Background: an optimization exercise with open tools, aiming at small area and a short achievable clock period. Do not read the settings as production practice. Only simulation tests tie the RTL to the original design; equivalence was not proved. Some runs may be left out. An edit can pass the tests and still lose a function that they never use.

==> flow/run.sh <==
#!/bin/bash
# synth_recipe.tcl (not shown) runs the flow's synth.tcl, then flattens the netlist and writes it again
# the make line also repeats each setting of config.mk as NAME=value (left out here)
make -C /OpenROAD-flow-scripts/flow DESIGN_CONFIG=/design/flow/config.mk WORK_HOME=/design/flow/orfs CLKGATE_MAP_FILE= SYNTH_SCRIPT=/design/flow/synth_recipe.tcl finish
==> flow/config.mk <==
export PLATFORM = sky130hd
export DESIGN_NAME = systolic_array
export DESIGN_NICKNAME = systolic_array
export VERILOG_FILES = /design/flow/design.v
export SDC_FILE = /design/flow/constraint.sdc
export NUM_CORES = 4
export LEC_CHECK = 0
export CAP_MARGIN = 20
export CORE_MARGIN = 2
export CORE_UTILIZATION = 40
export SLEW_MARGIN = 20
==> flow/constraint.sdc <==
create_clock -name core_clock -period 9.0 [get_ports {clk}]
set_input_delay 1.8000 -clock core_clock [delete_from_list [all_inputs] [get_ports {clk}]]
set_output_delay 1.8000 -clock core_clock [all_outputs]
set_load 0.01 [all_outputs]
==> flow/design.v <==
module pe #(
    parameter DATA_W = 16
) (
    input  logic clk,
    input  logic rst_n,
    input  logic signed [DATA_W-1:0] a_in,
    input  logic signed [DATA_W-1:0] b_in,
    input  logic signed [2*DATA_W-1:0] acc_in,
    input  logic valid_in,             
    output logic ready_out,            
    output logic signed [DATA_W-1:0] a_out,
    output logic signed [DATA_W-1:0] b_out,
    output logic signed [2*DATA_W-1:0] acc_out,
    output logic valid_out,            
    input  logic ready_in              
);
    logic reg_valid0, reg_valid1;
    logic signed [DATA_W-1:0] a0, b0, a1, b1;
    logic signed [2*DATA_W-1:0] acc0, acc1;
    assign ready_out = !(reg_valid0 && reg_valid1);
    assign valid_out = reg_valid1;
    assign a_out = a1;
    assign b_out = b1;
    assign acc_out = acc1;
    always_ff @(posedge clk or negedge rst_n) begin
        if (!rst_n) begin
            reg_valid0 <= 0;
            reg_valid1 <= 0;
            a0 <= '0; b0 <= '0; acc0 <= '0;
            a1 <= '0; b1 <= '0; acc1 <= '0;
        end else begin
            if (reg_valid1 && ready_in) begin
                reg_valid1 <= 0;
            end
            if (reg_valid0 && !reg_valid1) begin
                reg_valid1 <= 1;
                a1 <= a0;
                b1 <= b0;
                acc1 <= acc0 + $signed(a0) * $signed(b0);
                reg_valid0 <= 0;
            end
            if (valid_in && ready_out) begin
                reg_valid0 <= 1;
                a0 <= a_in;
                b0 <= b_in;
                acc0 <= acc_in;
            end
        end
    end
endmodule
module systolic_array #(
    parameter DATA_W = 16,
    parameter DIM = 4
) (
    input  logic clk,
    input  logic rst_n,
    input  logic [DIM*DATA_W-1:0] a_in,  
    input  logic [DIM*DATA_W-1:0] b_in,  
    input  logic valid_in,
    output logic [DIM*2*DATA_W-1:0] c_out,
    output logic valid_out
);
    logic [DIM*DIM*DATA_W-1:0] a_out_sig;
    logic [DIM*DIM*DATA_W-1:0] b_out_sig;
    logic [DIM*DIM*2*DATA_W-1:0] acc_out_sig;
    logic [DIM*DIM-1:0] valid_out_sig;
    logic [DIM*DIM-1:0] ready_out_sig;
    genvar i, j;
    generate
        for (i = 0; i < DIM; i++) begin : row
            for (j = 0; j < DIM; j++) begin : col
                logic signed [DATA_W-1:0] local_a_in;
                logic signed [DATA_W-1:0] local_b_in;
                logic signed [2*DATA_W-1:0] local_acc_in;
                logic local_valid_in;
                logic local_ready_in;
                if (j == 0) begin
                    assign local_a_in = a_in[i*DATA_W +: DATA_W];
                end else begin
                    assign local_a_in = a_out_sig[(i*DIM+j-1)*DATA_W +: DATA_W];
                end
                if (i == 0) begin
                    assign local_b_in = b_in[j*DATA_W +: DATA_W];
                end else begin
                    assign local_b_in = b_out_sig[((i-1)*DIM+j)*DATA_W +: DATA_W];
                end
                if (j == 0) begin
                    assign local_acc_in = '0;
                end else begin
                    assign local_acc_in = acc_out_sig[(i*DIM+j-1)*2*DATA_W +: 2*DATA_W];
                end
                if (j == 0) begin
                    assign local_valid_in = valid_in;
                end else begin
                    assign local_valid_in = valid_out_sig[i*DIM+j-1];
                end
                if (j == DIM-1) begin
                    assign local_ready_in = 1'b1;  
                end else begin
                    assign local_ready_in = ready_out_sig[i*DIM+j+1];
                end
                pe #(.DATA_W(DATA_W)) pe_inst (
                    .clk(clk),
                    .rst_n(rst_n),
                    .a_in(local_a_in),
                    .b_in(local_b_in),
                    .acc_in(local_acc_in),
                    .valid_in(local_valid_in),
                    .ready_out(ready_out_sig[i*DIM+j]),
                    .a_out(a_out_sig[(i*DIM+j)*DATA_W +: DATA_W]),
                    .b_out(b_out_sig[(i*DIM+j)*DATA_W +: DATA_W]),
                    .acc_out(acc_out_sig[(i*DIM+j)*2*DATA_W +: 2*DATA_W]),
                    .valid_out(valid_out_sig[i*DIM+j]),
                    .ready_in(local_ready_in)
                );
                if (j == DIM-1) begin
                    assign c_out[i*2*DATA_W +: 2*DATA_W] = acc_out_sig[(i*DIM+j)*2*DATA_W +: 2*DATA_W];
                end
            end
        end
    endgenerate
    assign valid_out = valid_out_sig[DIM*DIM-1];
endmodule
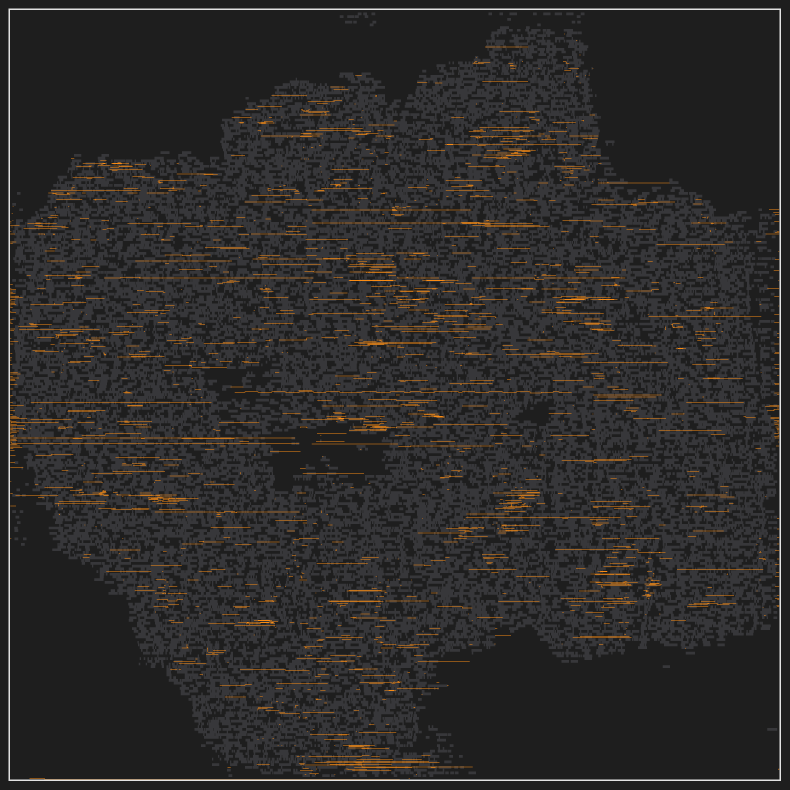
run_1/m3.png
Drawn at 1 px/um.
nets with wire on the layer = 1,022
wire length on this layer = 23.4 mm
main direction = horizontal
longest straight run = 355 um
share of all routed wire = 3.9%

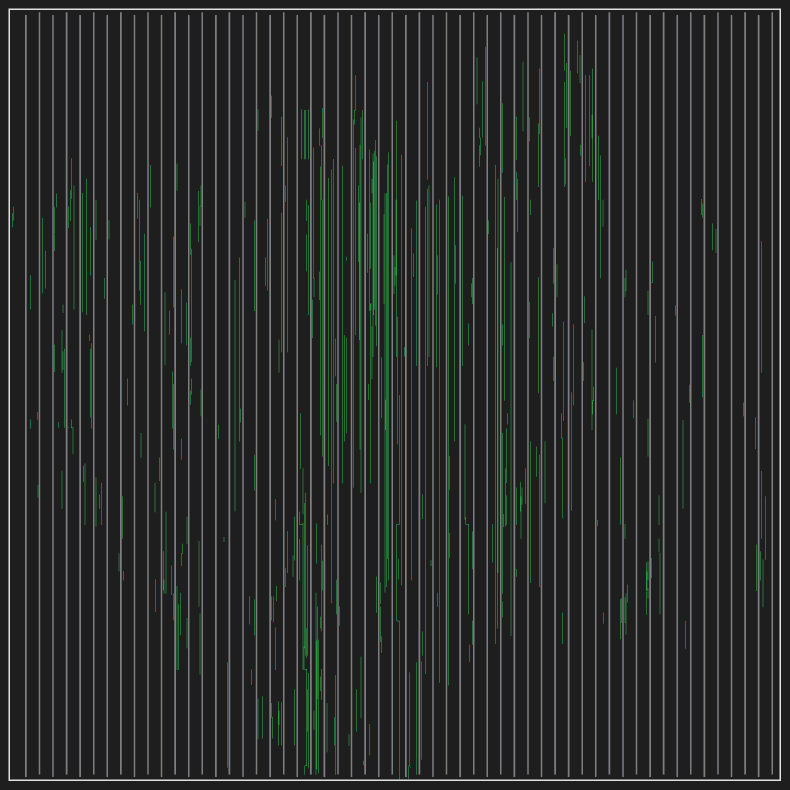
run_1/m4.png
Drawn at 1 px/um. Supply wires on this layer in gray.
nets with wire on the layer = 259
wire length on this layer = 27.0 mm
main direction = vertical
share of all routed wire = 4.6%
total number of vias: 151,800
Routed WL: 593,700 um

==> summary.md, run 1 <==
| Metric | Value |
|---|---|
| Status | timing/DRC/antenna clean |
| R2R Setup Slk | 1580 ps |
| Yosys top cell area share | roughly 40% |
| TritonCTS clock tree | done |
| Seq/total area | 18.05% |
| CP max stage delay | between 900 and 1000 ps |
| Critical-path cell list | nand2_1 -> fa_1 -> fa_1 -> fa_1 -> inv_1 -> fa_1 -> fa_1 -> inv_1 -> fa_1 -> inv_1 -> ha_1 -> and4_1 -> nand4_1 -> a2111oi_0 -> nor3b_1 -> o31ai_1 -> a21oi_1 -> or4b_1 -> nand3_1 |
| Hold Buf Count CTS | 0 |
| H-tree depth | 4 |
| Fin Clk Skew | around 75 ps |
| Cell area after synthesis | 234,500 um^2 |
| Post-synthesis adder-cell area fraction | 46.89% |
| Max stage delay cell, worst path | a2111oi_0 |
| Synth Area in Simple Gates | a little under an eighth |
| Cell Area, Placed | 245,100 um^2 |
| Non-clk bufs | 409 |
| Clock buffer count | 298 |
| Fin area | 252,900 um^2 |
| Largest reg by FF count | row.col.pe_inst.acc1 |
| Final min period | 7420 ps |
| Multi-input gate area | 166,400 um^2 |
| Biggest Area Class | multi-input gates |
| CORE AREA | 584,700 um^2 |
| Post-synth ARST share | 100.0% |
| Yosys warns | 1 |
| Initial antenna violation count | 24 |
| Worst endpoint data arrival time | ~8300 ps |
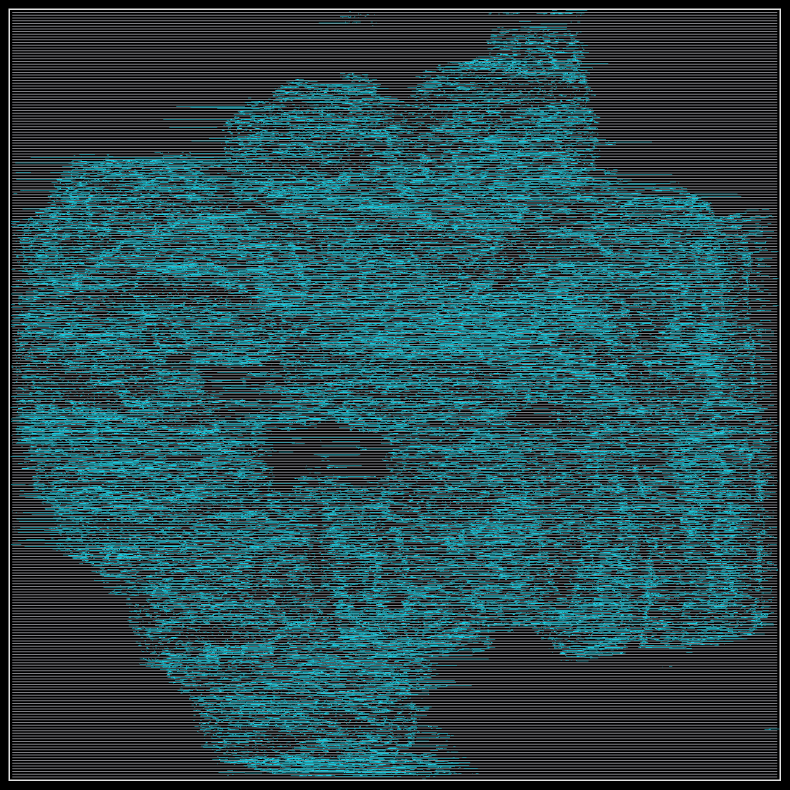
run_1/m1.png
Drawn at 1 px/um. Supply wires on this layer in gray.
main direction = horizontal
longest straight run = 197 um
nets with wire on the layer = 26,473
wire length on this layer = 255 mm

[run 1: logic make-up (layout without fill, tap and decap cells)]
family / count (synthesis) / after routing
buffers and inverters: 6045 / 6020
adder cells (fa/ha/maj): 6056 / 6056
AO/OA/AOI/OAI: 1595 / 1595
other: 0 / 10
multiplexers: 1201 / 1201
XOR/XNOR: 592 / 592
AND/OR/NAND/NOR: 5706 / 5706
flip-flops: 1824 / 1824
[run 1: tightest hold or removal path, stage by stage, from the launching register on]
cell	delay [ps]
dfrtp_1	340
nand2_1	50
nand2_1	50
[run 1: final timing paths]
| path | to | depth (start not counted) |
|---|---|---|
| setup / recovery | row[1].col[0].pe_inst.acc1[28] | 19 |
| hold / removal | row[0].col[2].pe_inst.a1[15] | 2 |
| setup reg to reg | row[1].col[0].pe_inst.acc1[28] | 19 |
| hold reg to reg | row[0].col[2].pe_inst.a1[15] | 2 |
| max in group asynchronous | row[0].col[3].pe_inst.acc1[23] | 3 |
| min in group asynchronous | row[3].col[3].pe_inst.reg_valid0 | 1 |
run_1/critical_path.png
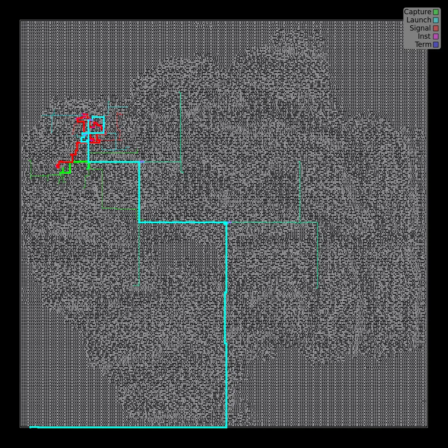

==> run 2: too many edits to list; what changed since run 1 <==
flow/design.v: 123 -> 1840 lines; modules unchanged: 0
  mul2: new, 460 lines
  mac3_r0: new, 510 lines
  fin3_r0: new, 70 lines
  mac3_rn: new, 529 lines
  fin3_rn: new, 46 lines
  systolic_array: edited, 73 -> 225 lines
  removed: pe
==> module fin3_rn as of run 2 <==
module fin3_rn (
    input  wire [65:0] i,
    output wire [31:0] o
);
    wire u0 = i[24] ^ i[25] ^ i[26];
    wire u1 = (i[24] & i[25]) | (i[24] & i[26]) | (i[25] & i[26]);
    wire u2 = i[27] ^ i[28];
    wire u3 = i[27] & i[28];
    wire u4 = i[29] ^ i[30];
    wire u5 = i[29] & i[30];
    wire u6 = i[31] ^ i[32] ^ i[33];
    wire u7 = (i[31] & i[32]) | (i[31] & i[33]) | (i[32] & i[33]);
    wire u8 = i[34] ^ i[35];
    wire u9 = i[34] & i[35];
    wire u10 = i[36] ^ i[37];
    wire u11 = i[36] & i[37];
    wire u12 = i[38] ^ i[39] ^ i[40];
    wire u13 = (i[38] & i[39]) | (i[38] & i[40]) | (i[39] & i[40]);
    wire u14 = i[41] ^ i[42];
    wire u15 = i[41] & i[42];
    wire u16 = i[43] ^ i[44] ^ i[45];
    wire u17 = (i[43] & i[44]) | (i[43] & i[45]) | (i[44] & i[45]);
    wire u18 = i[46] ^ i[47];
    wire u19 = i[46] & i[47];
    wire u20 = i[48] ^ i[49];
    wire u21 = i[48] & i[49];
    wire u22 = i[50] ^ i[51];
    wire u23 = i[50] & i[51];
    wire u24 = i[52] ^ i[53];
    wire u25 = i[52] & i[53];
    wire u26 = i[54] ^ i[55];
    wire u27 = i[54] & i[55];
    wire u28 = i[56] ^ i[57];
    wire u29 = i[56] & i[57];
    wire u30 = i[58] ^ i[59];
    wire u31 = i[58] & i[59];
    wire u32 = i[60] ^ i[61];
    wire u33 = i[60] & i[61];
    wire u34 = i[62] ^ i[63];
    wire u35 = i[62] & i[63];
    wire u36 = i[64] ^ i[65];
    wire u37 = i[64] & i[65];
    wire [31:0] s = {u35, u33, u31, u29, u27, u25, u23, u21, u19, u18, u15, u14, u11, u9, u8, u5, u3, u2, u0, i[22], i[20], i[19], i[17], i[15], i[13], i[11], i[10], i[8], i[6], i[4], i[2], i[0]};
    wire [31:0] c = {u36, u34, u32, u30, u28, u26, u24, u22, u20, u17, u16, u13, u12, u10, u7, u6, u4, u1, 1'b0, i[23], i[21], 1'b0, i[18], i[16], i[14], i[12], 1'b0, i[9], i[7], i[5], i[3], i[1]};
    assign o = s + c;
endmodule
==> module systolic_array as of run 2 <==
module systolic_array #(
    parameter DATA_W = 16,
    parameter DIM = 4
) (
    input  logic clk,
    input  logic rst_n,
    input  logic [DIM*DATA_W-1:0] a_in,
    input  logic [DIM*DATA_W-1:0] b_in,
    input  logic valid_in,
    output logic [DIM*2*DATA_W-1:0] c_out,
    output logic valid_out
);
    logic [3:0] v0, v1;
    logic [3:0] vin, rdy, rin, cap, mv;
    assign vin = {v1[2:0], valid_in};
    assign rdy = ~(v0 & v1);
    assign rin = {1'b1, rdy[3:1]};
    assign cap = vin & rdy;           
    assign mv  = v0 & ~v1;            
    always_ff @(posedge clk or negedge rst_n) begin
        if (!rst_n) begin
            v0 <= '0;
            v1 <= '0;
        end else begin
            v0 <= vin | (v0 & v1);
            v1 <= mv | (v1 & ~rin);
        end
    end
    assign valid_out = v1[3];
    logic [15:0] b0_0_0, b1_0_0;
    always_ff @(posedge clk) if (cap[0]) b0_0_0 <= b_in[15:0];
    always_ff @(posedge clk or negedge rst_n)
        if (!rst_n) b1_0_0 <= '0; else if (mv[0]) b1_0_0 <= b0_0_0;
    logic [15:0] b0_0_1, b1_0_1;
    always_ff @(posedge clk) if (cap[1]) b0_0_1 <= b_in[31:16];
    always_ff @(posedge clk or negedge rst_n)
        if (!rst_n) b1_0_1 <= '0; else if (mv[1]) b1_0_1 <= b0_0_1;
    logic [15:0] b0_0_2, b1_0_2;
    always_ff @(posedge clk) if (cap[2]) b0_0_2 <= b_in[47:32];
    always_ff @(posedge clk or negedge rst_n)
        if (!rst_n) b1_0_2 <= '0; else if (mv[2]) b1_0_2 <= b0_0_2;
    logic [15:0] b0_0_3, b1_0_3;
    always_ff @(posedge clk) if (cap[3]) b0_0_3 <= b_in[63:48];
    always_ff @(posedge clk or negedge rst_n)
        if (!rst_n) b1_0_3 <= '0; else if (mv[3]) b1_0_3 <= b0_0_3;
    logic [15:0] a_rec0;
    assign a_rec0 = a_in[15:0] ^ ({a_in[14:0], 1'b0} & 16'h5555);
    logic [15:0] a0_0_0, a1_0_0;
    always_ff @(posedge clk) begin
        if (cap[0]) a0_0_0 <= a_rec0;
        if (mv[0]) a1_0_0 <= a0_0_0;
    end
    logic [15:0] a0_0_1, a1_0_1;
    always_ff @(posedge clk) begin
        if (cap[1]) a0_0_1 <= a1_0_0;
        if (mv[1]) a1_0_1 <= a0_0_1;
    end
    logic [15:0] a0_0_2, a1_0_2;
    always_ff @(posedge clk) begin
        if (cap[2]) a0_0_2 <= a1_0_1;
        if (mv[2]) a1_0_2 <= a0_0_2;
    end
    logic [16:0] bs0_0_1, bs1_0_1;
    always_ff @(posedge clk) begin
        if (cap[1]) bs0_0_1 <= {b1_0_0[15], b1_0_0} + {b_in[31], b_in[31:16]};
        if (mv[1]) bs1_0_1 <= bs0_0_1;
    end
    logic [17:0] bs0_0_2;
    always_ff @(posedge clk)
        if (cap[2]) bs0_0_2 <= {bs1_0_1[16], bs1_0_1} + {{2{b_in[47]}}, b_in[47:32]};
    logic [61:0] p2_0, p2n_0;
    mul2 u_mul2_0 (.x(a0_0_2), .y(bs0_0_2), .o(p2n_0));
    always_ff @(posedge clk) if (mv[2]) p2_0 <= p2n_0;
    logic [78:0] x0_0_3, xn_0_3;
    logic [31:0] acc1_0_3, sum_0_3;
    mac3_r0 u_mac3_0 (.x(a1_0_2), .y(b_in[63:48]), .acc0(p2_0), .o(xn_0_3));
    fin3_r0 u_fin3_0 (.i(x0_0_3), .o(sum_0_3));
    always_ff @(posedge clk) if (cap[3]) x0_0_3 <= xn_0_3;
    always_ff @(posedge clk or negedge rst_n)
        if (!rst_n) acc1_0_3 <= '0; else if (mv[3]) acc1_0_3 <= sum_0_3;
    assign c_out[31:0] = acc1_0_3;
    logic [15:0] b0_1_0, b1_1_0;
    always_ff @(posedge clk) if (cap[0]) b0_1_0 <= b1_0_0;
    always_ff @(posedge clk or negedge rst_n)
        if (!rst_n) b1_1_0 <= '0; else if (mv[0]) b1_1_0 <= b0_1_0;
    logic [15:0] b0_1_1, b1_1_1;
    always_ff @(posedge clk) if (cap[1]) b0_1_1 <= b1_0_1;
    always_ff @(posedge clk or negedge rst_n)
        if (!rst_n) b1_1_1 <= '0; else if (mv[1]) b1_1_1 <= b0_1_1;
    logic [15:0] b0_1_2, b1_1_2;
    always_ff @(posedge clk) if (cap[2]) b0_1_2 <= b1_0_2;
    always_ff @(posedge clk or negedge rst_n)
        if (!rst_n) b1_1_2 <= '0; else if (mv[2]) b1_1_2 <= b0_1_2;
    logic [15:0] b0_1_3, b1_1_3;
    always_ff @(posedge clk) if (cap[3]) b0_1_3 <= b1_0_3;
    always_ff @(posedge clk or negedge rst_n)
        if (!rst_n) b1_1_3 <= '0; else if (mv[3]) b1_1_3 <= b0_1_3;
    logic [15:0] a_rec1;
    assign a_rec1 = a_in[31:16] ^ ({a_in[30:16], 1'b0} & 16'h5555);
    logic [15:0] a0_1_0, a1_1_0;
    always_ff @(posedge clk) begin
        if (cap[0]) a0_1_0 <= a_rec1;
        if (mv[0]) a1_1_0 <= a0_1_0;
    end
    logic [15:0] a0_1_1, a1_1_1;
    always_ff @(posedge clk) begin
        if (cap[1]) a0_1_1 <= a1_1_0;
        if (mv[1]) a1_1_1 <= a0_1_1;
    end
    logic [15:0] a0_1_2, a1_1_2;
    always_ff @(posedge clk) begin
        if (cap[2]) a0_1_2 <= a1_1_1;
        if (mv[2]) a1_1_2 <= a0_1_2;
    end
    logic [16:0] bs0_1_1, bs1_1_1;
    always_ff @(posedge clk) begin
        if (cap[1]) bs0_1_1 <= {b1_1_0[15], b1_1_0} + {b1_0_1[15], b1_0_1};
        if (mv[1]) bs1_1_1 <= bs0_1_1;
    end
    logic [17:0] bs0_1_2;
    always_ff @(posedge clk)
        if (cap[2]) bs0_1_2 <= {bs1_1_1[16], bs1_1_1} + {{2{b1_0_2[15]}}, b1_0_2};
    logic [61:0] p2_1, p2n_1;
    mul2 u_mul2_1 (.x(a0_1_2), .y(bs0_1_2), .o(p2n_1));
    always_ff @(posedge clk) if (mv[2]) p2_1 <= p2n_1;
    logic [65:0] x0_1_3, xn_1_3;
    logic [31:0] acc1_1_3, sum_1_3;
    mac3_rn u_mac3_1 (.x(a1_1_2), .y(b1_0_3), .acc0(p2_1), .o(xn_1_3));
    fin3_rn u_fin3_1 (.i(x0_1_3), .o(sum_1_3));
    always_ff @(posedge clk) if (cap[3]) x0_1_3 <= xn_1_3;
    always_ff @(posedge clk or negedge rst_n)
        if (!rst_n) acc1_1_3 <= '0; else if (mv[3]) acc1_1_3 <= sum_1_3;
    assign c_out[63:32] = acc1_1_3;
    logic [15:0] b0_2_0, b1_2_0;
    always_ff @(posedge clk) if (cap[0]) b0_2_0 <= b1_1_0;
    always_ff @(posedge clk or negedge rst_n)
        if (!rst_n) b1_2_0 <= '0; else if (mv[0]) b1_2_0 <= b0_2_0;
    logic [15:0] b0_2_1, b1_2_1;
    always_ff @(posedge clk) if (cap[1]) b0_2_1 <= b1_1_1;
    always_ff @(posedge clk or negedge rst_n)
        if (!rst_n) b1_2_1 <= '0; else if (mv[1]) b1_2_1 <= b0_2_1;
    logic [15:0] b0_2_2, b1_2_2;
    always_ff @(posedge clk) if (cap[2]) b0_2_2 <= b1_1_2;
    always_ff @(posedge clk or negedge rst_n)
        if (!rst_n) b1_2_2 <= '0; else if (mv[2]) b1_2_2 <= b0_2_2;
    logic [15:0] b0_2_3, b1_2_3;
    always_ff @(posedge clk) if (cap[3]) b0_2_3 <= b1_1_3;
    always_ff @(posedge clk or negedge rst_n)
        if (!rst_n) b1_2_3 <= '0; else if (mv[3]) b1_2_3 <= b0_2_3;
    logic [15:0] a_rec2;
    assign a_rec2 = a_in[47:32] ^ ({a_in[46:32], 1'b0} & 16'h5555);
    logic [15:0] a0_2_0, a1_2_0;
    always_ff @(posedge clk) begin
        if (cap[0]) a0_2_0 <= a_rec2;
        if (mv[0]) a1_2_0 <= a0_2_0;
    end
    logic [15:0] a0_2_1, a1_2_1;
    always_ff @(posedge clk) begin
        if (cap[1]) a0_2_1 <= a1_2_0;
        if (mv[1]) a1_2_1 <= a0_2_1;
    end
    logic [15:0] a0_2_2, a1_2_2;
    always_ff @(posedge clk) begin
        if (cap[2]) a0_2_2 <= a1_2_1;
        if (mv[2]) a1_2_2 <= a0_2_2;
    end
    logic [16:0] bs0_2_1, bs1_2_1;
    always_ff @(posedge clk) begin
        if (cap[1]) bs0_2_1 <= {b1_2_0[15], b1_2_0} + {b1_1_1[15], b1_1_1};
        if (mv[1]) bs1_2_1 <= bs0_2_1;
    end
    logic [17:0] bs0_2_2;
    always_ff @(posedge clk)
        if (cap[2]) bs0_2_2 <= {bs1_2_1[16], bs1_2_1} + {{2{b1_1_2[15]}}, b1_1_2};
    logic [61:0] p2_2, p2n_2;
    mul2 u_mul2_2 (.x(a0_2_2), .y(bs0_2_2), .o(p2n_2));
    always_ff @(posedge clk) if (mv[2]) p2_2 <= p2n_2;
    logic [65:0] x0_2_3, xn_2_3;
    logic [31:0] acc1_2_3, sum_2_3;
    mac3_rn u_mac3_2 (.x(a1_2_2), .y(b1_1_3), .acc0(p2_2), .o(xn_2_3));
    fin3_rn u_fin3_2 (.i(x0_2_3), .o(sum_2_3));
    always_ff @(posedge clk) if (cap[3]) x0_2_3 <= xn_2_3;
    always_ff @(posedge clk or negedge rst_n)
        if (!rst_n) acc1_2_3 <= '0; else if (mv[3]) acc1_2_3 <= sum_2_3;
    assign c_out[95:64] = acc1_2_3;
    logic [15:0] b0_3_0, b1_3_0;
    always_ff @(posedge clk) if (cap[0]) b0_3_0 <= b1_2_0;
    always_ff @(posedge clk) if (mv[0]) b1_3_0 <= b0_3_0;
    logic [15:0] a_rec3;
    assign a_rec3 = a_in[63:48] ^ ({a_in[62:48], 1'b0} & 16'h5555);
    logic [15:0] a0_3_0, a1_3_0;
    always_ff @(posedge clk) begin
        if (cap[0]) a0_3_0 <= a_rec3;
        if (mv[0]) a1_3_0 <= a0_3_0;
    end
    logic [15:0] a0_3_1, a1_3_1;
    always_ff @(posedge clk) begin
        if (cap[1]) a0_3_1 <= a1_3_0;
        if (mv[1]) a1_3_1 <= a0_3_1;
    end
    logic [15:0] a0_3_2, a1_3_2;
    always_ff @(posedge clk) begin
        if (cap[2]) a0_3_2 <= a1_3_1;
        if (mv[2]) a1_3_2 <= a0_3_2;
    end
    logic [16:0] bs0_3_1, bs1_3_1;
    always_ff @(posedge clk) begin
        if (cap[1]) bs0_3_1 <= {b1_3_0[15], b1_3_0} + {b1_2_1[15], b1_2_1};
        if (mv[1]) bs1_3_1 <= bs0_3_1;
    end
    logic [17:0] bs0_3_2;
    always_ff @(posedge clk)
        if (cap[2]) bs0_3_2 <= {bs1_3_1[16], bs1_3_1} + {{2{b1_2_2[15]}}, b1_2_2};
    logic [61:0] p2_3, p2n_3;
    mul2 u_mul2_3 (.x(a0_3_2), .y(bs0_3_2), .o(p2n_3));
    always_ff @(posedge clk) if (mv[2]) p2_3 <= p2n_3;
    logic [65:0] x0_3_3, xn_3_3;
    logic [31:0] acc1_3_3, sum_3_3;
    mac3_rn u_mac3_3 (.x(a1_3_2), .y(b1_2_3), .acc0(p2_3), .o(xn_3_3));
    fin3_rn u_fin3_3 (.i(x0_3_3), .o(sum_3_3));
    always_ff @(posedge clk) if (cap[3]) x0_3_3 <= xn_3_3;
    always_ff @(posedge clk or negedge rst_n)
        if (!rst_n) acc1_3_3 <= '0; else if (mv[3]) acc1_3_3 <= sum_3_3;
    assign c_out[127:96] = acc1_3_3;
endmodule
==> module fin3_r0 as of run 2 <==
module fin3_r0 (
    input  wire [78:0] i,
    output wire [31:0] o
);
    wire u0 = i[18] ^ i[19] ^ i[20];
    wire u1 = (i[18] & i[19]) | (i[18] & i[20]) | (i[19] & i[20]);
    wire u2 = i[21] ^ i[22] ^ i[23];
    wire u3 = (i[21] & i[22]) | (i[21] & i[23]) | (i[22] & i[23]);
    wire u4 = i[24] ^ i[25] ^ i[26];
    wire u5 = (i[24] & i[25]) | (i[24] & i[26]) | (i[25] & i[26]);
    wire u6 = i[27] ^ i[28] ^ i[29];
    wire u7 = (i[27] & i[28]) | (i[27] & i[29]) | (i[28] & i[29]);
    wire u8 = i[30] ^ u5;
    wire u9 = i[30] & u5;
    wire u10 = i[31] ^ i[32] ^ i[33];
    wire u11 = (i[31] & i[32]) | (i[31] & i[33]) | (i[32] & i[33]);
    wire u12 = u7 ^ u10;
    wire u13 = u7 & u10;
    wire u14 = i[34] ^ i[35] ^ i[36];
    wire u15 = (i[34] & i[35]) | (i[34] & i[36]) | (i[35] & i[36]);
    wire u16 = u11 ^ u14;
    wire u17 = u11 & u14;
    wire u18 = i[37] ^ i[38] ^ i[39];
    wire u19 = (i[37] & i[38]) | (i[37] & i[39]) | (i[38] & i[39]);
    wire u20 = i[40] ^ u15 ^ u18;
    wire u21 = (i[40] & u15) | (i[40] & u18) | (u15 & u18);
    wire u22 = i[41] ^ i[42] ^ i[43];
    wire u23 = (i[41] & i[42]) | (i[41] & i[43]) | (i[42] & i[43]);
    wire u24 = u19 ^ u22;
    wire u25 = u19 & u22;
    wire u26 = i[44] ^ i[45] ^ i[46];
    wire u27 = (i[44] & i[45]) | (i[44] & i[46]) | (i[45] & i[46]);
    wire u28 = u23 ^ u26;
    wire u29 = u23 & u26;
    wire u30 = i[47] ^ i[48] ^ i[49];
    wire u31 = (i[47] & i[48]) | (i[47] & i[49]) | (i[48] & i[49]);
    wire u32 = i[50] ^ u27 ^ u30;
    wire u33 = (i[50] & u27) | (i[50] & u30) | (u27 & u30);
    wire u34 = i[51] ^ i[52] ^ i[53];
    wire u35 = (i[51] & i[52]) | (i[51] & i[53]) | (i[52] & i[53]);
    wire u36 = u31 ^ u34;
    wire u37 = u31 & u34;
    wire u38 = i[54] ^ i[55] ^ i[56];
    wire u39 = (i[54] & i[55]) | (i[54] & i[56]) | (i[55] & i[56]);
    wire u40 = i[57] ^ u35 ^ u38;
    wire u41 = (i[57] & u35) | (i[57] & u38) | (u35 & u38);
    wire u42 = i[58] ^ i[59] ^ u39;
    wire u43 = (i[58] & i[59]) | (i[58] & u39) | (i[59] & u39);
    wire u44 = i[60] ^ i[61];
    wire u45 = i[60] & i[61];
    wire u46 = i[62] ^ i[63] ^ i[64];
    wire u47 = (i[62] & i[63]) | (i[62] & i[64]) | (i[63] & i[64]);
    wire u48 = i[65] ^ i[66];
    wire u49 = i[65] & i[66];
    wire u50 = i[67] ^ i[68];
    wire u51 = i[67] & i[68];
    wire u52 = i[69] ^ i[70];
    wire u53 = i[69] & i[70];
    wire u54 = i[71] ^ i[72];
    wire u55 = i[71] & i[72];
    wire u56 = i[73] ^ i[74];
    wire u57 = i[73] & i[74];
    wire u58 = i[75] ^ i[76];
    wire u59 = i[75] & i[76];
    wire u60 = i[77] ^ i[78];
    wire u61 = i[77] & i[78];
    wire [31:0] s = {u59, u57, u55, u53, u51, u49, u48, u45, u44, u41, u37, u36, u29, u25, u24, u17, u13, u9, u6, u3, u1, u0, i[16], i[14], i[12], i[10], i[9], i[7], i[5], i[4], i[2], i[0]};
    wire [31:0] c = {u60, u58, u56, u54, u52, u50, u47, u46, u43, u42, u40, u33, u32, u28, u21, u20, u16, u12, u8, u4, u2, 1'b0, i[17], i[15], i[13], i[11], 1'b0, i[8], i[6], 1'b0, i[3], i[1]};
    assign o = s + c;
endmodule
--- a/flow/config.mk
+++ b/flow/config.mk
@@ -9,3 +9,4 @@
 export CORE_MARGIN = 2
 export CORE_UTILIZATION = 40
+export SETUP_SLACK_MARGIN = 5
 export SLEW_MARGIN = 20
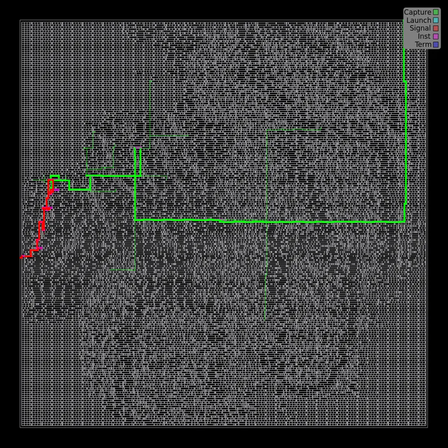
run_2/critical_path.png
final core utilization: 44.68%
non-filler cells, final: 15,180
setup ws final: 5008 ps
Final TNS setup: 0 ps
Final min period: 3992 ps

==> summary.md, run 2 <==
| Metric | Value |
|---|---|
| Hold Buf Count CTS | 0 |
| Area grow syn2layout | 11.22% |
| Synth Area in Simple Gates | 6.626% |
| Largest reg by FF count | x0_0_3 |
| Initial Util | 40.17% |
| Worst r2r dst | p2_1[29] |
| Synth Area in Compound Gates | a little under an eighth |
| CORE AREA | 299,500 um^2 |
| Worst-case hold path end point | a0_2_2[1] |
| Yosys warns | 1 |
| Hold depth | 0 |
| Post-synth ARST share | 19.70% |
| Status | timing/DRC/antenna clean |
| Total number of vias | 81,050 |
| Fin Clk Skew | 92.97 ps |
| R2R Setup Slk | 5070 ps |
| Cell area after synthesis | 120,300 um^2 |
| Worst r2r src | bs0_1_2[3] |
| Multi-input gate area | 63,880 um^2 |
| Worst setup path endpoint | bs0_0_1[16] |
| Initial antenna violation count | 24 |
| Yosys top cell area share | 33.37% |
| Worst endpoint data arrival time | 4570 ps |
| TritonCTS clock tree | done |
| Setup CP Type | input port to flip-flop |
| Synth top area cells | edfxtp_1, fa_1, dfrtp_1 |
| Cell Area, Placed | 126,300 um^2 |
| Cells after synthesis | 11,220 |
| Post-synthesis adder-cell area fraction | roughly a fifth |
| R2R depth | 8 |
| Fin area | 133,800 um^2 |
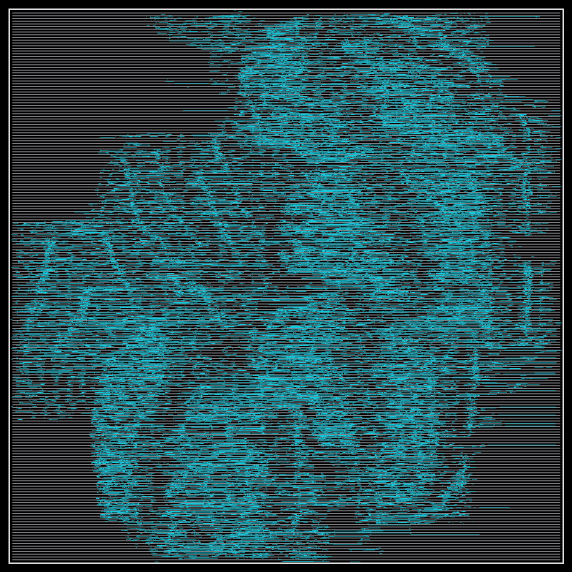
run_2/m1.png
Drawn at 1 px/um. Supply wires on this layer in gray.
share of all routed wire = 46%
wire length on this layer = 144 mm
longest straight run = 89.2 um
main direction = horizontal
Routed WL: 312,600 um
GR Util met1: 29.37%

[run 2: cell count changes in the layout (fill, tap and decap cells not counted), moves of 200 or more]
cell,previous run,this run
dfrtp_1,1824,314
a21oi_1,314,669
mux2_2,1198,287
ha_1,1504,438
nand2_1,2843,843
mux2i_1,3,434
nor2_1,398,598
a211oi_1,60,344
and2_1,1992,20
xor2_1,207,776
inv_1,5195,1245
edfxtp_1,0,1337
fa_1,4552,959
[run 2: layout make-up]
type	count	area share, %
Clock buffer	237	3.837
Inverter	1264	3.590
Sequential cell	1665	36.15
Timing Repair Buffer	584	4.105
Multi-Input combinational cell	7353	47.73
Tap cell	3958	3.701
Antenna cell	6	0.01122
Clock inverter	114	0.8733
[run 2: metal layers]
metal / vias to the layer above / track usage [%] / part of all wire (%)
li1: 37660 / - / -
met1: 40250 / 29.37 / 46
met2: 2626 / 31.39 / 45
met3: 504 / 2.747 / 6.2
met4: 8 / 6.030 / 2.8
met5: - / 0 / 0.015
[run 2: critical path: stages]
cell and delay (ps):
clkdlybuf4s50_1 510, inv_1 80, fa_2 390, nor2b_1 140, o21ai_2 90, a21oi_2 180
o21ai_2 100, a211o_1 280, a21bo_2 250, a2111oi_4 380, o21ai_2 110, a31o_2 240
run_2/m3.png
Drawn at 1 px/um.
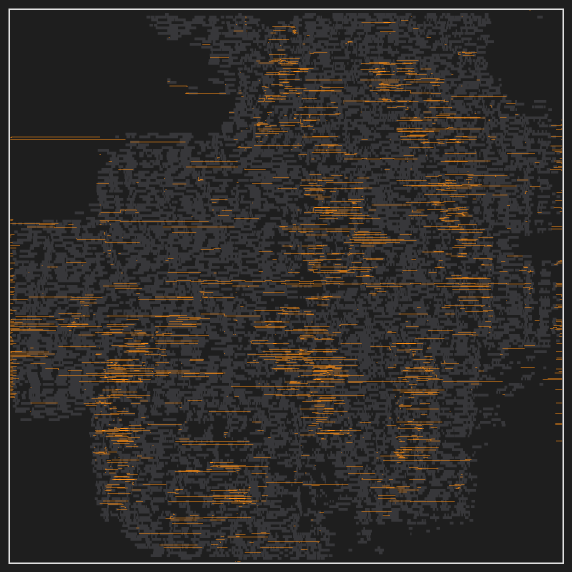

## Run 3: what changed since run 2
==> flow/flow/run.sh (new file) <==
#!/bin/bash
set -euo pipefail
bash standard.sh SETUP_SLACK_MARGIN=5.5 finish > standard.log 2>&1
==> flow/standard.sh (new file) <==
#!/bin/bash
# synth_recipe.tcl (not shown) runs the flow's synth.tcl, then flattens the netlist and writes it again
# the make line also repeats each setting of config.mk as NAME=value (left out here)
make -C /OpenROAD-flow-scripts/flow DESIGN_CONFIG=/design/flow/config.mk WORK_HOME=/design/flow/orfs CLKGATE_MAP_FILE= SYNTH_SCRIPT=/design/flow/synth_recipe.tcl "${@:-finish}"
--- a/flow/config.mk
+++ b/flow/config.mk
@@ -9,4 +9,3 @@
 export CORE_MARGIN = 2
 export CORE_UTILIZATION = 40
-export SETUP_SLACK_MARGIN = 5
 export SLEW_MARGIN = 20
removed: flow/run.sh
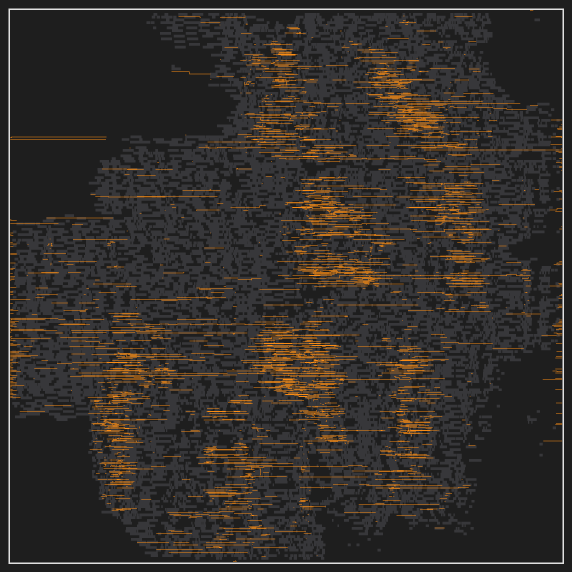
run_3/m3.png
Drawn at 1 px/um.
nets with wire on the layer = 1,179
main direction = horizontal
wire length on this layer = 28.7 mm
longest straight run = 138 um
share of all routed wire = 8.3%
Routed WL: 344,600 um
total number of vias: 85,680
GRT met3 Usage: 3.468%

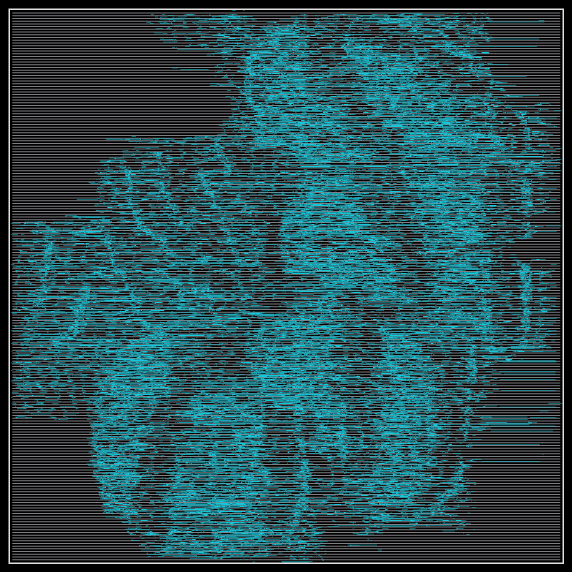
run_3/m1.png
Drawn at 1 px/um. Supply wires on this layer in gray.
share of all routed wire = 44%
wire length on this layer = 150 mm
nets with wire on the layer = 12,272
main direction = horizontal

==> summary.md, run 3 <==
| Metric | Value |
|---|---|
| R2R Setup Slk | between 5000 and 6000 ps |
| Worst r2r dst | acc1_0_3[29] |
| Hold depth | 0 |
| H-tree depth | 4 |
| Worst endpoint data arrival time | 4310 ps |
| Synth Area in Simple Gates | 6.626% |
| Setup CP Type | flip-flop to flip-flop |
| Cell area after synthesis | around 120,000 um^2 |
| Final core utilization | 47.48% |
| Metal3 WL | 28,730 um |
| Max stage delay cell, worst path | fa_2 |
| Synth top area cells | edfxtp_1, fa_1, dfrtp_1 |
| GR Util met1 | a little under a third |
| Initial antenna violation count | 19 |
| Worst-case hold path end point | bs1_2_1[5] |
| Top routing layer in use | met5 |
| Met2 Usage GRT | 33.44% |
| Final min period | between 3000 and 4000 ps |
| Area grow syn2layout | 18.20% |
| R2R depth | 14 |
| TritonCTS clock tree | done |
| Non-filler cells, final | 15,680 |
| Post-synthesis adder-cell area fraction | between 20% and 30% |
| Hold Buf Count CTS | 0 |
| Fin Clk Skew | 68.94 ps |
| Critical-path cell list | fa_1 -> inv_2 -> fa_2 -> inv_2 -> ha_4 -> a21o_1 -> a21o_1 -> a21oi_4 -> o2111ai_4 -> a211o_1 -> nand3_4 -> o21bai_4 -> xnor2_2 -> o21ai_1 |
| Wire length on met2 | 153,500 um |
| Setup ws final | 5414 ps |
| Fin area | 142,200 um^2 |
| Yosys warns | 1 |
| Status | timing/DRC/antenna clean |
| CORE AREA | 299,500 um^2 |
| Busiest grt layer | met2 |
## run 3: cell count changes in the layout (fill, tap and decap cells not counted), sizes merged
cell,previous run,this run
bufinv,18,22
clkdlybuf4s50,255,107
and2,31,35
clkdlybuf4s15,0,5
dlygate4sd2,1,128
clkinv,73,71
buf,323,746
inv,1259,1247
bufbuf,0,52
diode,6,8
clkinvlp,28,37
clkbuf,240,275
## run 3: area by class of cell
cell class / instances / area [um^2]
Timing Repair Buffer: 1082 / 12510
Sequential cell: 1665 / 48430
Fill cell: 26760 / 157300
Clock inverter: 113 / 1260
Clock buffer: 233 / 5060
Antenna cell: 8 / 20.02
Multi-Input combinational cell: 7357 / 65120
Inverter: 1264 / 4870
Tap cell: 3958 / 4952
run_3/m4.png
Drawn at 1 px/um. Supply wires on this layer in gray.
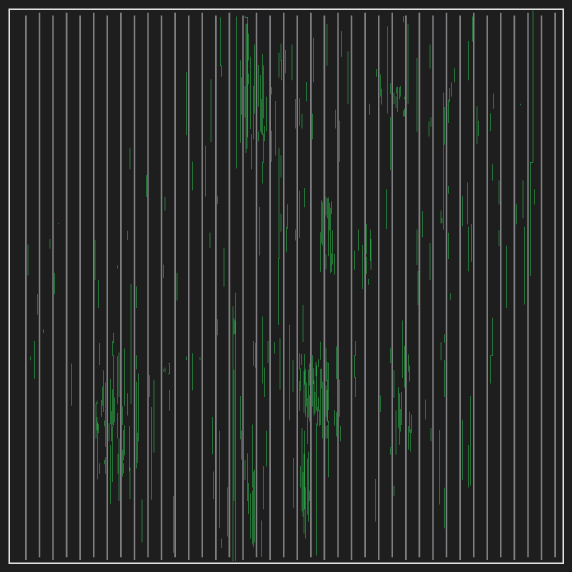

## Run 4: what changed since run 3
==> flow/flow/run.sh (replaced) <==
#!/bin/bash
set -euo pipefail
bash standard.sh SETUP_SLACK_MARGIN=5.5 "BUFFER_PORTS_ARGS=-buffer_cell sky130_fd_sc_hd__buf_2" finish > standard.log 2>&1
--- a/flow/config.mk
+++ b/flow/config.mk
@@ -9,3 +9,5 @@
 export CORE_MARGIN = 2
 export CORE_UTILIZATION = 40
+export CTS_BUF_LIST = sky130_fd_sc_hd__clkbuf_8
+export PLACE_DENSITY = 0.7
 export SLEW_MARGIN = 20
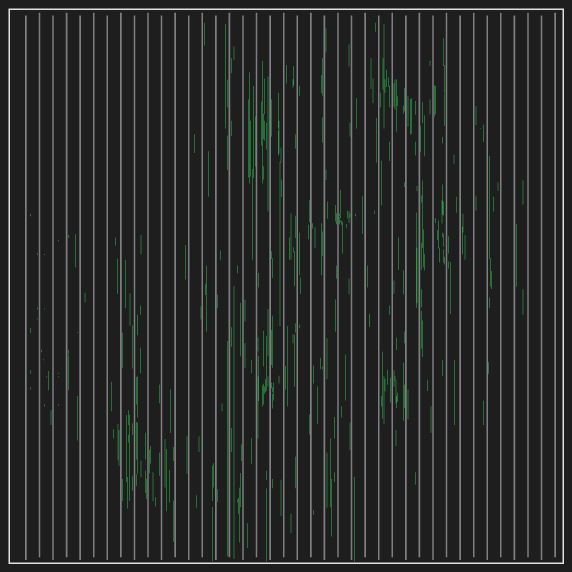
run_4/m4.png
Drawn at 1 px/um. Supply wires on this layer in gray.
nets with wire on the layer = 226
main direction = vertical
wire length on this layer = 8,970 um

==> summary.md, run 4 <==
| Metric | Value |
|---|---|
| Synth top area cells | edfxtp_1, fa_1, dfrtp_1 |
| Max stage delay cell, worst path | fa_1 |
| Critical-path cell list | buf_4 -> clkbuf_16 -> nor2_1 -> a211oi_1 -> a21oi_1 -> fa_2 -> fa_1 -> fa_1 -> inv_1 -> fa_1 |
| Largest net degree at the start of global routing | 170 |
| Crit path depth | 10 |
| M1 wire length | between 100,000 and 150,000 um |
| Met2 Usage GRT | 29.27% |
| Synthesized Nets | 12,750 |
| Fin Clk Skew | 103.3 ps |
| Register area | 48,430 um^2 |
| Hold Buf Count CTS | 0 |
| R2R depth | 10 |
| Worst-case hold path end point | bs1_1_1[6] |
| Cell area after synthesis | 120,300 um^2 |
| Final TNS setup | 0 ps |
| Setup ws final | between 5000 and 6000 ps |
| Top routing layer in use | met5 |
| Metal3 WL | roughly 32,000 um |
| Initial antenna violation count | 25 |
| Critical path buffer and inverter count | 3 |
| Hold depth | 0 |
| Wire length on met2 | 138,900 um |
| Cell family contributing the most delay on the critical path | adder cells |
| CP most frequent cell | fa_1 |
| Multi-input gate area | 64,420 um^2 |
| GR Util met1 | 28.87% |
| Worst endpoint data arrival time | approximately 4200 ps |
| Setup CP Type | flip-flop to flip-flop |
| GRT met3 Usage | 3.683% |
| CORE AREA | around 300,000 um^2 |
| Post-synth ARST share | ~20% |
| Worst setup path endpoint | x0_2_3[28] |
| Worst r2r src | a1_2_2[5] |
| Final min period | roughly 3500 ps |
| Total number of vias | 83,970 |
| TritonCTS clock tree | done |
| Yosys top cell area share | between 30% and 40% |
| Routed WL | ~320,000 um |
| H-tree depth | 5 |
| Yosys warns | 1 |
| Status | timing/DRC/antenna clean |
| FILL cells | 27,010 |
| Largest reg by FF count | x0_0_3 |
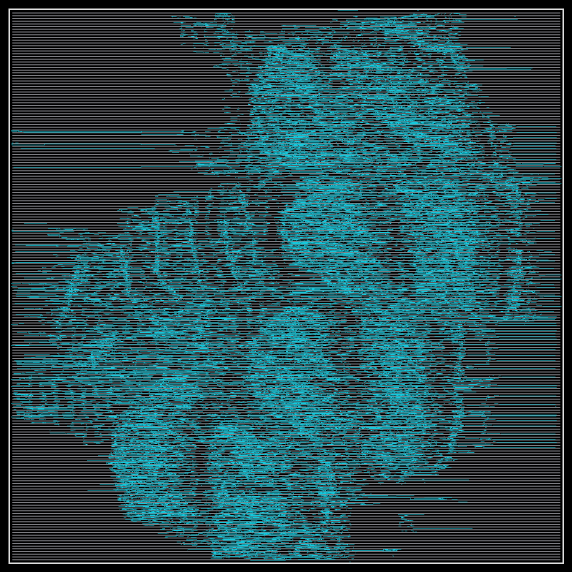
run_4/m1.png
Drawn at 1 px/um. Supply wires on this layer in gray.
main direction = horizontal
longest straight run = 134 um
wire length on this layer = 139 mm

==> run 4: cell counts after synthesis <==
Identical to the previous run, type by type.
==> run 4: metrics by stage <==
stage	hold WS [ps]	instance area, um^2	cells	utilization [%]
after global routing	378.8	137400	15690	45.86
after floorplan	400.3	120400	11220	-
after CTS	381.8	133500	15440	44.58
final	385.0	137400	15700	45.86
after detailed placement	404.5	125000	14730	41.72
after global placement	401.6	125000	14730	41.72
==> run 4: layout make-up <==
type | count | area share, %
Antenna cell | 8 | 0.01457
Clock buffer | 311 | 3.116
Clock inverter | 199 | 0.9701
Inverter | 1264 | 3.533
Multi-Input combinational cell | 7354 | 46.90
Sequential cell | 1665 | 35.26
Tap cell | 3958 | 3.605
Timing Repair Buffer | 936 | 6.599
==> run 4: cell families (layout without fill, tap and decap cells) <==
family / count (synthesis) / after routing / synth area share, %
flops: 1665 / 1665 / 40.19
other cells: 0 / 8 / 0
fa+ha+maj: 1400 / 1400 / 20.55
simple gates: 1872 / 1873 / 6.626
buf+inv: 2200 / 2710 / 6.873
mux: 721 / 721 / 6.297
compound gates: 2328 / 2328 / 11.95
xor+xnor: 1032 / 1032 / 7.512
run_4/critical_path.png
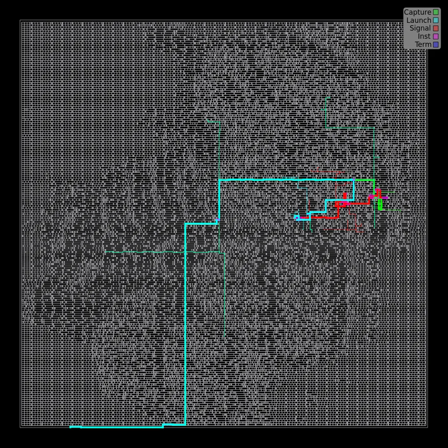

## Run 5: what changed since run 4
--- a/flow/config.mk
+++ b/flow/config.mk
@@ -10,4 +10,3 @@
 export CORE_UTILIZATION = 40
 export CTS_BUF_LIST = sky130_fd_sc_hd__clkbuf_8
-export PLACE_DENSITY = 0.7
 export SLEW_MARGIN = 20
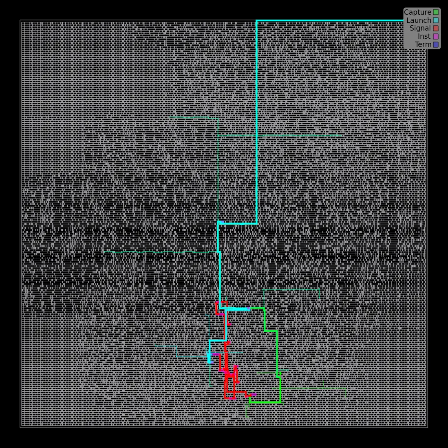
run_5/critical_path.png
Final min period: 3570 ps
non-filler cells, final: 15,800
final core utilization: 46.46%
setup ws final: 5430 ps

==> summary.md, run 5 <==
| Metric | Value |
|---|---|
| Status | timing/DRC/antenna clean |
| H-tree depth | 5 |
| Cell family contributing the most delay on the critical path | compound AO/OA/AOI/OAI gates |
| Top routing layer in use | met5 |
| Largest family of logic cells by synthesized area | adder cells |
| Met2 Usage GRT | about a third |
| Synth Area in XOR/XNOR | 7.512% |
| Yosys warns | 1 |
| Cell area after synthesis | 120,300 um^2 |
| Worst-case hold path end point | a0_1_2[12] |
| Hold Buf Count CTS | 0 |
| Post-synthesis adder-cell area fraction | between 20 and 25% |
| Worst r2r src | x0_0_3[39] |
| CP max stage delay | 540 ps |
| Metal3 WL | 28,060 um |
| Crit path depth | 14 |
| R2R Setup Slk | 5430 ps |
| Synth top area cells | edfxtp_1, fa_1, dfrtp_1 |
| Synthesized Nets | 12,750 |
| Worst r2r dst | acc1_0_3[29] |
| Wire length on met2 | 153,900 um |
| GRT met3 Usage | 3.533% |
| CORE AREA | approximately 300,000 um^2 |
| Yosys top cell area share | approximately a third |
| Synth Area in Simple Gates | 6.626% |
| Max stage delay cell, worst path | fa_1 |
| TritonCTS clock tree | done |
| Worst endpoint data arrival time | 4420 ps |
| Cell with the most instances after synthesis | edfxtp_1 |
| M1 wire length | 150,500 um |
| Max reg flops | 79 |
| R2R depth | 14 |
| Initial Util | 40.17% |
| Busiest grt layer | met2 |
| Fin Clk Skew | 91.55 ps |
| Critical path buffer and inverter count | 2 |
| Critical-path cell list | fa_1 -> inv_1 -> fa_1 -> inv_2 -> ha_4 -> a21o_1 -> a21o_1 -> a21oi_4 -> o2111ai_4 -> a211o_1 -> nand3_4 -> o21bai_4 -> xnor2_4 -> o21ai_2 |
| Synth Area in Compound Gates | between 10% and 20% |
| GR Util met1 | 30.23% |
| Largest net degree at the start of global routing | roughly 210 |
| Area grow syn2layout | 15.65% |
| Initial antenna violation count | 27 |
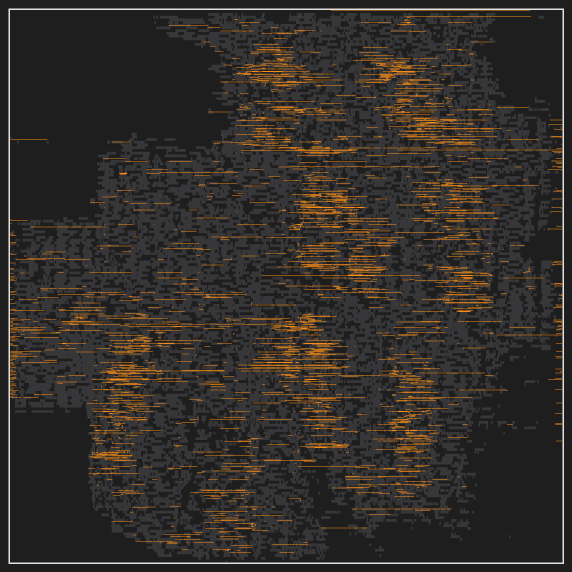
run_5/m3.png
Drawn at 1 px/um.
main direction = horizontal
nets with wire on the layer = 1,142
total number of vias: 85,340
Routed WL: 342,700 um

==> run 5: changes by cell type in the layout (fill, tap and decap cells not counted), moves of 8 or more <==
cell        change
clkinv_1        +9
clkbuf_8       +13
clkinvlp_4     +10
buf_4           +8
buf_12         +36
clkbuf_16       +8
==> run 5: per-stage QoR <==
step | hold slack (ps) | util, % | cell area [um^2] | setup WS, ps
final | 380.1 | 46.46 | 139100 | 5430
after global routing | 393.6 | 46.45 | 139100 | 5313
after CTS | 381.9 | 44.99 | 134800 | 5362
after detailed placement | 404.5 | 41.70 | 124900 | 4270
after global placement | 400.7 | 41.70 | 124900 | 4242
after floorplan | 400.3 | - | 120400 | 2530
==> run 5: area by class of cell <==
class,count,area (um^2)
Clock inverter,230,1518
Antenna cell,11,27.53
Timing Repair Buffer,991,10230
Multi-Input combinational cell,7356,64650
Inverter,1264,4872
Fill cell,27240,160400
Clock buffer,324,4459
Tap cell,3958,4952
Sequential cell,1665,48440
run_5/m1.png
Drawn at 1 px/um. Supply wires on this layer in gray.
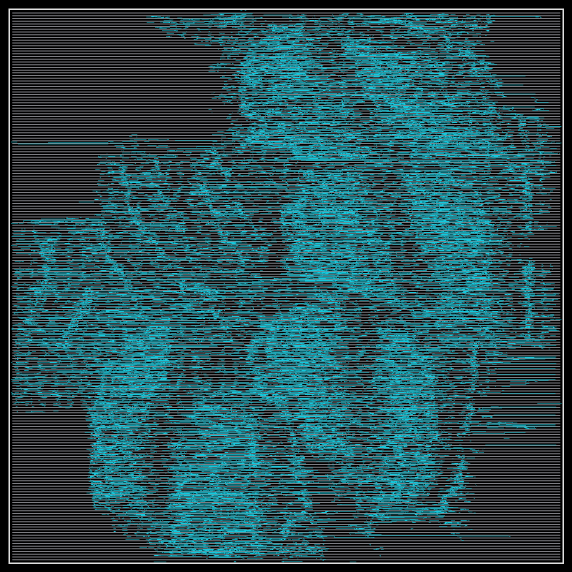

## Run 6: what changed since run 5
--- a/flow/config.mk
+++ b/flow/config.mk
@@ -10,3 +10,4 @@
 export CORE_UTILIZATION = 40
 export CTS_BUF_LIST = sky130_fd_sc_hd__clkbuf_8
+export PLACE_DENSITY = 0.8
 export SLEW_MARGIN = 20
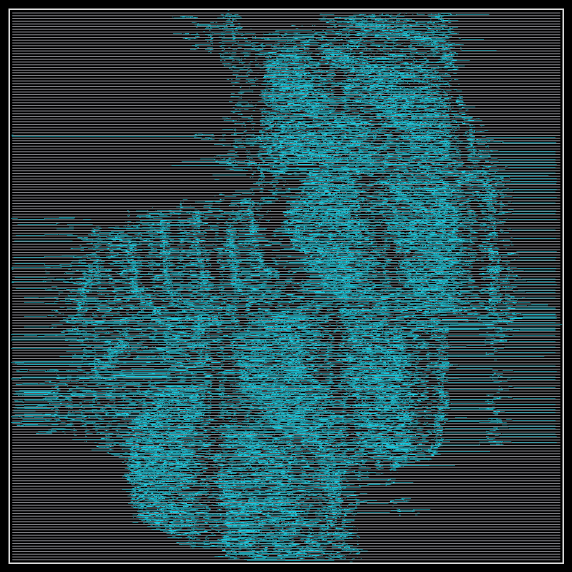
run_6/m1.png
Drawn at 1 px/um. Supply wires on this layer in gray.
wire length on this layer = 131 mm
longest straight run = 184 um
share of all routed wire = 40%
total number of vias: 86,780
Routed WL: 325,700 um

==> summary.md, run 6 <==
| Metric | Value |
|---|---|
| Status | timing/DRC/antenna clean |
| Synth top area cells | edfxtp_1, fa_1, dfrtp_1 |
| CP max stage delay | 580 ps |
| Critical path buffer and inverter count | 1 |
| Hold depth | 0 |
| Area grow syn2layout | 14.64% |
| Fin area | approximately 140,000 um^2 |
| Setup ws final | 5446 ps |
| Yosys warns | 1 |
| Cells after synthesis | between 10,000 and 15,000 |
| R2R Setup Slk | around 5500 ps |
| Worst-case hold path end point | bs1_2_1[14] |
| M1 wire length | roughly 130,000 um |
| Initial antenna violation count | 35 |
| Largest reg by FF count | x0_0_3 |
| FILL cells | between 20,000 and 30,000 |
| TritonCTS clock tree | done |
| Dpl cells | between 10,000 and 15,000 |
| Final TNS setup | 0 ps |
| Final min period | 3554 ps |
| Fin Clk Skew | 119.1 ps |
| Worst setup path endpoint | c_out[31] |
| Top routing layer in use | met5 |
| Cell Area, Placed | between 100,000 and 150,000 um^2 |
| Worst endpoint data arrival time | around 1800 ps |
| Worst r2r src | a1_2_2[11] |
| R2R depth | 12 |
| Final core utilization | roughly 46% |
| Cell area after synthesis | 120,300 um^2 |
| Post-synth ARST share | 19.70% |
| Worst r2r dst | x0_2_3[35] |
| Initial Util | 40.17% |
| Cell family contributing the most delay on the critical path | flip-flops |
| Synthesized Nets | between 10,000 and 15,000 |
| Busiest grt layer | met2 |
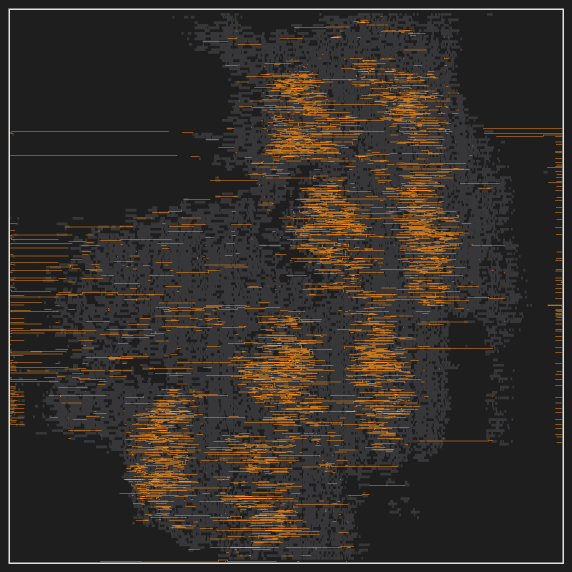
run_6/m3.png
Drawn at 1 px/um.
share of all routed wire = 11%
main direction = horizontal

[run 6: cell counts after synthesis]
Identical to the previous run, type by type.
[run 6: what timing repair did]
action / CTS / global route
resized for setup: 249 / 348
hold endpoints to repair: 0 / 0
setup endpoints to repair: 362 / 352
buffers inserted: 180 / 222
pin swaps: 10 / 71
cloned: 22 / 53
[run 6: kinds of logic after synthesis]
group / Yosys count / share of synthesized area (%)
DFF: 1665 / 40.19
xor gates and xnor gates: 1032 / 7.512
adders and majority gates: 1400 / 20.55
AOI/OAI and AO/OA: 2328 / 11.95
buffers and inverters: 2200 / 6.873
muxes: 721 / 6.297
and+or+nand+nor: 1872 / 6.626
[run 6: final cells by class]
type                            instances  area (um^2)  area share [%]
Inverter                             1264         4855           3.519
Timing Repair inverter                  1        7.507        0.005442
Timing Repair Buffer                  943         9399           6.814
Clock buffer                          314         4322           3.133
Multi-Input combinational cell       7355        64450           46.72
Tap cell                             3958         4952           3.590
Clock inverter                        199         1461           1.059
Sequential cell                      1665        48450           35.13
Antenna cell                           17        42.54         0.03084
run_6/critical_path.png
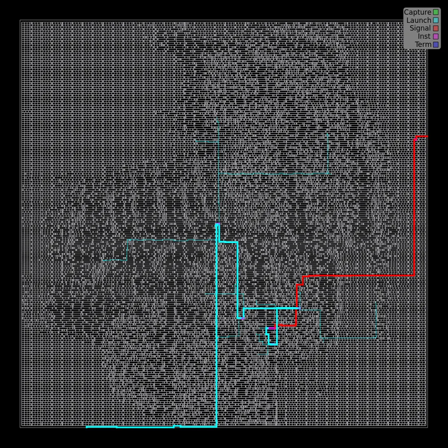

## Run 7: what changed since run 6
--- a/flow/config.mk
+++ b/flow/config.mk
@@ -8,6 +8,6 @@
 export CAP_MARGIN = 20
 export CORE_MARGIN = 2
-export CORE_UTILIZATION = 40
+export CORE_UTILIZATION = 50
 export CTS_BUF_LIST = sky130_fd_sc_hd__clkbuf_8
-export PLACE_DENSITY = 0.8
+export PLACE_DENSITY = 0.7
 export SLEW_MARGIN = 20
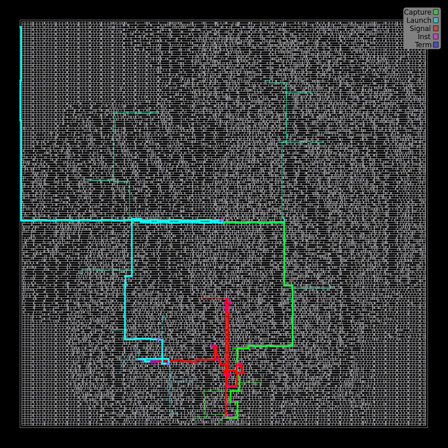
run_7/critical_path.png
Final min period: 3597 ps
setup ws final: 5403 ps
non-filler cells, final: 15,000
final core utilization: 57.61%

==> summary.md, run 7 <==
| Metric | Value |
|---|---|
| Status | timing/DRC/antenna clean |
| Post-synthesis adder-cell area fraction | 20.55% |
| Post-synth ARST share | between 10% and 20% |
| Synth Area in Simple Gates | 6.626% |
| Largest net degree at the start of global routing | between 150 and 200 |
| TritonCTS clock tree | done |
| Critical-path cell list | fa_1 -> inv_1 -> fa_1 -> inv_2 -> ha_4 -> a21o_1 -> a21o_1 -> a21oi_4 -> o2111ai_4 -> a211o_1 -> nand3_4 -> buf_6 -> xor2_4 -> o21ai_1 |
| Cell family contributing the most delay on the critical path | adder cells |
| Cells after synthesis | 11,220 |
| Total number of vias | about 87,000 |
| CP max stage delay | 520 ps |
| Routed WL | between 300,000 and 400,000 um |
| Largest family of logic cells by synthesized area | adder cells |
| Synth Area in XOR/XNOR | 7.512% |
| Hold depth | 0 |
| Wire length on met2 | 150,700 um |
| Initial antenna violation count | 13 |
| Synthesized Nets | 12,750 |
| Area grow syn2layout | 14.84% |
| Critical path buffer and inverter count | 3 |
| Cell Area, Placed | 123,900 um^2 |
| Worst r2r src | x0_0_3[39] |
| R2R Setup Slk | 5400 ps |
| Hold Buf Count CTS | 0 |
| Fin Hold WS | 364.5 ps |
| Top routing layer in use | met5 |
| Register area | around 48,000 um^2 |
| Max reg flops | 79 |
| Fin Clk Skew | 80.93 ps |
| Multi-input gate area | about 65,000 um^2 |
| Synth Area in Compound Gates | 11.95% |
| Yosys warns | 1 |
| Cell area after synthesis | 120,300 um^2 |
| Worst-case hold path end point | a0_3_1[1] |
| Worst setup path endpoint | acc1_0_3[27] |
| CORE AREA | 239,900 um^2 |
| Fin area | 138,200 um^2 |
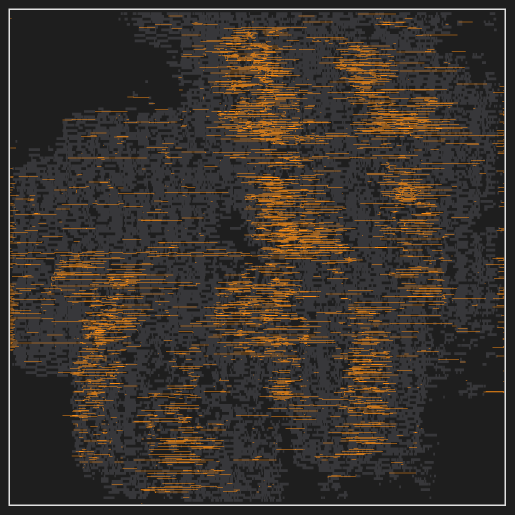
run_7/m3.png
Drawn at 1 px/um.
share of all routed wire = 10%
wire length on this layer = 33.7 mm
main direction = horizontal
nets with wire on the layer = 1,340
longest straight run = 116 um

[run 7: cell counts after synthesis]
No cell type changed its count.
[run 7: cell type report]
cell class,count,share of cell area (%)
Multi-Input combinational cell,7356,46.89
Sequential cell,1665,35.07
Timing Repair Buffer,997,7.329
Inverter,1264,3.521
Clock buffer,327,3.257
Tap cell,3185,2.884
Clock inverter,199,1.047
Antenna cell,3,0.005433
[run 7: layer usage]
| layer | vias to the layer above | global-route usage [%] |
|---|---|---|
| met5 | - | 0 |
| met4 | 10 | 8.558 |
| met3 | 1009 | 5.043 |
| met2 | 4652 | 39.73 |
| met1 | 42440 | 36.15 |
| li1 | 38770 | - |
[run 7: repair_timing]
item,CTS,global route
gates resized for setup,311,384
endpoints found under the setup margin,324,201
setup buffers,234,200
cloned,26,61
pin swaps,17,96
run_7/m1.png
Drawn at 1 px/um. Supply wires on this layer in gray.
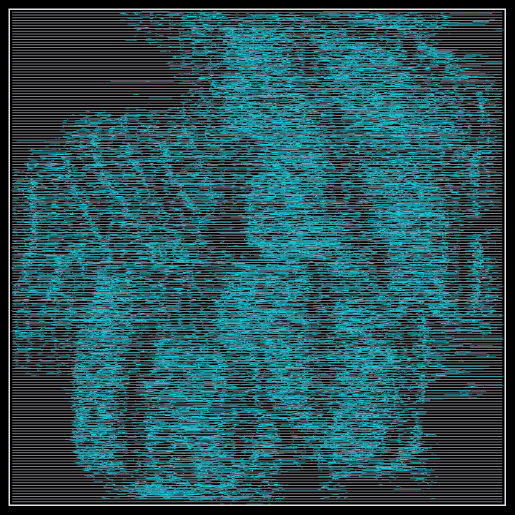

## Run 8: large edit since run 7, in outline
flow/design.v: 1840 -> 1834 lines; modules unchanged: 3
  mac3_r0: edited, 510 -> 528 lines
  fin3_r0: edited, 70 -> 46 lines
  systolic_array: edited, 225 -> 225 lines
==> module fin3_r0 as of run 8 <==
module fin3_r0 (
    input  wire [64:0] i,
    output wire [31:0] o
);
    wire u0 = i[23] ^ i[24] ^ i[25];
    wire u1 = (i[23] & i[24]) | (i[23] & i[25]) | (i[24] & i[25]);
    wire u2 = i[26] ^ i[27];
    wire u3 = i[26] & i[27];
    wire u4 = i[28] ^ i[29];
    wire u5 = i[28] & i[29];
    wire u6 = i[30] ^ i[31] ^ i[32];
    wire u7 = (i[30] & i[31]) | (i[30] & i[32]) | (i[31] & i[32]);
    wire u8 = i[33] ^ i[34];
    wire u9 = i[33] & i[34];
    wire u10 = i[35] ^ i[36];
    wire u11 = i[35] & i[36];
    wire u12 = i[37] ^ i[38] ^ i[39];
    wire u13 = (i[37] & i[38]) | (i[37] & i[39]) | (i[38] & i[39]);
    wire u14 = i[40] ^ i[41];
    wire u15 = i[40] & i[41];
    wire u16 = i[42] ^ i[43] ^ i[44];
    wire u17 = (i[42] & i[43]) | (i[42] & i[44]) | (i[43] & i[44]);
    wire u18 = i[45] ^ i[46];
    wire u19 = i[45] & i[46];
    wire u20 = i[47] ^ i[48];
    wire u21 = i[47] & i[48];
    wire u22 = i[49] ^ i[50];
    wire u23 = i[49] & i[50];
    wire u24 = i[51] ^ i[52];
    wire u25 = i[51] & i[52];
    wire u26 = i[53] ^ i[54];
    wire u27 = i[53] & i[54];
    wire u28 = i[55] ^ i[56];
    wire u29 = i[55] & i[56];
    wire u30 = i[57] ^ i[58];
    wire u31 = i[57] & i[58];
    wire u32 = i[59] ^ i[60];
    wire u33 = i[59] & i[60];
    wire u34 = i[61] ^ i[62];
    wire u35 = i[61] & i[62];
    wire u36 = i[63] ^ i[64];
    wire u37 = i[63] & i[64];
    wire [31:0] s = {u35, u33, u31, u29, u27, u25, u23, u21, u19, u18, u15, u14, u11, u9, u8, u5, u3, u2, u0, i[21], i[19], i[18], i[16], i[14], i[12], i[10], i[9], i[7], i[5], i[4], i[2], i[0]};
    wire [31:0] c = {u36, u34, u32, u30, u28, u26, u24, u22, u20, u17, u16, u13, u12, u10, u7, u6, u4, u1, 1'b0, i[22], i[20], 1'b0, i[17], i[15], i[13], i[11], 1'b0, i[8], i[6], 1'b0, i[3], i[1]};
    assign o = s + c;
endmodule
--- a/flow/config.mk
+++ b/flow/config.mk
@@ -8,6 +8,5 @@
 export CAP_MARGIN = 20
 export CORE_MARGIN = 2
-export CORE_UTILIZATION = 50
+export CORE_UTILIZATION = 40
 export CTS_BUF_LIST = sky130_fd_sc_hd__clkbuf_8
-export PLACE_DENSITY = 0.7
 export SLEW_MARGIN = 20
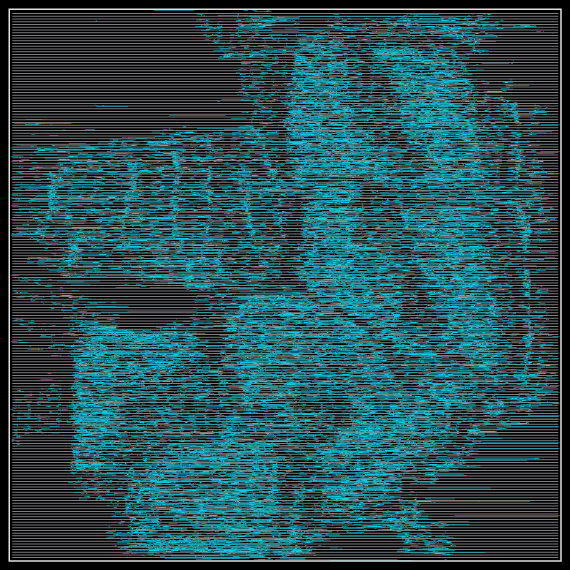
run_8/m1.png
Drawn at 1 px/um. Supply wires on this layer in gray.
share of all routed wire = 42%
nets with wire on the layer = 12,358
longest straight run = 106 um
main direction = horizontal
Routed WL: 348,500 um
GR Util met1: 30.00%
total number of vias: 85,190

==> summary.md, run 8 <==
| Metric | Value |
|---|---|
| Status | timing/DRC/antenna clean |
| Biggest Area Class | multi-input gates |
| Inverters | 1,262 |
| Wire length on met2 | approximately 160,000 um |
| Final TNS setup | 0 ps |
| Dpl cells | 14,680 |
| Setup CP Type | flip-flop to flip-flop |
| FILL cells | roughly 27,000 |
| Register area | 48,030 um^2 |
| Critical path buffer and inverter count | 0 |
| Clock buffer count | between 300 and 400 |
| Fin Clk Skew | 74.03 ps |
| Cell with the most instances after synthesis | edfxtp_1 |
| Hold Buf Count CTS | 0 |
| Setup ws final | 5276 ps |
| Multi-input combinational area share | 46.29% |
| Synthesized Nets | 12,710 |
| Post-CTS setup buffers | approximately 270 |
| Worst endpoint data arrival time | around 4600 ps |
| Multi-input gate area | around 65,000 um^2 |
| Synth top area cells | edfxtp_1, fa_1, dfrtp_1 |
| Busiest grt layer | met2 |
| Final non-clock buffer share | 7.722% |
| Post-synth ARST share | 19.87% |
| Met2 Usage GRT | a little over a third |
| Area grow syn2layout | 17.25% |
| Yosys warns | 1 |
| Final min period | 3724 ps |
| TritonCTS clock tree | done |
| Count of multi-input gates | 7,356 |
| Antenna fix cells | 17 |
| Cell family contributing the most delay on the critical path | compound AO/OA/AOI/OAI gates |
| GRT met3 Usage | ~3.7% |
| Fin Hold WS | 377.7 ps |
| Seq/total area | 34.31% |
| Critical-path cell list | fa_1 -> ha_4 -> a21o_1 -> a2111o_1 -> a221oi_4 -> o221ai_2 -> a21o_1 -> and3_4 -> a221oi_4 -> xnor2_4 -> o21ai_1 |
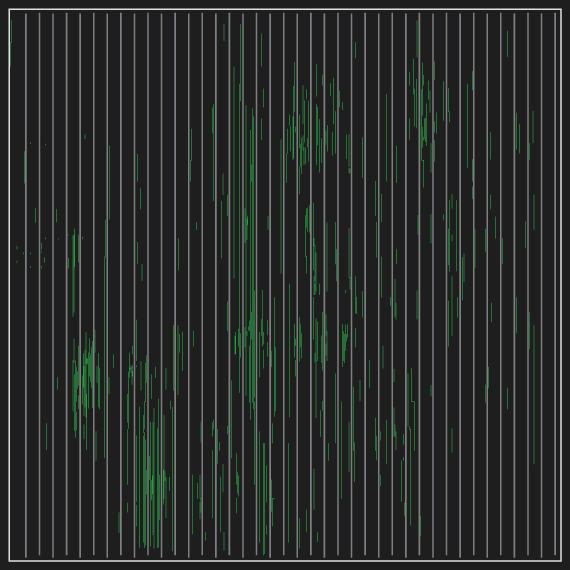
run_8/m4.png
Drawn at 1 px/um. Supply wires on this layer in gray.
nets with wire on the layer = 282
main direction = vertical

run 8: cells by family (layout without fill, tap and decap cells):
kind of cell,Yosys count,in the layout,share of synthesized area [%]
AO/OA/AOI/OAI,2303,2303,11.59
adder cells (fa/ha/maj),1403,1403,20.75
AND/OR/NAND/NOR,1845,1850,6.489
buffers and inverters,2171,2832,6.825
multiplexers,692,692,6.067
XOR/XNOR,1108,1108,8.128
flip-flops,1651,1651,40.15
other,0,17,0
run 8: through the flow:
step	area, um^2
3_3_place_gp	124000
5_1_grt	140000
4_1_cts	136000
3_5_place_dp	124000
2_1_floorplan	119600
6_report	140000
run 8: final timing paths:
check | slack, ps | depth (start not counted) | from | to
max | 5280 | 11 | x0_0_3[30] | acc1_0_3[31]
min | 380 | 0 | a0_1_0[15] | a1_1_0[15]
max reg2reg | 5280 | 11 | x0_0_3[30] | acc1_0_3[31]
min reg2reg | 380 | 0 | a0_1_0[15] | a1_1_0[15]
max in group asynchronous | 6750 | 2 | rst_n | b1_0_0[13]
min in group asynchronous | 760 | 1 | rst_n | acc1_3_3[31]
run_8/m2.png
Drawn at 1 px/um.
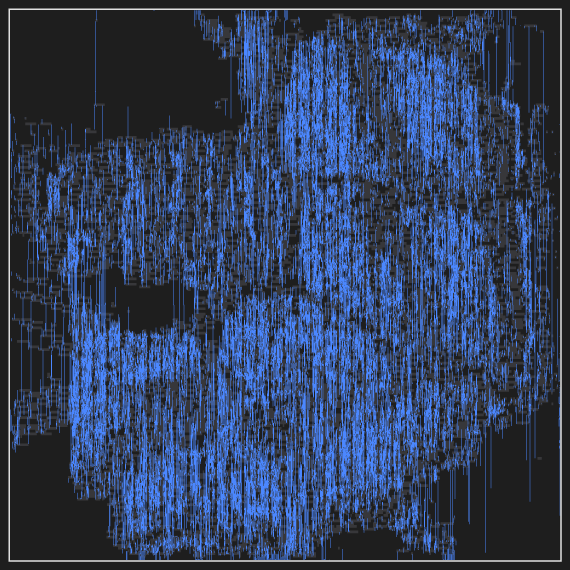

## Run 9: what changed since run 8
--- a/flow/config.mk
+++ b/flow/config.mk
@@ -10,3 +10,4 @@
 export CORE_UTILIZATION = 40
 export CTS_BUF_LIST = sky130_fd_sc_hd__clkbuf_8
+export PLACE_DENSITY = 0.7
 export SLEW_MARGIN = 20
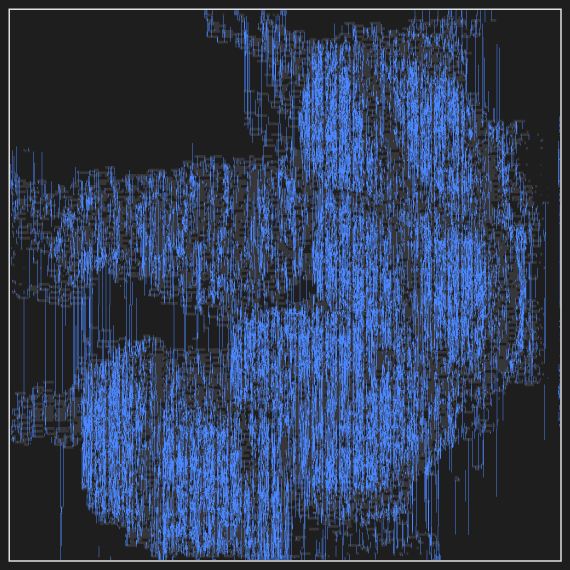
run_9/m2.png
Drawn at 1 px/um.
wire length on this layer = 147 mm
share of all routed wire = 45%

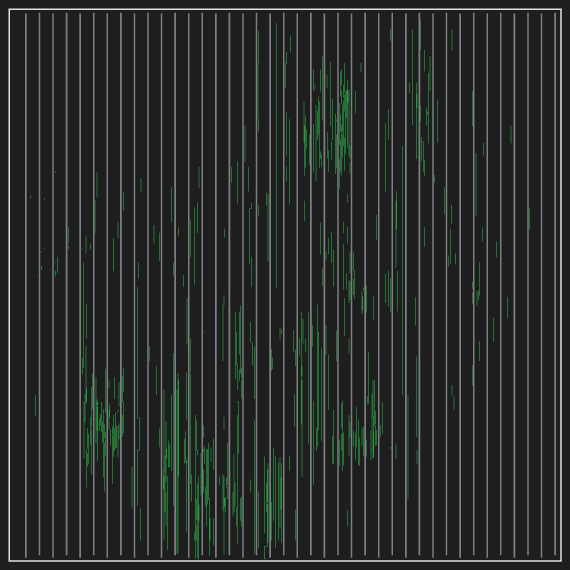
run_9/m4.png
Drawn at 1 px/um. Supply wires on this layer in gray.
nets with wire on the layer = 270
wire length on this layer = 13,500 um

==> summary.md, run 9 <==
| Metric | Value |
|---|---|
| Max stage delay cell, worst path | fa_1 |
| Hold Startpoint | a0_3_0[9] |
| Worst endpoint data arrival time | about 4300 ps |
| Antenna fix cells | 6 |
| Clock buffer count | roughly 320 |
| Fin Clk Skew | just under 80 ps |
| Tapcells | 3,939 |
| Final TNS setup | 0 ps |
| Initial Util | 40.19% |
| Register area | 47,990 um^2 |
| CORE AREA | 297,000 um^2 |
| Post-CTS setup buffers | 193 |
| Final min period | approximately 3600 ps |
| Seq/total area | 34.78% |
| Worst-case hold path end point | a1_3_0[9] |
| Clock-cell share of area | 4.270% |
| Cell Area, Placed | 124,100 um^2 |
| Multi-input gate area | 64,350 um^2 |
| Fin Hold WS | between 300 and 400 ps |
| Final core utilization | a little under half |
| TritonCTS clock tree | done |
| Cell with the most instances after synthesis | edfxtp_1 |
| Biggest Area Class | multi-input gates |
| Multi-input combinational area share | 46.63% |
| Initial antenna violation count | 20 |
| Cell area after synthesis | 119,400 um^2 |
| Largest net degree at the start of global routing | around 150 |
| Status | timing/DRC/antenna clean |
| Worst Setup SP | b_in[60] |
-- run 9: cell counts after synthesis --
Identical to the previous run, type by type.
-- run 9: cells by family after synthesis --
logic type | share of synthesized area [%]
adder cells (fa/ha/maj) | 20.75
buffers and inverters | 6.825
AND/OR/NAND/NOR | 6.489
XOR/XNOR | 8.128
multiplexers | 6.067
flip-flops | 40.15
AO/OA/AOI/OAI | 11.59
-- run 9: critical path: cells and delay by family --
| kind | cells | cell delay (ps) |
|---|---|---|
| adders and majority gates | 4 | 1820 |
| buffers and inverters | 3 | 300 |
| xor gates and xnor gates | 1 | 170 |
| AOI/OAI and AO/OA | 1 | 130 |
| and+or+nand+nor | 1 | 80 |
-- run 9: routing by layer --
layer	wire [um]	vias to the layer above	global-route usage, %
met3	28780	865	3.485
met1	134200	40740	27.91
met2	146900	3983	31.81
met5	162	-	0
li1	-	38410	-
met4	13490	24	7.240
run_9/m3.png
Drawn at 1 px/um.
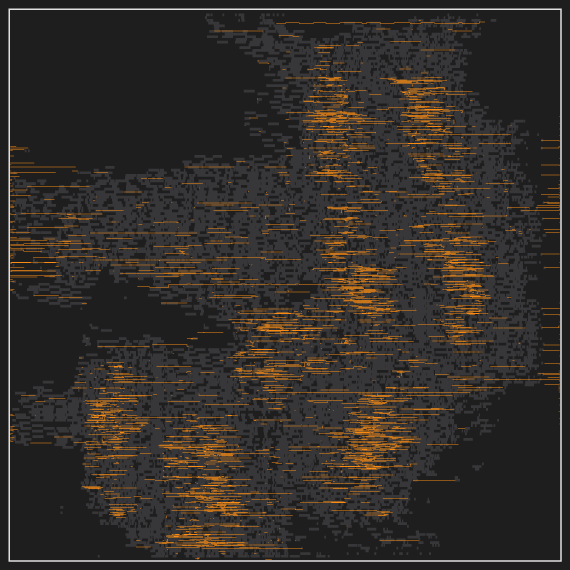

==> run 10: too many edits to list; what changed since run 9 <==
flow/design.v: 1834 -> 2903 lines; modules unchanged: 0
  mul0: new, 410 lines
  mac1_r0: new, 517 lines
  fin1_r0: new, 72 lines
  mac2_r0: new, 458 lines
  fin2_r0: new, 80 lines
  mac1_rn: new, 530 lines
  fin1_rn: new, 64 lines
  mac2_rn: new, 475 lines
  fin2_rn: new, 66 lines
  systolic_array: edited, 225 -> 231 lines
  removed: mul2, mac3_r0, fin3_r0, mac3_rn, fin3_rn
==> module fin2_r0 as of run 10 <==
module fin2_r0 (
    input  wire [79:0] i,
    output wire [31:0] o
);
    wire u0 = i[13] ^ i[14] ^ i[15];
    wire u1 = (i[13] & i[14]) | (i[13] & i[15]) | (i[14] & i[15]);
    wire u2 = i[16] ^ i[17];
    wire u3 = i[16] & i[17];
    wire u4 = i[18] ^ i[19];
    wire u5 = i[18] & i[19];
    wire u6 = i[20] ^ i[21];
    wire u7 = i[20] & i[21];
    wire u8 = i[22] ^ i[23] ^ i[24];
    wire u9 = (i[22] & i[23]) | (i[22] & i[24]) | (i[23] & i[24]);
    wire u10 = i[25] ^ u7;
    wire u11 = i[25] & u7;
    wire u12 = i[26] ^ i[27] ^ i[28];
    wire u13 = (i[26] & i[27]) | (i[26] & i[28]) | (i[27] & i[28]);
    wire u14 = u9 ^ u11 ^ u12;
    wire u15 = (u9 & u11) | (u9 & u12) | (u11 & u12);
    wire u16 = i[29] ^ i[30] ^ i[31];
    wire u17 = (i[29] & i[30]) | (i[29] & i[31]) | (i[30] & i[31]);
    wire u18 = u13 ^ u16;
    wire u19 = u13 & u16;
    wire u20 = i[32] ^ i[33] ^ i[34];
    wire u21 = (i[32] & i[33]) | (i[32] & i[34]) | (i[33] & i[34]);
    wire u22 = u17 ^ u20;
    wire u23 = u17 & u20;
    wire u24 = i[35] ^ i[36] ^ i[37];
    wire u25 = (i[35] & i[36]) | (i[35] & i[37]) | (i[36] & i[37]);
    wire u26 = u21 ^ u24;
    wire u27 = u21 & u24;
    wire u28 = i[38] ^ i[39] ^ i[40];
    wire u29 = (i[38] & i[39]) | (i[38] & i[40]) | (i[39] & i[40]);
    wire u30 = i[41] ^ u25 ^ u28;
    wire u31 = (i[41] & u25) | (i[41] & u28) | (u25 & u28);
    wire u32 = i[42] ^ i[43] ^ i[44];
    wire u33 = (i[42] & i[43]) | (i[42] & i[44]) | (i[43] & i[44]);
    wire u34 = u29 ^ u32;
    wire u35 = u29 & u32;
    wire u36 = i[45] ^ i[46] ^ i[47];
    wire u37 = (i[45] & i[46]) | (i[45] & i[47]) | (i[46] & i[47]);
    wire u38 = i[48] ^ u33 ^ u36;
    wire u39 = (i[48] & u33) | (i[48] & u36) | (u33 & u36);
    wire u40 = i[49] ^ i[50] ^ i[51];
    wire u41 = (i[49] & i[50]) | (i[49] & i[51]) | (i[50] & i[51]);
    wire u42 = u37 ^ u40;
    wire u43 = u37 & u40;
    wire u44 = i[52] ^ i[53] ^ i[54];
    wire u45 = (i[52] & i[53]) | (i[52] & i[54]) | (i[53] & i[54]);
    wire u46 = i[55] ^ u41 ^ u44;
    wire u47 = (i[55] & u41) | (i[55] & u44) | (u41 & u44);
    wire u48 = i[56] ^ i[57] ^ i[58];
    wire u49 = (i[56] & i[57]) | (i[56] & i[58]) | (i[57] & i[58]);
    wire u50 = u45 ^ u48;
    wire u51 = u45 & u48;
    wire u52 = i[59] ^ i[60] ^ u49;
    wire u53 = (i[59] & i[60]) | (i[59] & u49) | (i[60] & u49);
    wire u54 = i[61] ^ i[62];
    wire u55 = i[61] & i[62];
    wire u56 = i[63] ^ i[64] ^ i[65];
    wire u57 = (i[63] & i[64]) | (i[63] & i[65]) | (i[64] & i[65]);
    wire u58 = i[66] ^ i[67];
    wire u59 = i[66] & i[67];
    wire u60 = i[68] ^ i[69];
    wire u61 = i[68] & i[69];
    wire u62 = i[70] ^ i[71];
    wire u63 = i[70] & i[71];
    wire u64 = i[72] ^ i[73];
    wire u65 = i[72] & i[73];
    wire u66 = i[74] ^ i[75];
    wire u67 = i[74] & i[75];
    wire u68 = i[76] ^ i[77];
    wire u69 = i[76] & i[77];
    wire u70 = i[78] ^ i[79];
    wire u71 = i[78] & i[79];
    wire [31:0] s = {u69, u67, u65, u63, u61, u59, u58, u55, u54, u51, u50, u43, u42, u35, u34, u27, u23, u19, u18, u14, u8, u5, u3, u2, u0, i[11], i[10], i[7], i[5], i[4], i[2], i[0]};
    wire [31:0] c = {u70, u68, u66, u64, u62, u60, u57, u56, u53, u52, u47, u46, u39, u38, u31, u30, u26, u22, u15, 1'b0, u10, u6, u4, u1, 1'b0, i[12], i[9], i[8], i[6], 1'b0, i[3], i[1]};
    assign o = s + c;
endmodule
==> module fin2_rn as of run 10 <==
module fin2_rn (
    input  wire [76:0] i,
    output wire [31:0] o
);
    wire u0 = i[16] ^ i[17] ^ i[18];
    wire u1 = (i[16] & i[17]) | (i[16] & i[18]) | (i[17] & i[18]);
    wire u2 = i[19] ^ i[20];
    wire u3 = i[19] & i[20];
    wire u4 = i[21] ^ i[22];
    wire u5 = i[21] & i[22];
    wire u6 = i[23] ^ i[24];
    wire u7 = i[23] & i[24];
    wire u8 = i[25] ^ i[26];
    wire u9 = i[25] & i[26];
    wire u10 = i[27] ^ i[28] ^ i[29];
    wire u11 = (i[27] & i[28]) | (i[27] & i[29]) | (i[28] & i[29]);
    wire u12 = i[30] ^ u9;
    wire u13 = i[30] & u9;
    wire u14 = i[31] ^ i[32] ^ u11;
    wire u15 = (i[31] & i[32]) | (i[31] & u11) | (i[32] & u11);
    wire u16 = i[33] ^ i[34] ^ i[35];
    wire u17 = (i[33] & i[34]) | (i[33] & i[35]) | (i[34] & i[35]);
    wire u18 = i[36] ^ u16;
    wire u19 = i[36] & u16;
    wire u20 = i[37] ^ i[38] ^ i[39];
    wire u21 = (i[37] & i[38]) | (i[37] & i[39]) | (i[38] & i[39]);
    wire u22 = i[40] ^ u17 ^ u20;
    wire u23 = (i[40] & u17) | (i[40] & u20) | (u17 & u20);
    wire u24 = i[41] ^ i[42] ^ u21;
    wire u25 = (i[41] & i[42]) | (i[41] & u21) | (i[42] & u21);
    wire u26 = i[43] ^ i[44] ^ i[45];
    wire u27 = (i[43] & i[44]) | (i[43] & i[45]) | (i[44] & i[45]);
    wire u28 = i[46] ^ i[47] ^ u26;
    wire u29 = (i[46] & i[47]) | (i[46] & u26) | (i[47] & u26);
    wire u30 = i[48] ^ i[49] ^ u27;
    wire u31 = (i[48] & i[49]) | (i[48] & u27) | (i[49] & u27);
    wire u32 = i[50] ^ i[51] ^ i[52];
    wire u33 = (i[50] & i[51]) | (i[50] & i[52]) | (i[51] & i[52]);
    wire u34 = i[53] ^ i[54];
    wire u35 = i[53] & i[54];
    wire u36 = i[55] ^ i[56];
    wire u37 = i[55] & i[56];
    wire u38 = i[57] ^ i[58];
    wire u39 = i[57] & i[58];
    wire u40 = i[59] ^ i[60] ^ i[61];
    wire u41 = (i[59] & i[60]) | (i[59] & i[61]) | (i[60] & i[61]);
    wire u42 = i[62] ^ u39;
    wire u43 = i[62] & u39;
    wire u44 = i[63] ^ i[64] ^ u41;
    wire u45 = (i[63] & i[64]) | (i[63] & u41) | (i[64] & u41);
    wire u46 = i[65] ^ i[66];
    wire u47 = i[65] & i[66];
    wire u48 = i[67] ^ i[68];
    wire u49 = i[67] & i[68];
    wire u50 = i[69] ^ i[70];
    wire u51 = i[69] & i[70];
    wire u52 = i[71] ^ i[72];
    wire u53 = i[71] & i[72];
    wire u54 = i[73] ^ i[74];
    wire u55 = i[73] & i[74];
    wire u56 = i[75] ^ i[76];
    wire u57 = i[75] & i[76];
    wire [31:0] s = {u55, u53, u51, u49, u47, u46, u43, u40, u37, u35, u34, u32, u29, u25, u23, u19, u18, u13, u10, u7, u5, u3, u2, u0, i[14], i[12], i[10], i[8], i[6], i[4], i[2], i[0]};
    wire [31:0] c = {u56, u54, u52, u50, u48, u45, u44, u42, u38, u36, u33, u31, u30, u28, u24, u22, u15, u14, u12, u8, u6, u4, u1, 1'b0, i[15], i[13], i[11], i[9], i[7], i[5], i[3], i[1]};
    assign o = s + c;
endmodule
==> flow/run.sh (new file) <==
#!/bin/bash
# synth_recipe.tcl (not shown) runs the flow's synth.tcl, then flattens the netlist and writes it again
# the make line also repeats each setting of config.mk as NAME=value (left out here)
make -C /OpenROAD-flow-scripts/flow DESIGN_CONFIG=/design/flow/config.mk WORK_HOME=/design/flow/orfs CLKGATE_MAP_FILE= SYNTH_SCRIPT=/design/flow/synth_recipe.tcl finish
--- a/flow/config.mk
+++ b/flow/config.mk
@@ -9,5 +9,4 @@
 export CORE_MARGIN = 2
 export CORE_UTILIZATION = 40
-export CTS_BUF_LIST = sky130_fd_sc_hd__clkbuf_8
-export PLACE_DENSITY = 0.7
+export SETUP_SLACK_MARGIN = 5
 export SLEW_MARGIN = 20
removed: flow/flow/run.sh
removed: flow/standard.sh
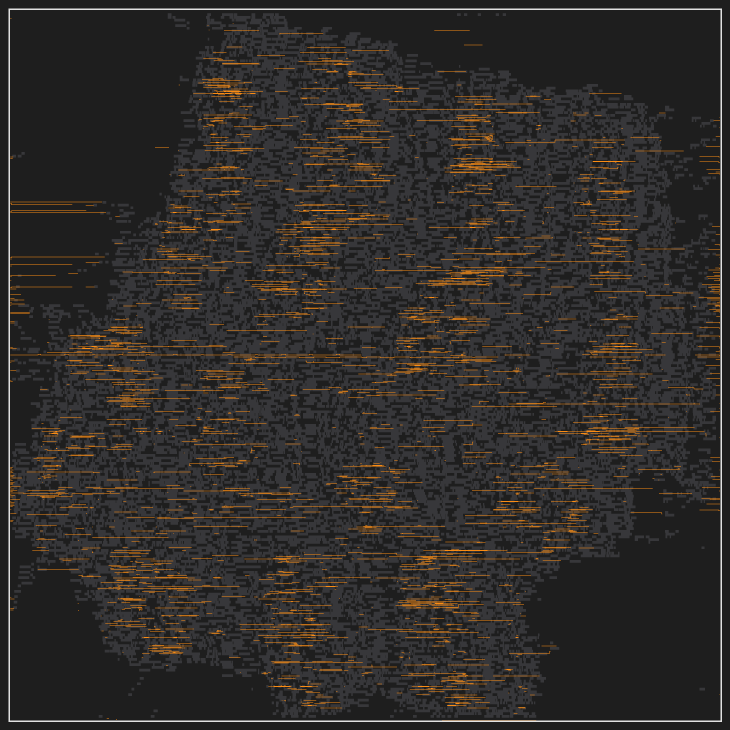
run_10/m3.png
Drawn at 1 px/um.
longest straight run = 191 um
share of all routed wire = 6.3%
wire length on this layer = 33.2 mm
main direction = horizontal
Routed WL: 524,000 um
GRT met3 Usage: 2.733%

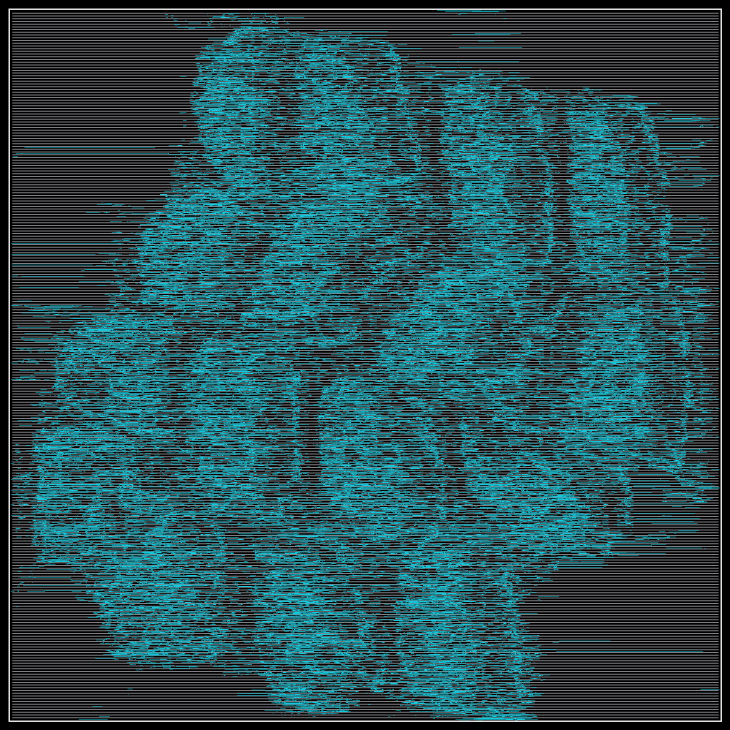
run_10/m1.png
Drawn at 1 px/um. Supply wires on this layer in gray.
share of all routed wire = 47%
wire length on this layer = 246 mm
GR Util met1: 30.49%
total number of vias: 136,200

==> summary.md, run 10 <==
| Metric | Value |
|---|---|
| Status | timing/DRC/antenna clean |
| Area grow syn2layout | 9.695% |
| Synthesized Nets | approximately 22,000 |
| Setup ws final | 5054 ps |
| Initial Util | 40.14% |
| Hold Startpoint | b1_0_0[12] |
| Worst endpoint data arrival time | 4630 ps |
| Final core utilization | 44.03% |
| Inverters | about 2,500 |
| Clock-cell share of area | 4.420% |
| Cell Area, Placed | 208,100 um^2 |
| Worst setup path endpoint | x0_0_1[22] |
| Num sequential | approximately 2,400 |
| FILL cells | 46,710 |
| Worst-case hold path end point | b0_1_0[12] |
| Worst r2r src | x0_1_1[26] |
| R2R depth | 14 |
| Multi-input combinational area share | between 50% and 60% |
| Count of multi-input gates | 13,050 |
| Final non-clock buffer share | between 3 and 4% |
| Non-clk bufs | 812 |
| Final TNS setup | 0 ps |
| Metal3 WL | 33,230 um |
| Final setup violating endpoints | 0 |
| Register area | around 70,000 um^2 |
| Final hold viol count | 0 |
| M1 wire length | between 200,000 and 250,000 um |
| Worst Setup SP | b_in[23] |
| Fin area | roughly 220,000 um^2 |
| R2R Setup Slk | about 5100 ps |
| Dpl cells | 25,350 |
| Cell area after synthesis | 199,600 um^2 |
| TritonCTS clock tree | done |
| HP Class | flip-flop to flip-flop |
| Setup CP Type | input port to flip-flop |
| Yosys warns | 1 |
| Wire length on met2 | roughly 230,000 um |
| Tapcells | 6,655 |
| H-tree depth | 5 |
| Cells after synthesis | 19,650 |
| Seq/total area | 31.71% |
| Biggest Area Class | multi-input gates |
| Met2 Usage GRT | 31.46% |
| Fin Clk Skew | 90.99 ps |
| Non-filler cells, final | 25,950 |
| Largest net degree at the start of global routing | 160 |
| Synth top area cells | edfxtp_1, fa_1, xor2_1 |
| Post-Place Worst Slack | 3659 ps |
| Hold depth | 0 |
| Hold Buf Count CTS | 0 |
| Yosys top cell area share | 30.67% |
run 10: cell count changes after synthesis, sizes merged, moves of 149 or more:
cell / change
inv: +1263
fa: +849
a21oi: +519
nor2b: +149
ha: +401
nand2: +561
edfxtp: +716
mux2i: +417
clkbuf: +714
nor2: +390
xor2: +582
o21ai: +569
xnor2: +265
a211oi: +322
run 10: cell families after synthesis:
family | share of synthesized area (%)
simple gates | 6.906
buf+inv | 7.966
mux | 5.611
flops | 34.78
xor+xnor | 8.576
fa+ha+maj | 23.43
compound gates | 12.73
run 10: repair_timing:
action,CTS,global route
setup endpoints to repair,75,123
gates cloned,0,1
pin swaps,2,18
resized for setup,52,120
setup buffers,7,37
run 10: critical path: stages:
cell             delay (ps)
clkdlybuf4s50_1         400
buf_4                   250
mux2_2                  320
o21ai_0                 240
fa_1                    500
fa_1                    560
inv_1                    60
fa_1                    470

==> screenshots <==
Signal wires on met2.
Drawn at 1 px/um.
Plate I
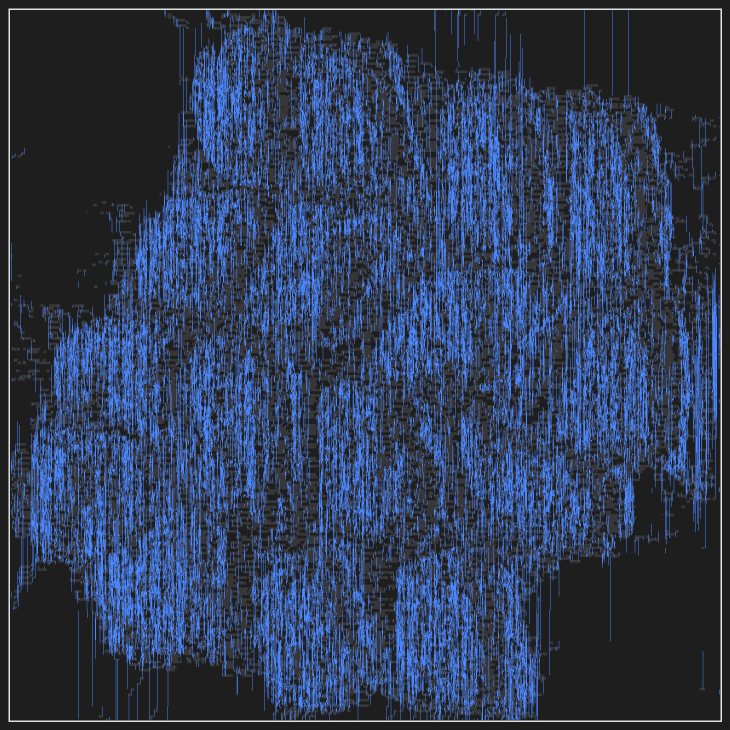
Plate II
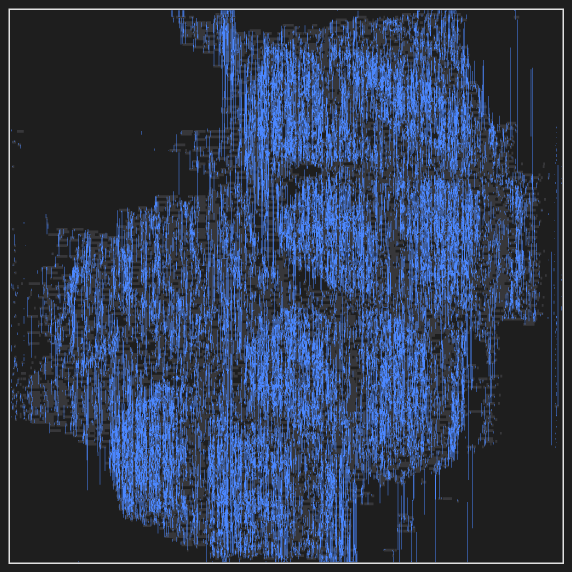
Plate III
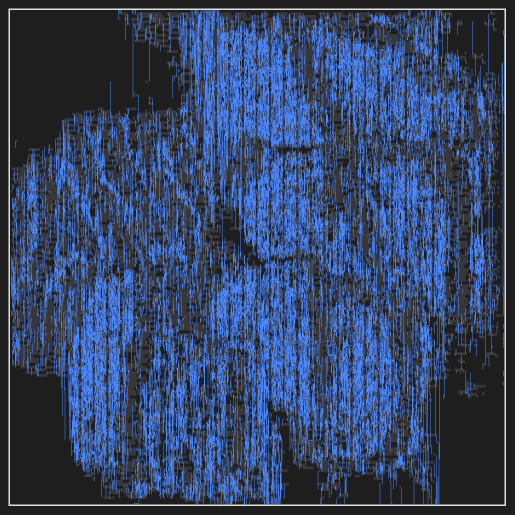
Plate IV
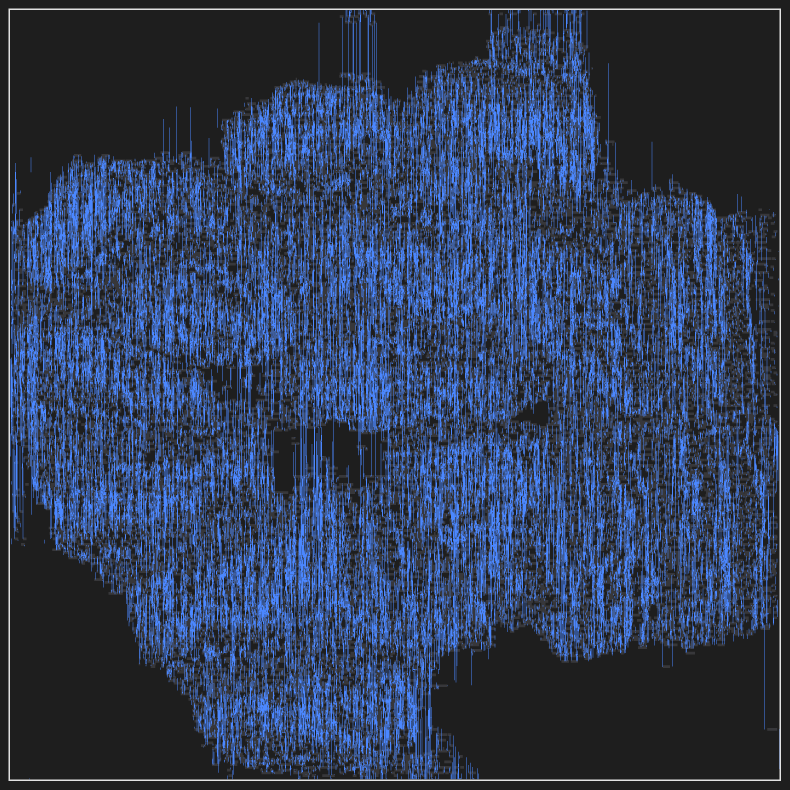
For run 1, see Plate IV.
For run 10, see Plate I.
For run 4, see Plate II.
For run 7, see Plate III.

Key to Plate I:
main direction = vertical
nets with wire on the layer = 16,481

[separate check: timing with driven ports]
No port has a modelled driver above. Below, the same layouts with a new extraction and two added sets of constraints. Step 1 sets driving cells, clkbuf_16 on the clock port and buf_2 on the other inputs (assumed; they add their load-dependent delay and slew). Step 2 also shifts input and output timing later by t, the mid clock arrival at the registers, as if the neighbouring blocks saw the same clock. a / b / c = ideal ports / drivers / drivers and shift; a / b = the first two.
| run | t (ns) | setup WS [ns] | hold slack, ns | slew at the worst register clock pin (ns) | worst data-port slew with drivers (ns) |
|---|---|---|---|---|---|
| run 1 | 1.070 | 1.580 / 1.580 / 1.580 | 0.471 / 0.471 / 0.471 | 0.07 / 0.07 | 0.14 |
| run 2 | 0.963 | 5.008 / 5.036 / 4.130 | 0.325 / 0.325 / 0.325 | 0.08 / 0.08 | 0.24 |
| run 3 | 0.968 | 5.414 / 5.414 / 4.576 | 0.366 / 0.366 / 0.366 | 0.07 / 0.07 | 0.26 |
| run 4 | 1.056 | 5.497 / 5.405 / 4.515 | 0.385 / 0.385 / 0.385 | 0.08 / 0.08 | 0.12 |
| run 5 | 1.088 | 5.430 / 5.392 / 4.508 | 0.380 / 0.380 / 0.380 | 0.08 / 0.08 | 0.20 |
| run 6 | 1.033 | 5.446 / 5.354 / 4.466 | 0.332 / 0.332 / 0.332 | 0.08 / 0.08 | 0.11 |
| run 7 | 1.120 | 5.403 / 5.403 / 4.421 | 0.365 / 0.365 / 0.365 | 0.08 / 0.08 | 0.12 |
| run 8 | 1.114 | 5.276 / 5.276 / 4.256 | 0.378 / 0.378 / 0.378 | 0.08 / 0.08 | 0.25 |
| run 9 | 1.091 | 5.423 / 5.319 / 4.227 | 0.383 / 0.383 / 0.383 | 0.07 / 0.07 | 0.31 |
| run 10 | 1.030 | 5.054 / 5.021 / 4.069 | 0.392 / 0.392 / 0.392 | 0.07 / 0.07 | 0.15 |
After both steps every run listed still meets setup and hold. The setup slack of run 9, which loses most, moves by -0.104 ns with the drivers and by -1.196 ns with both steps.
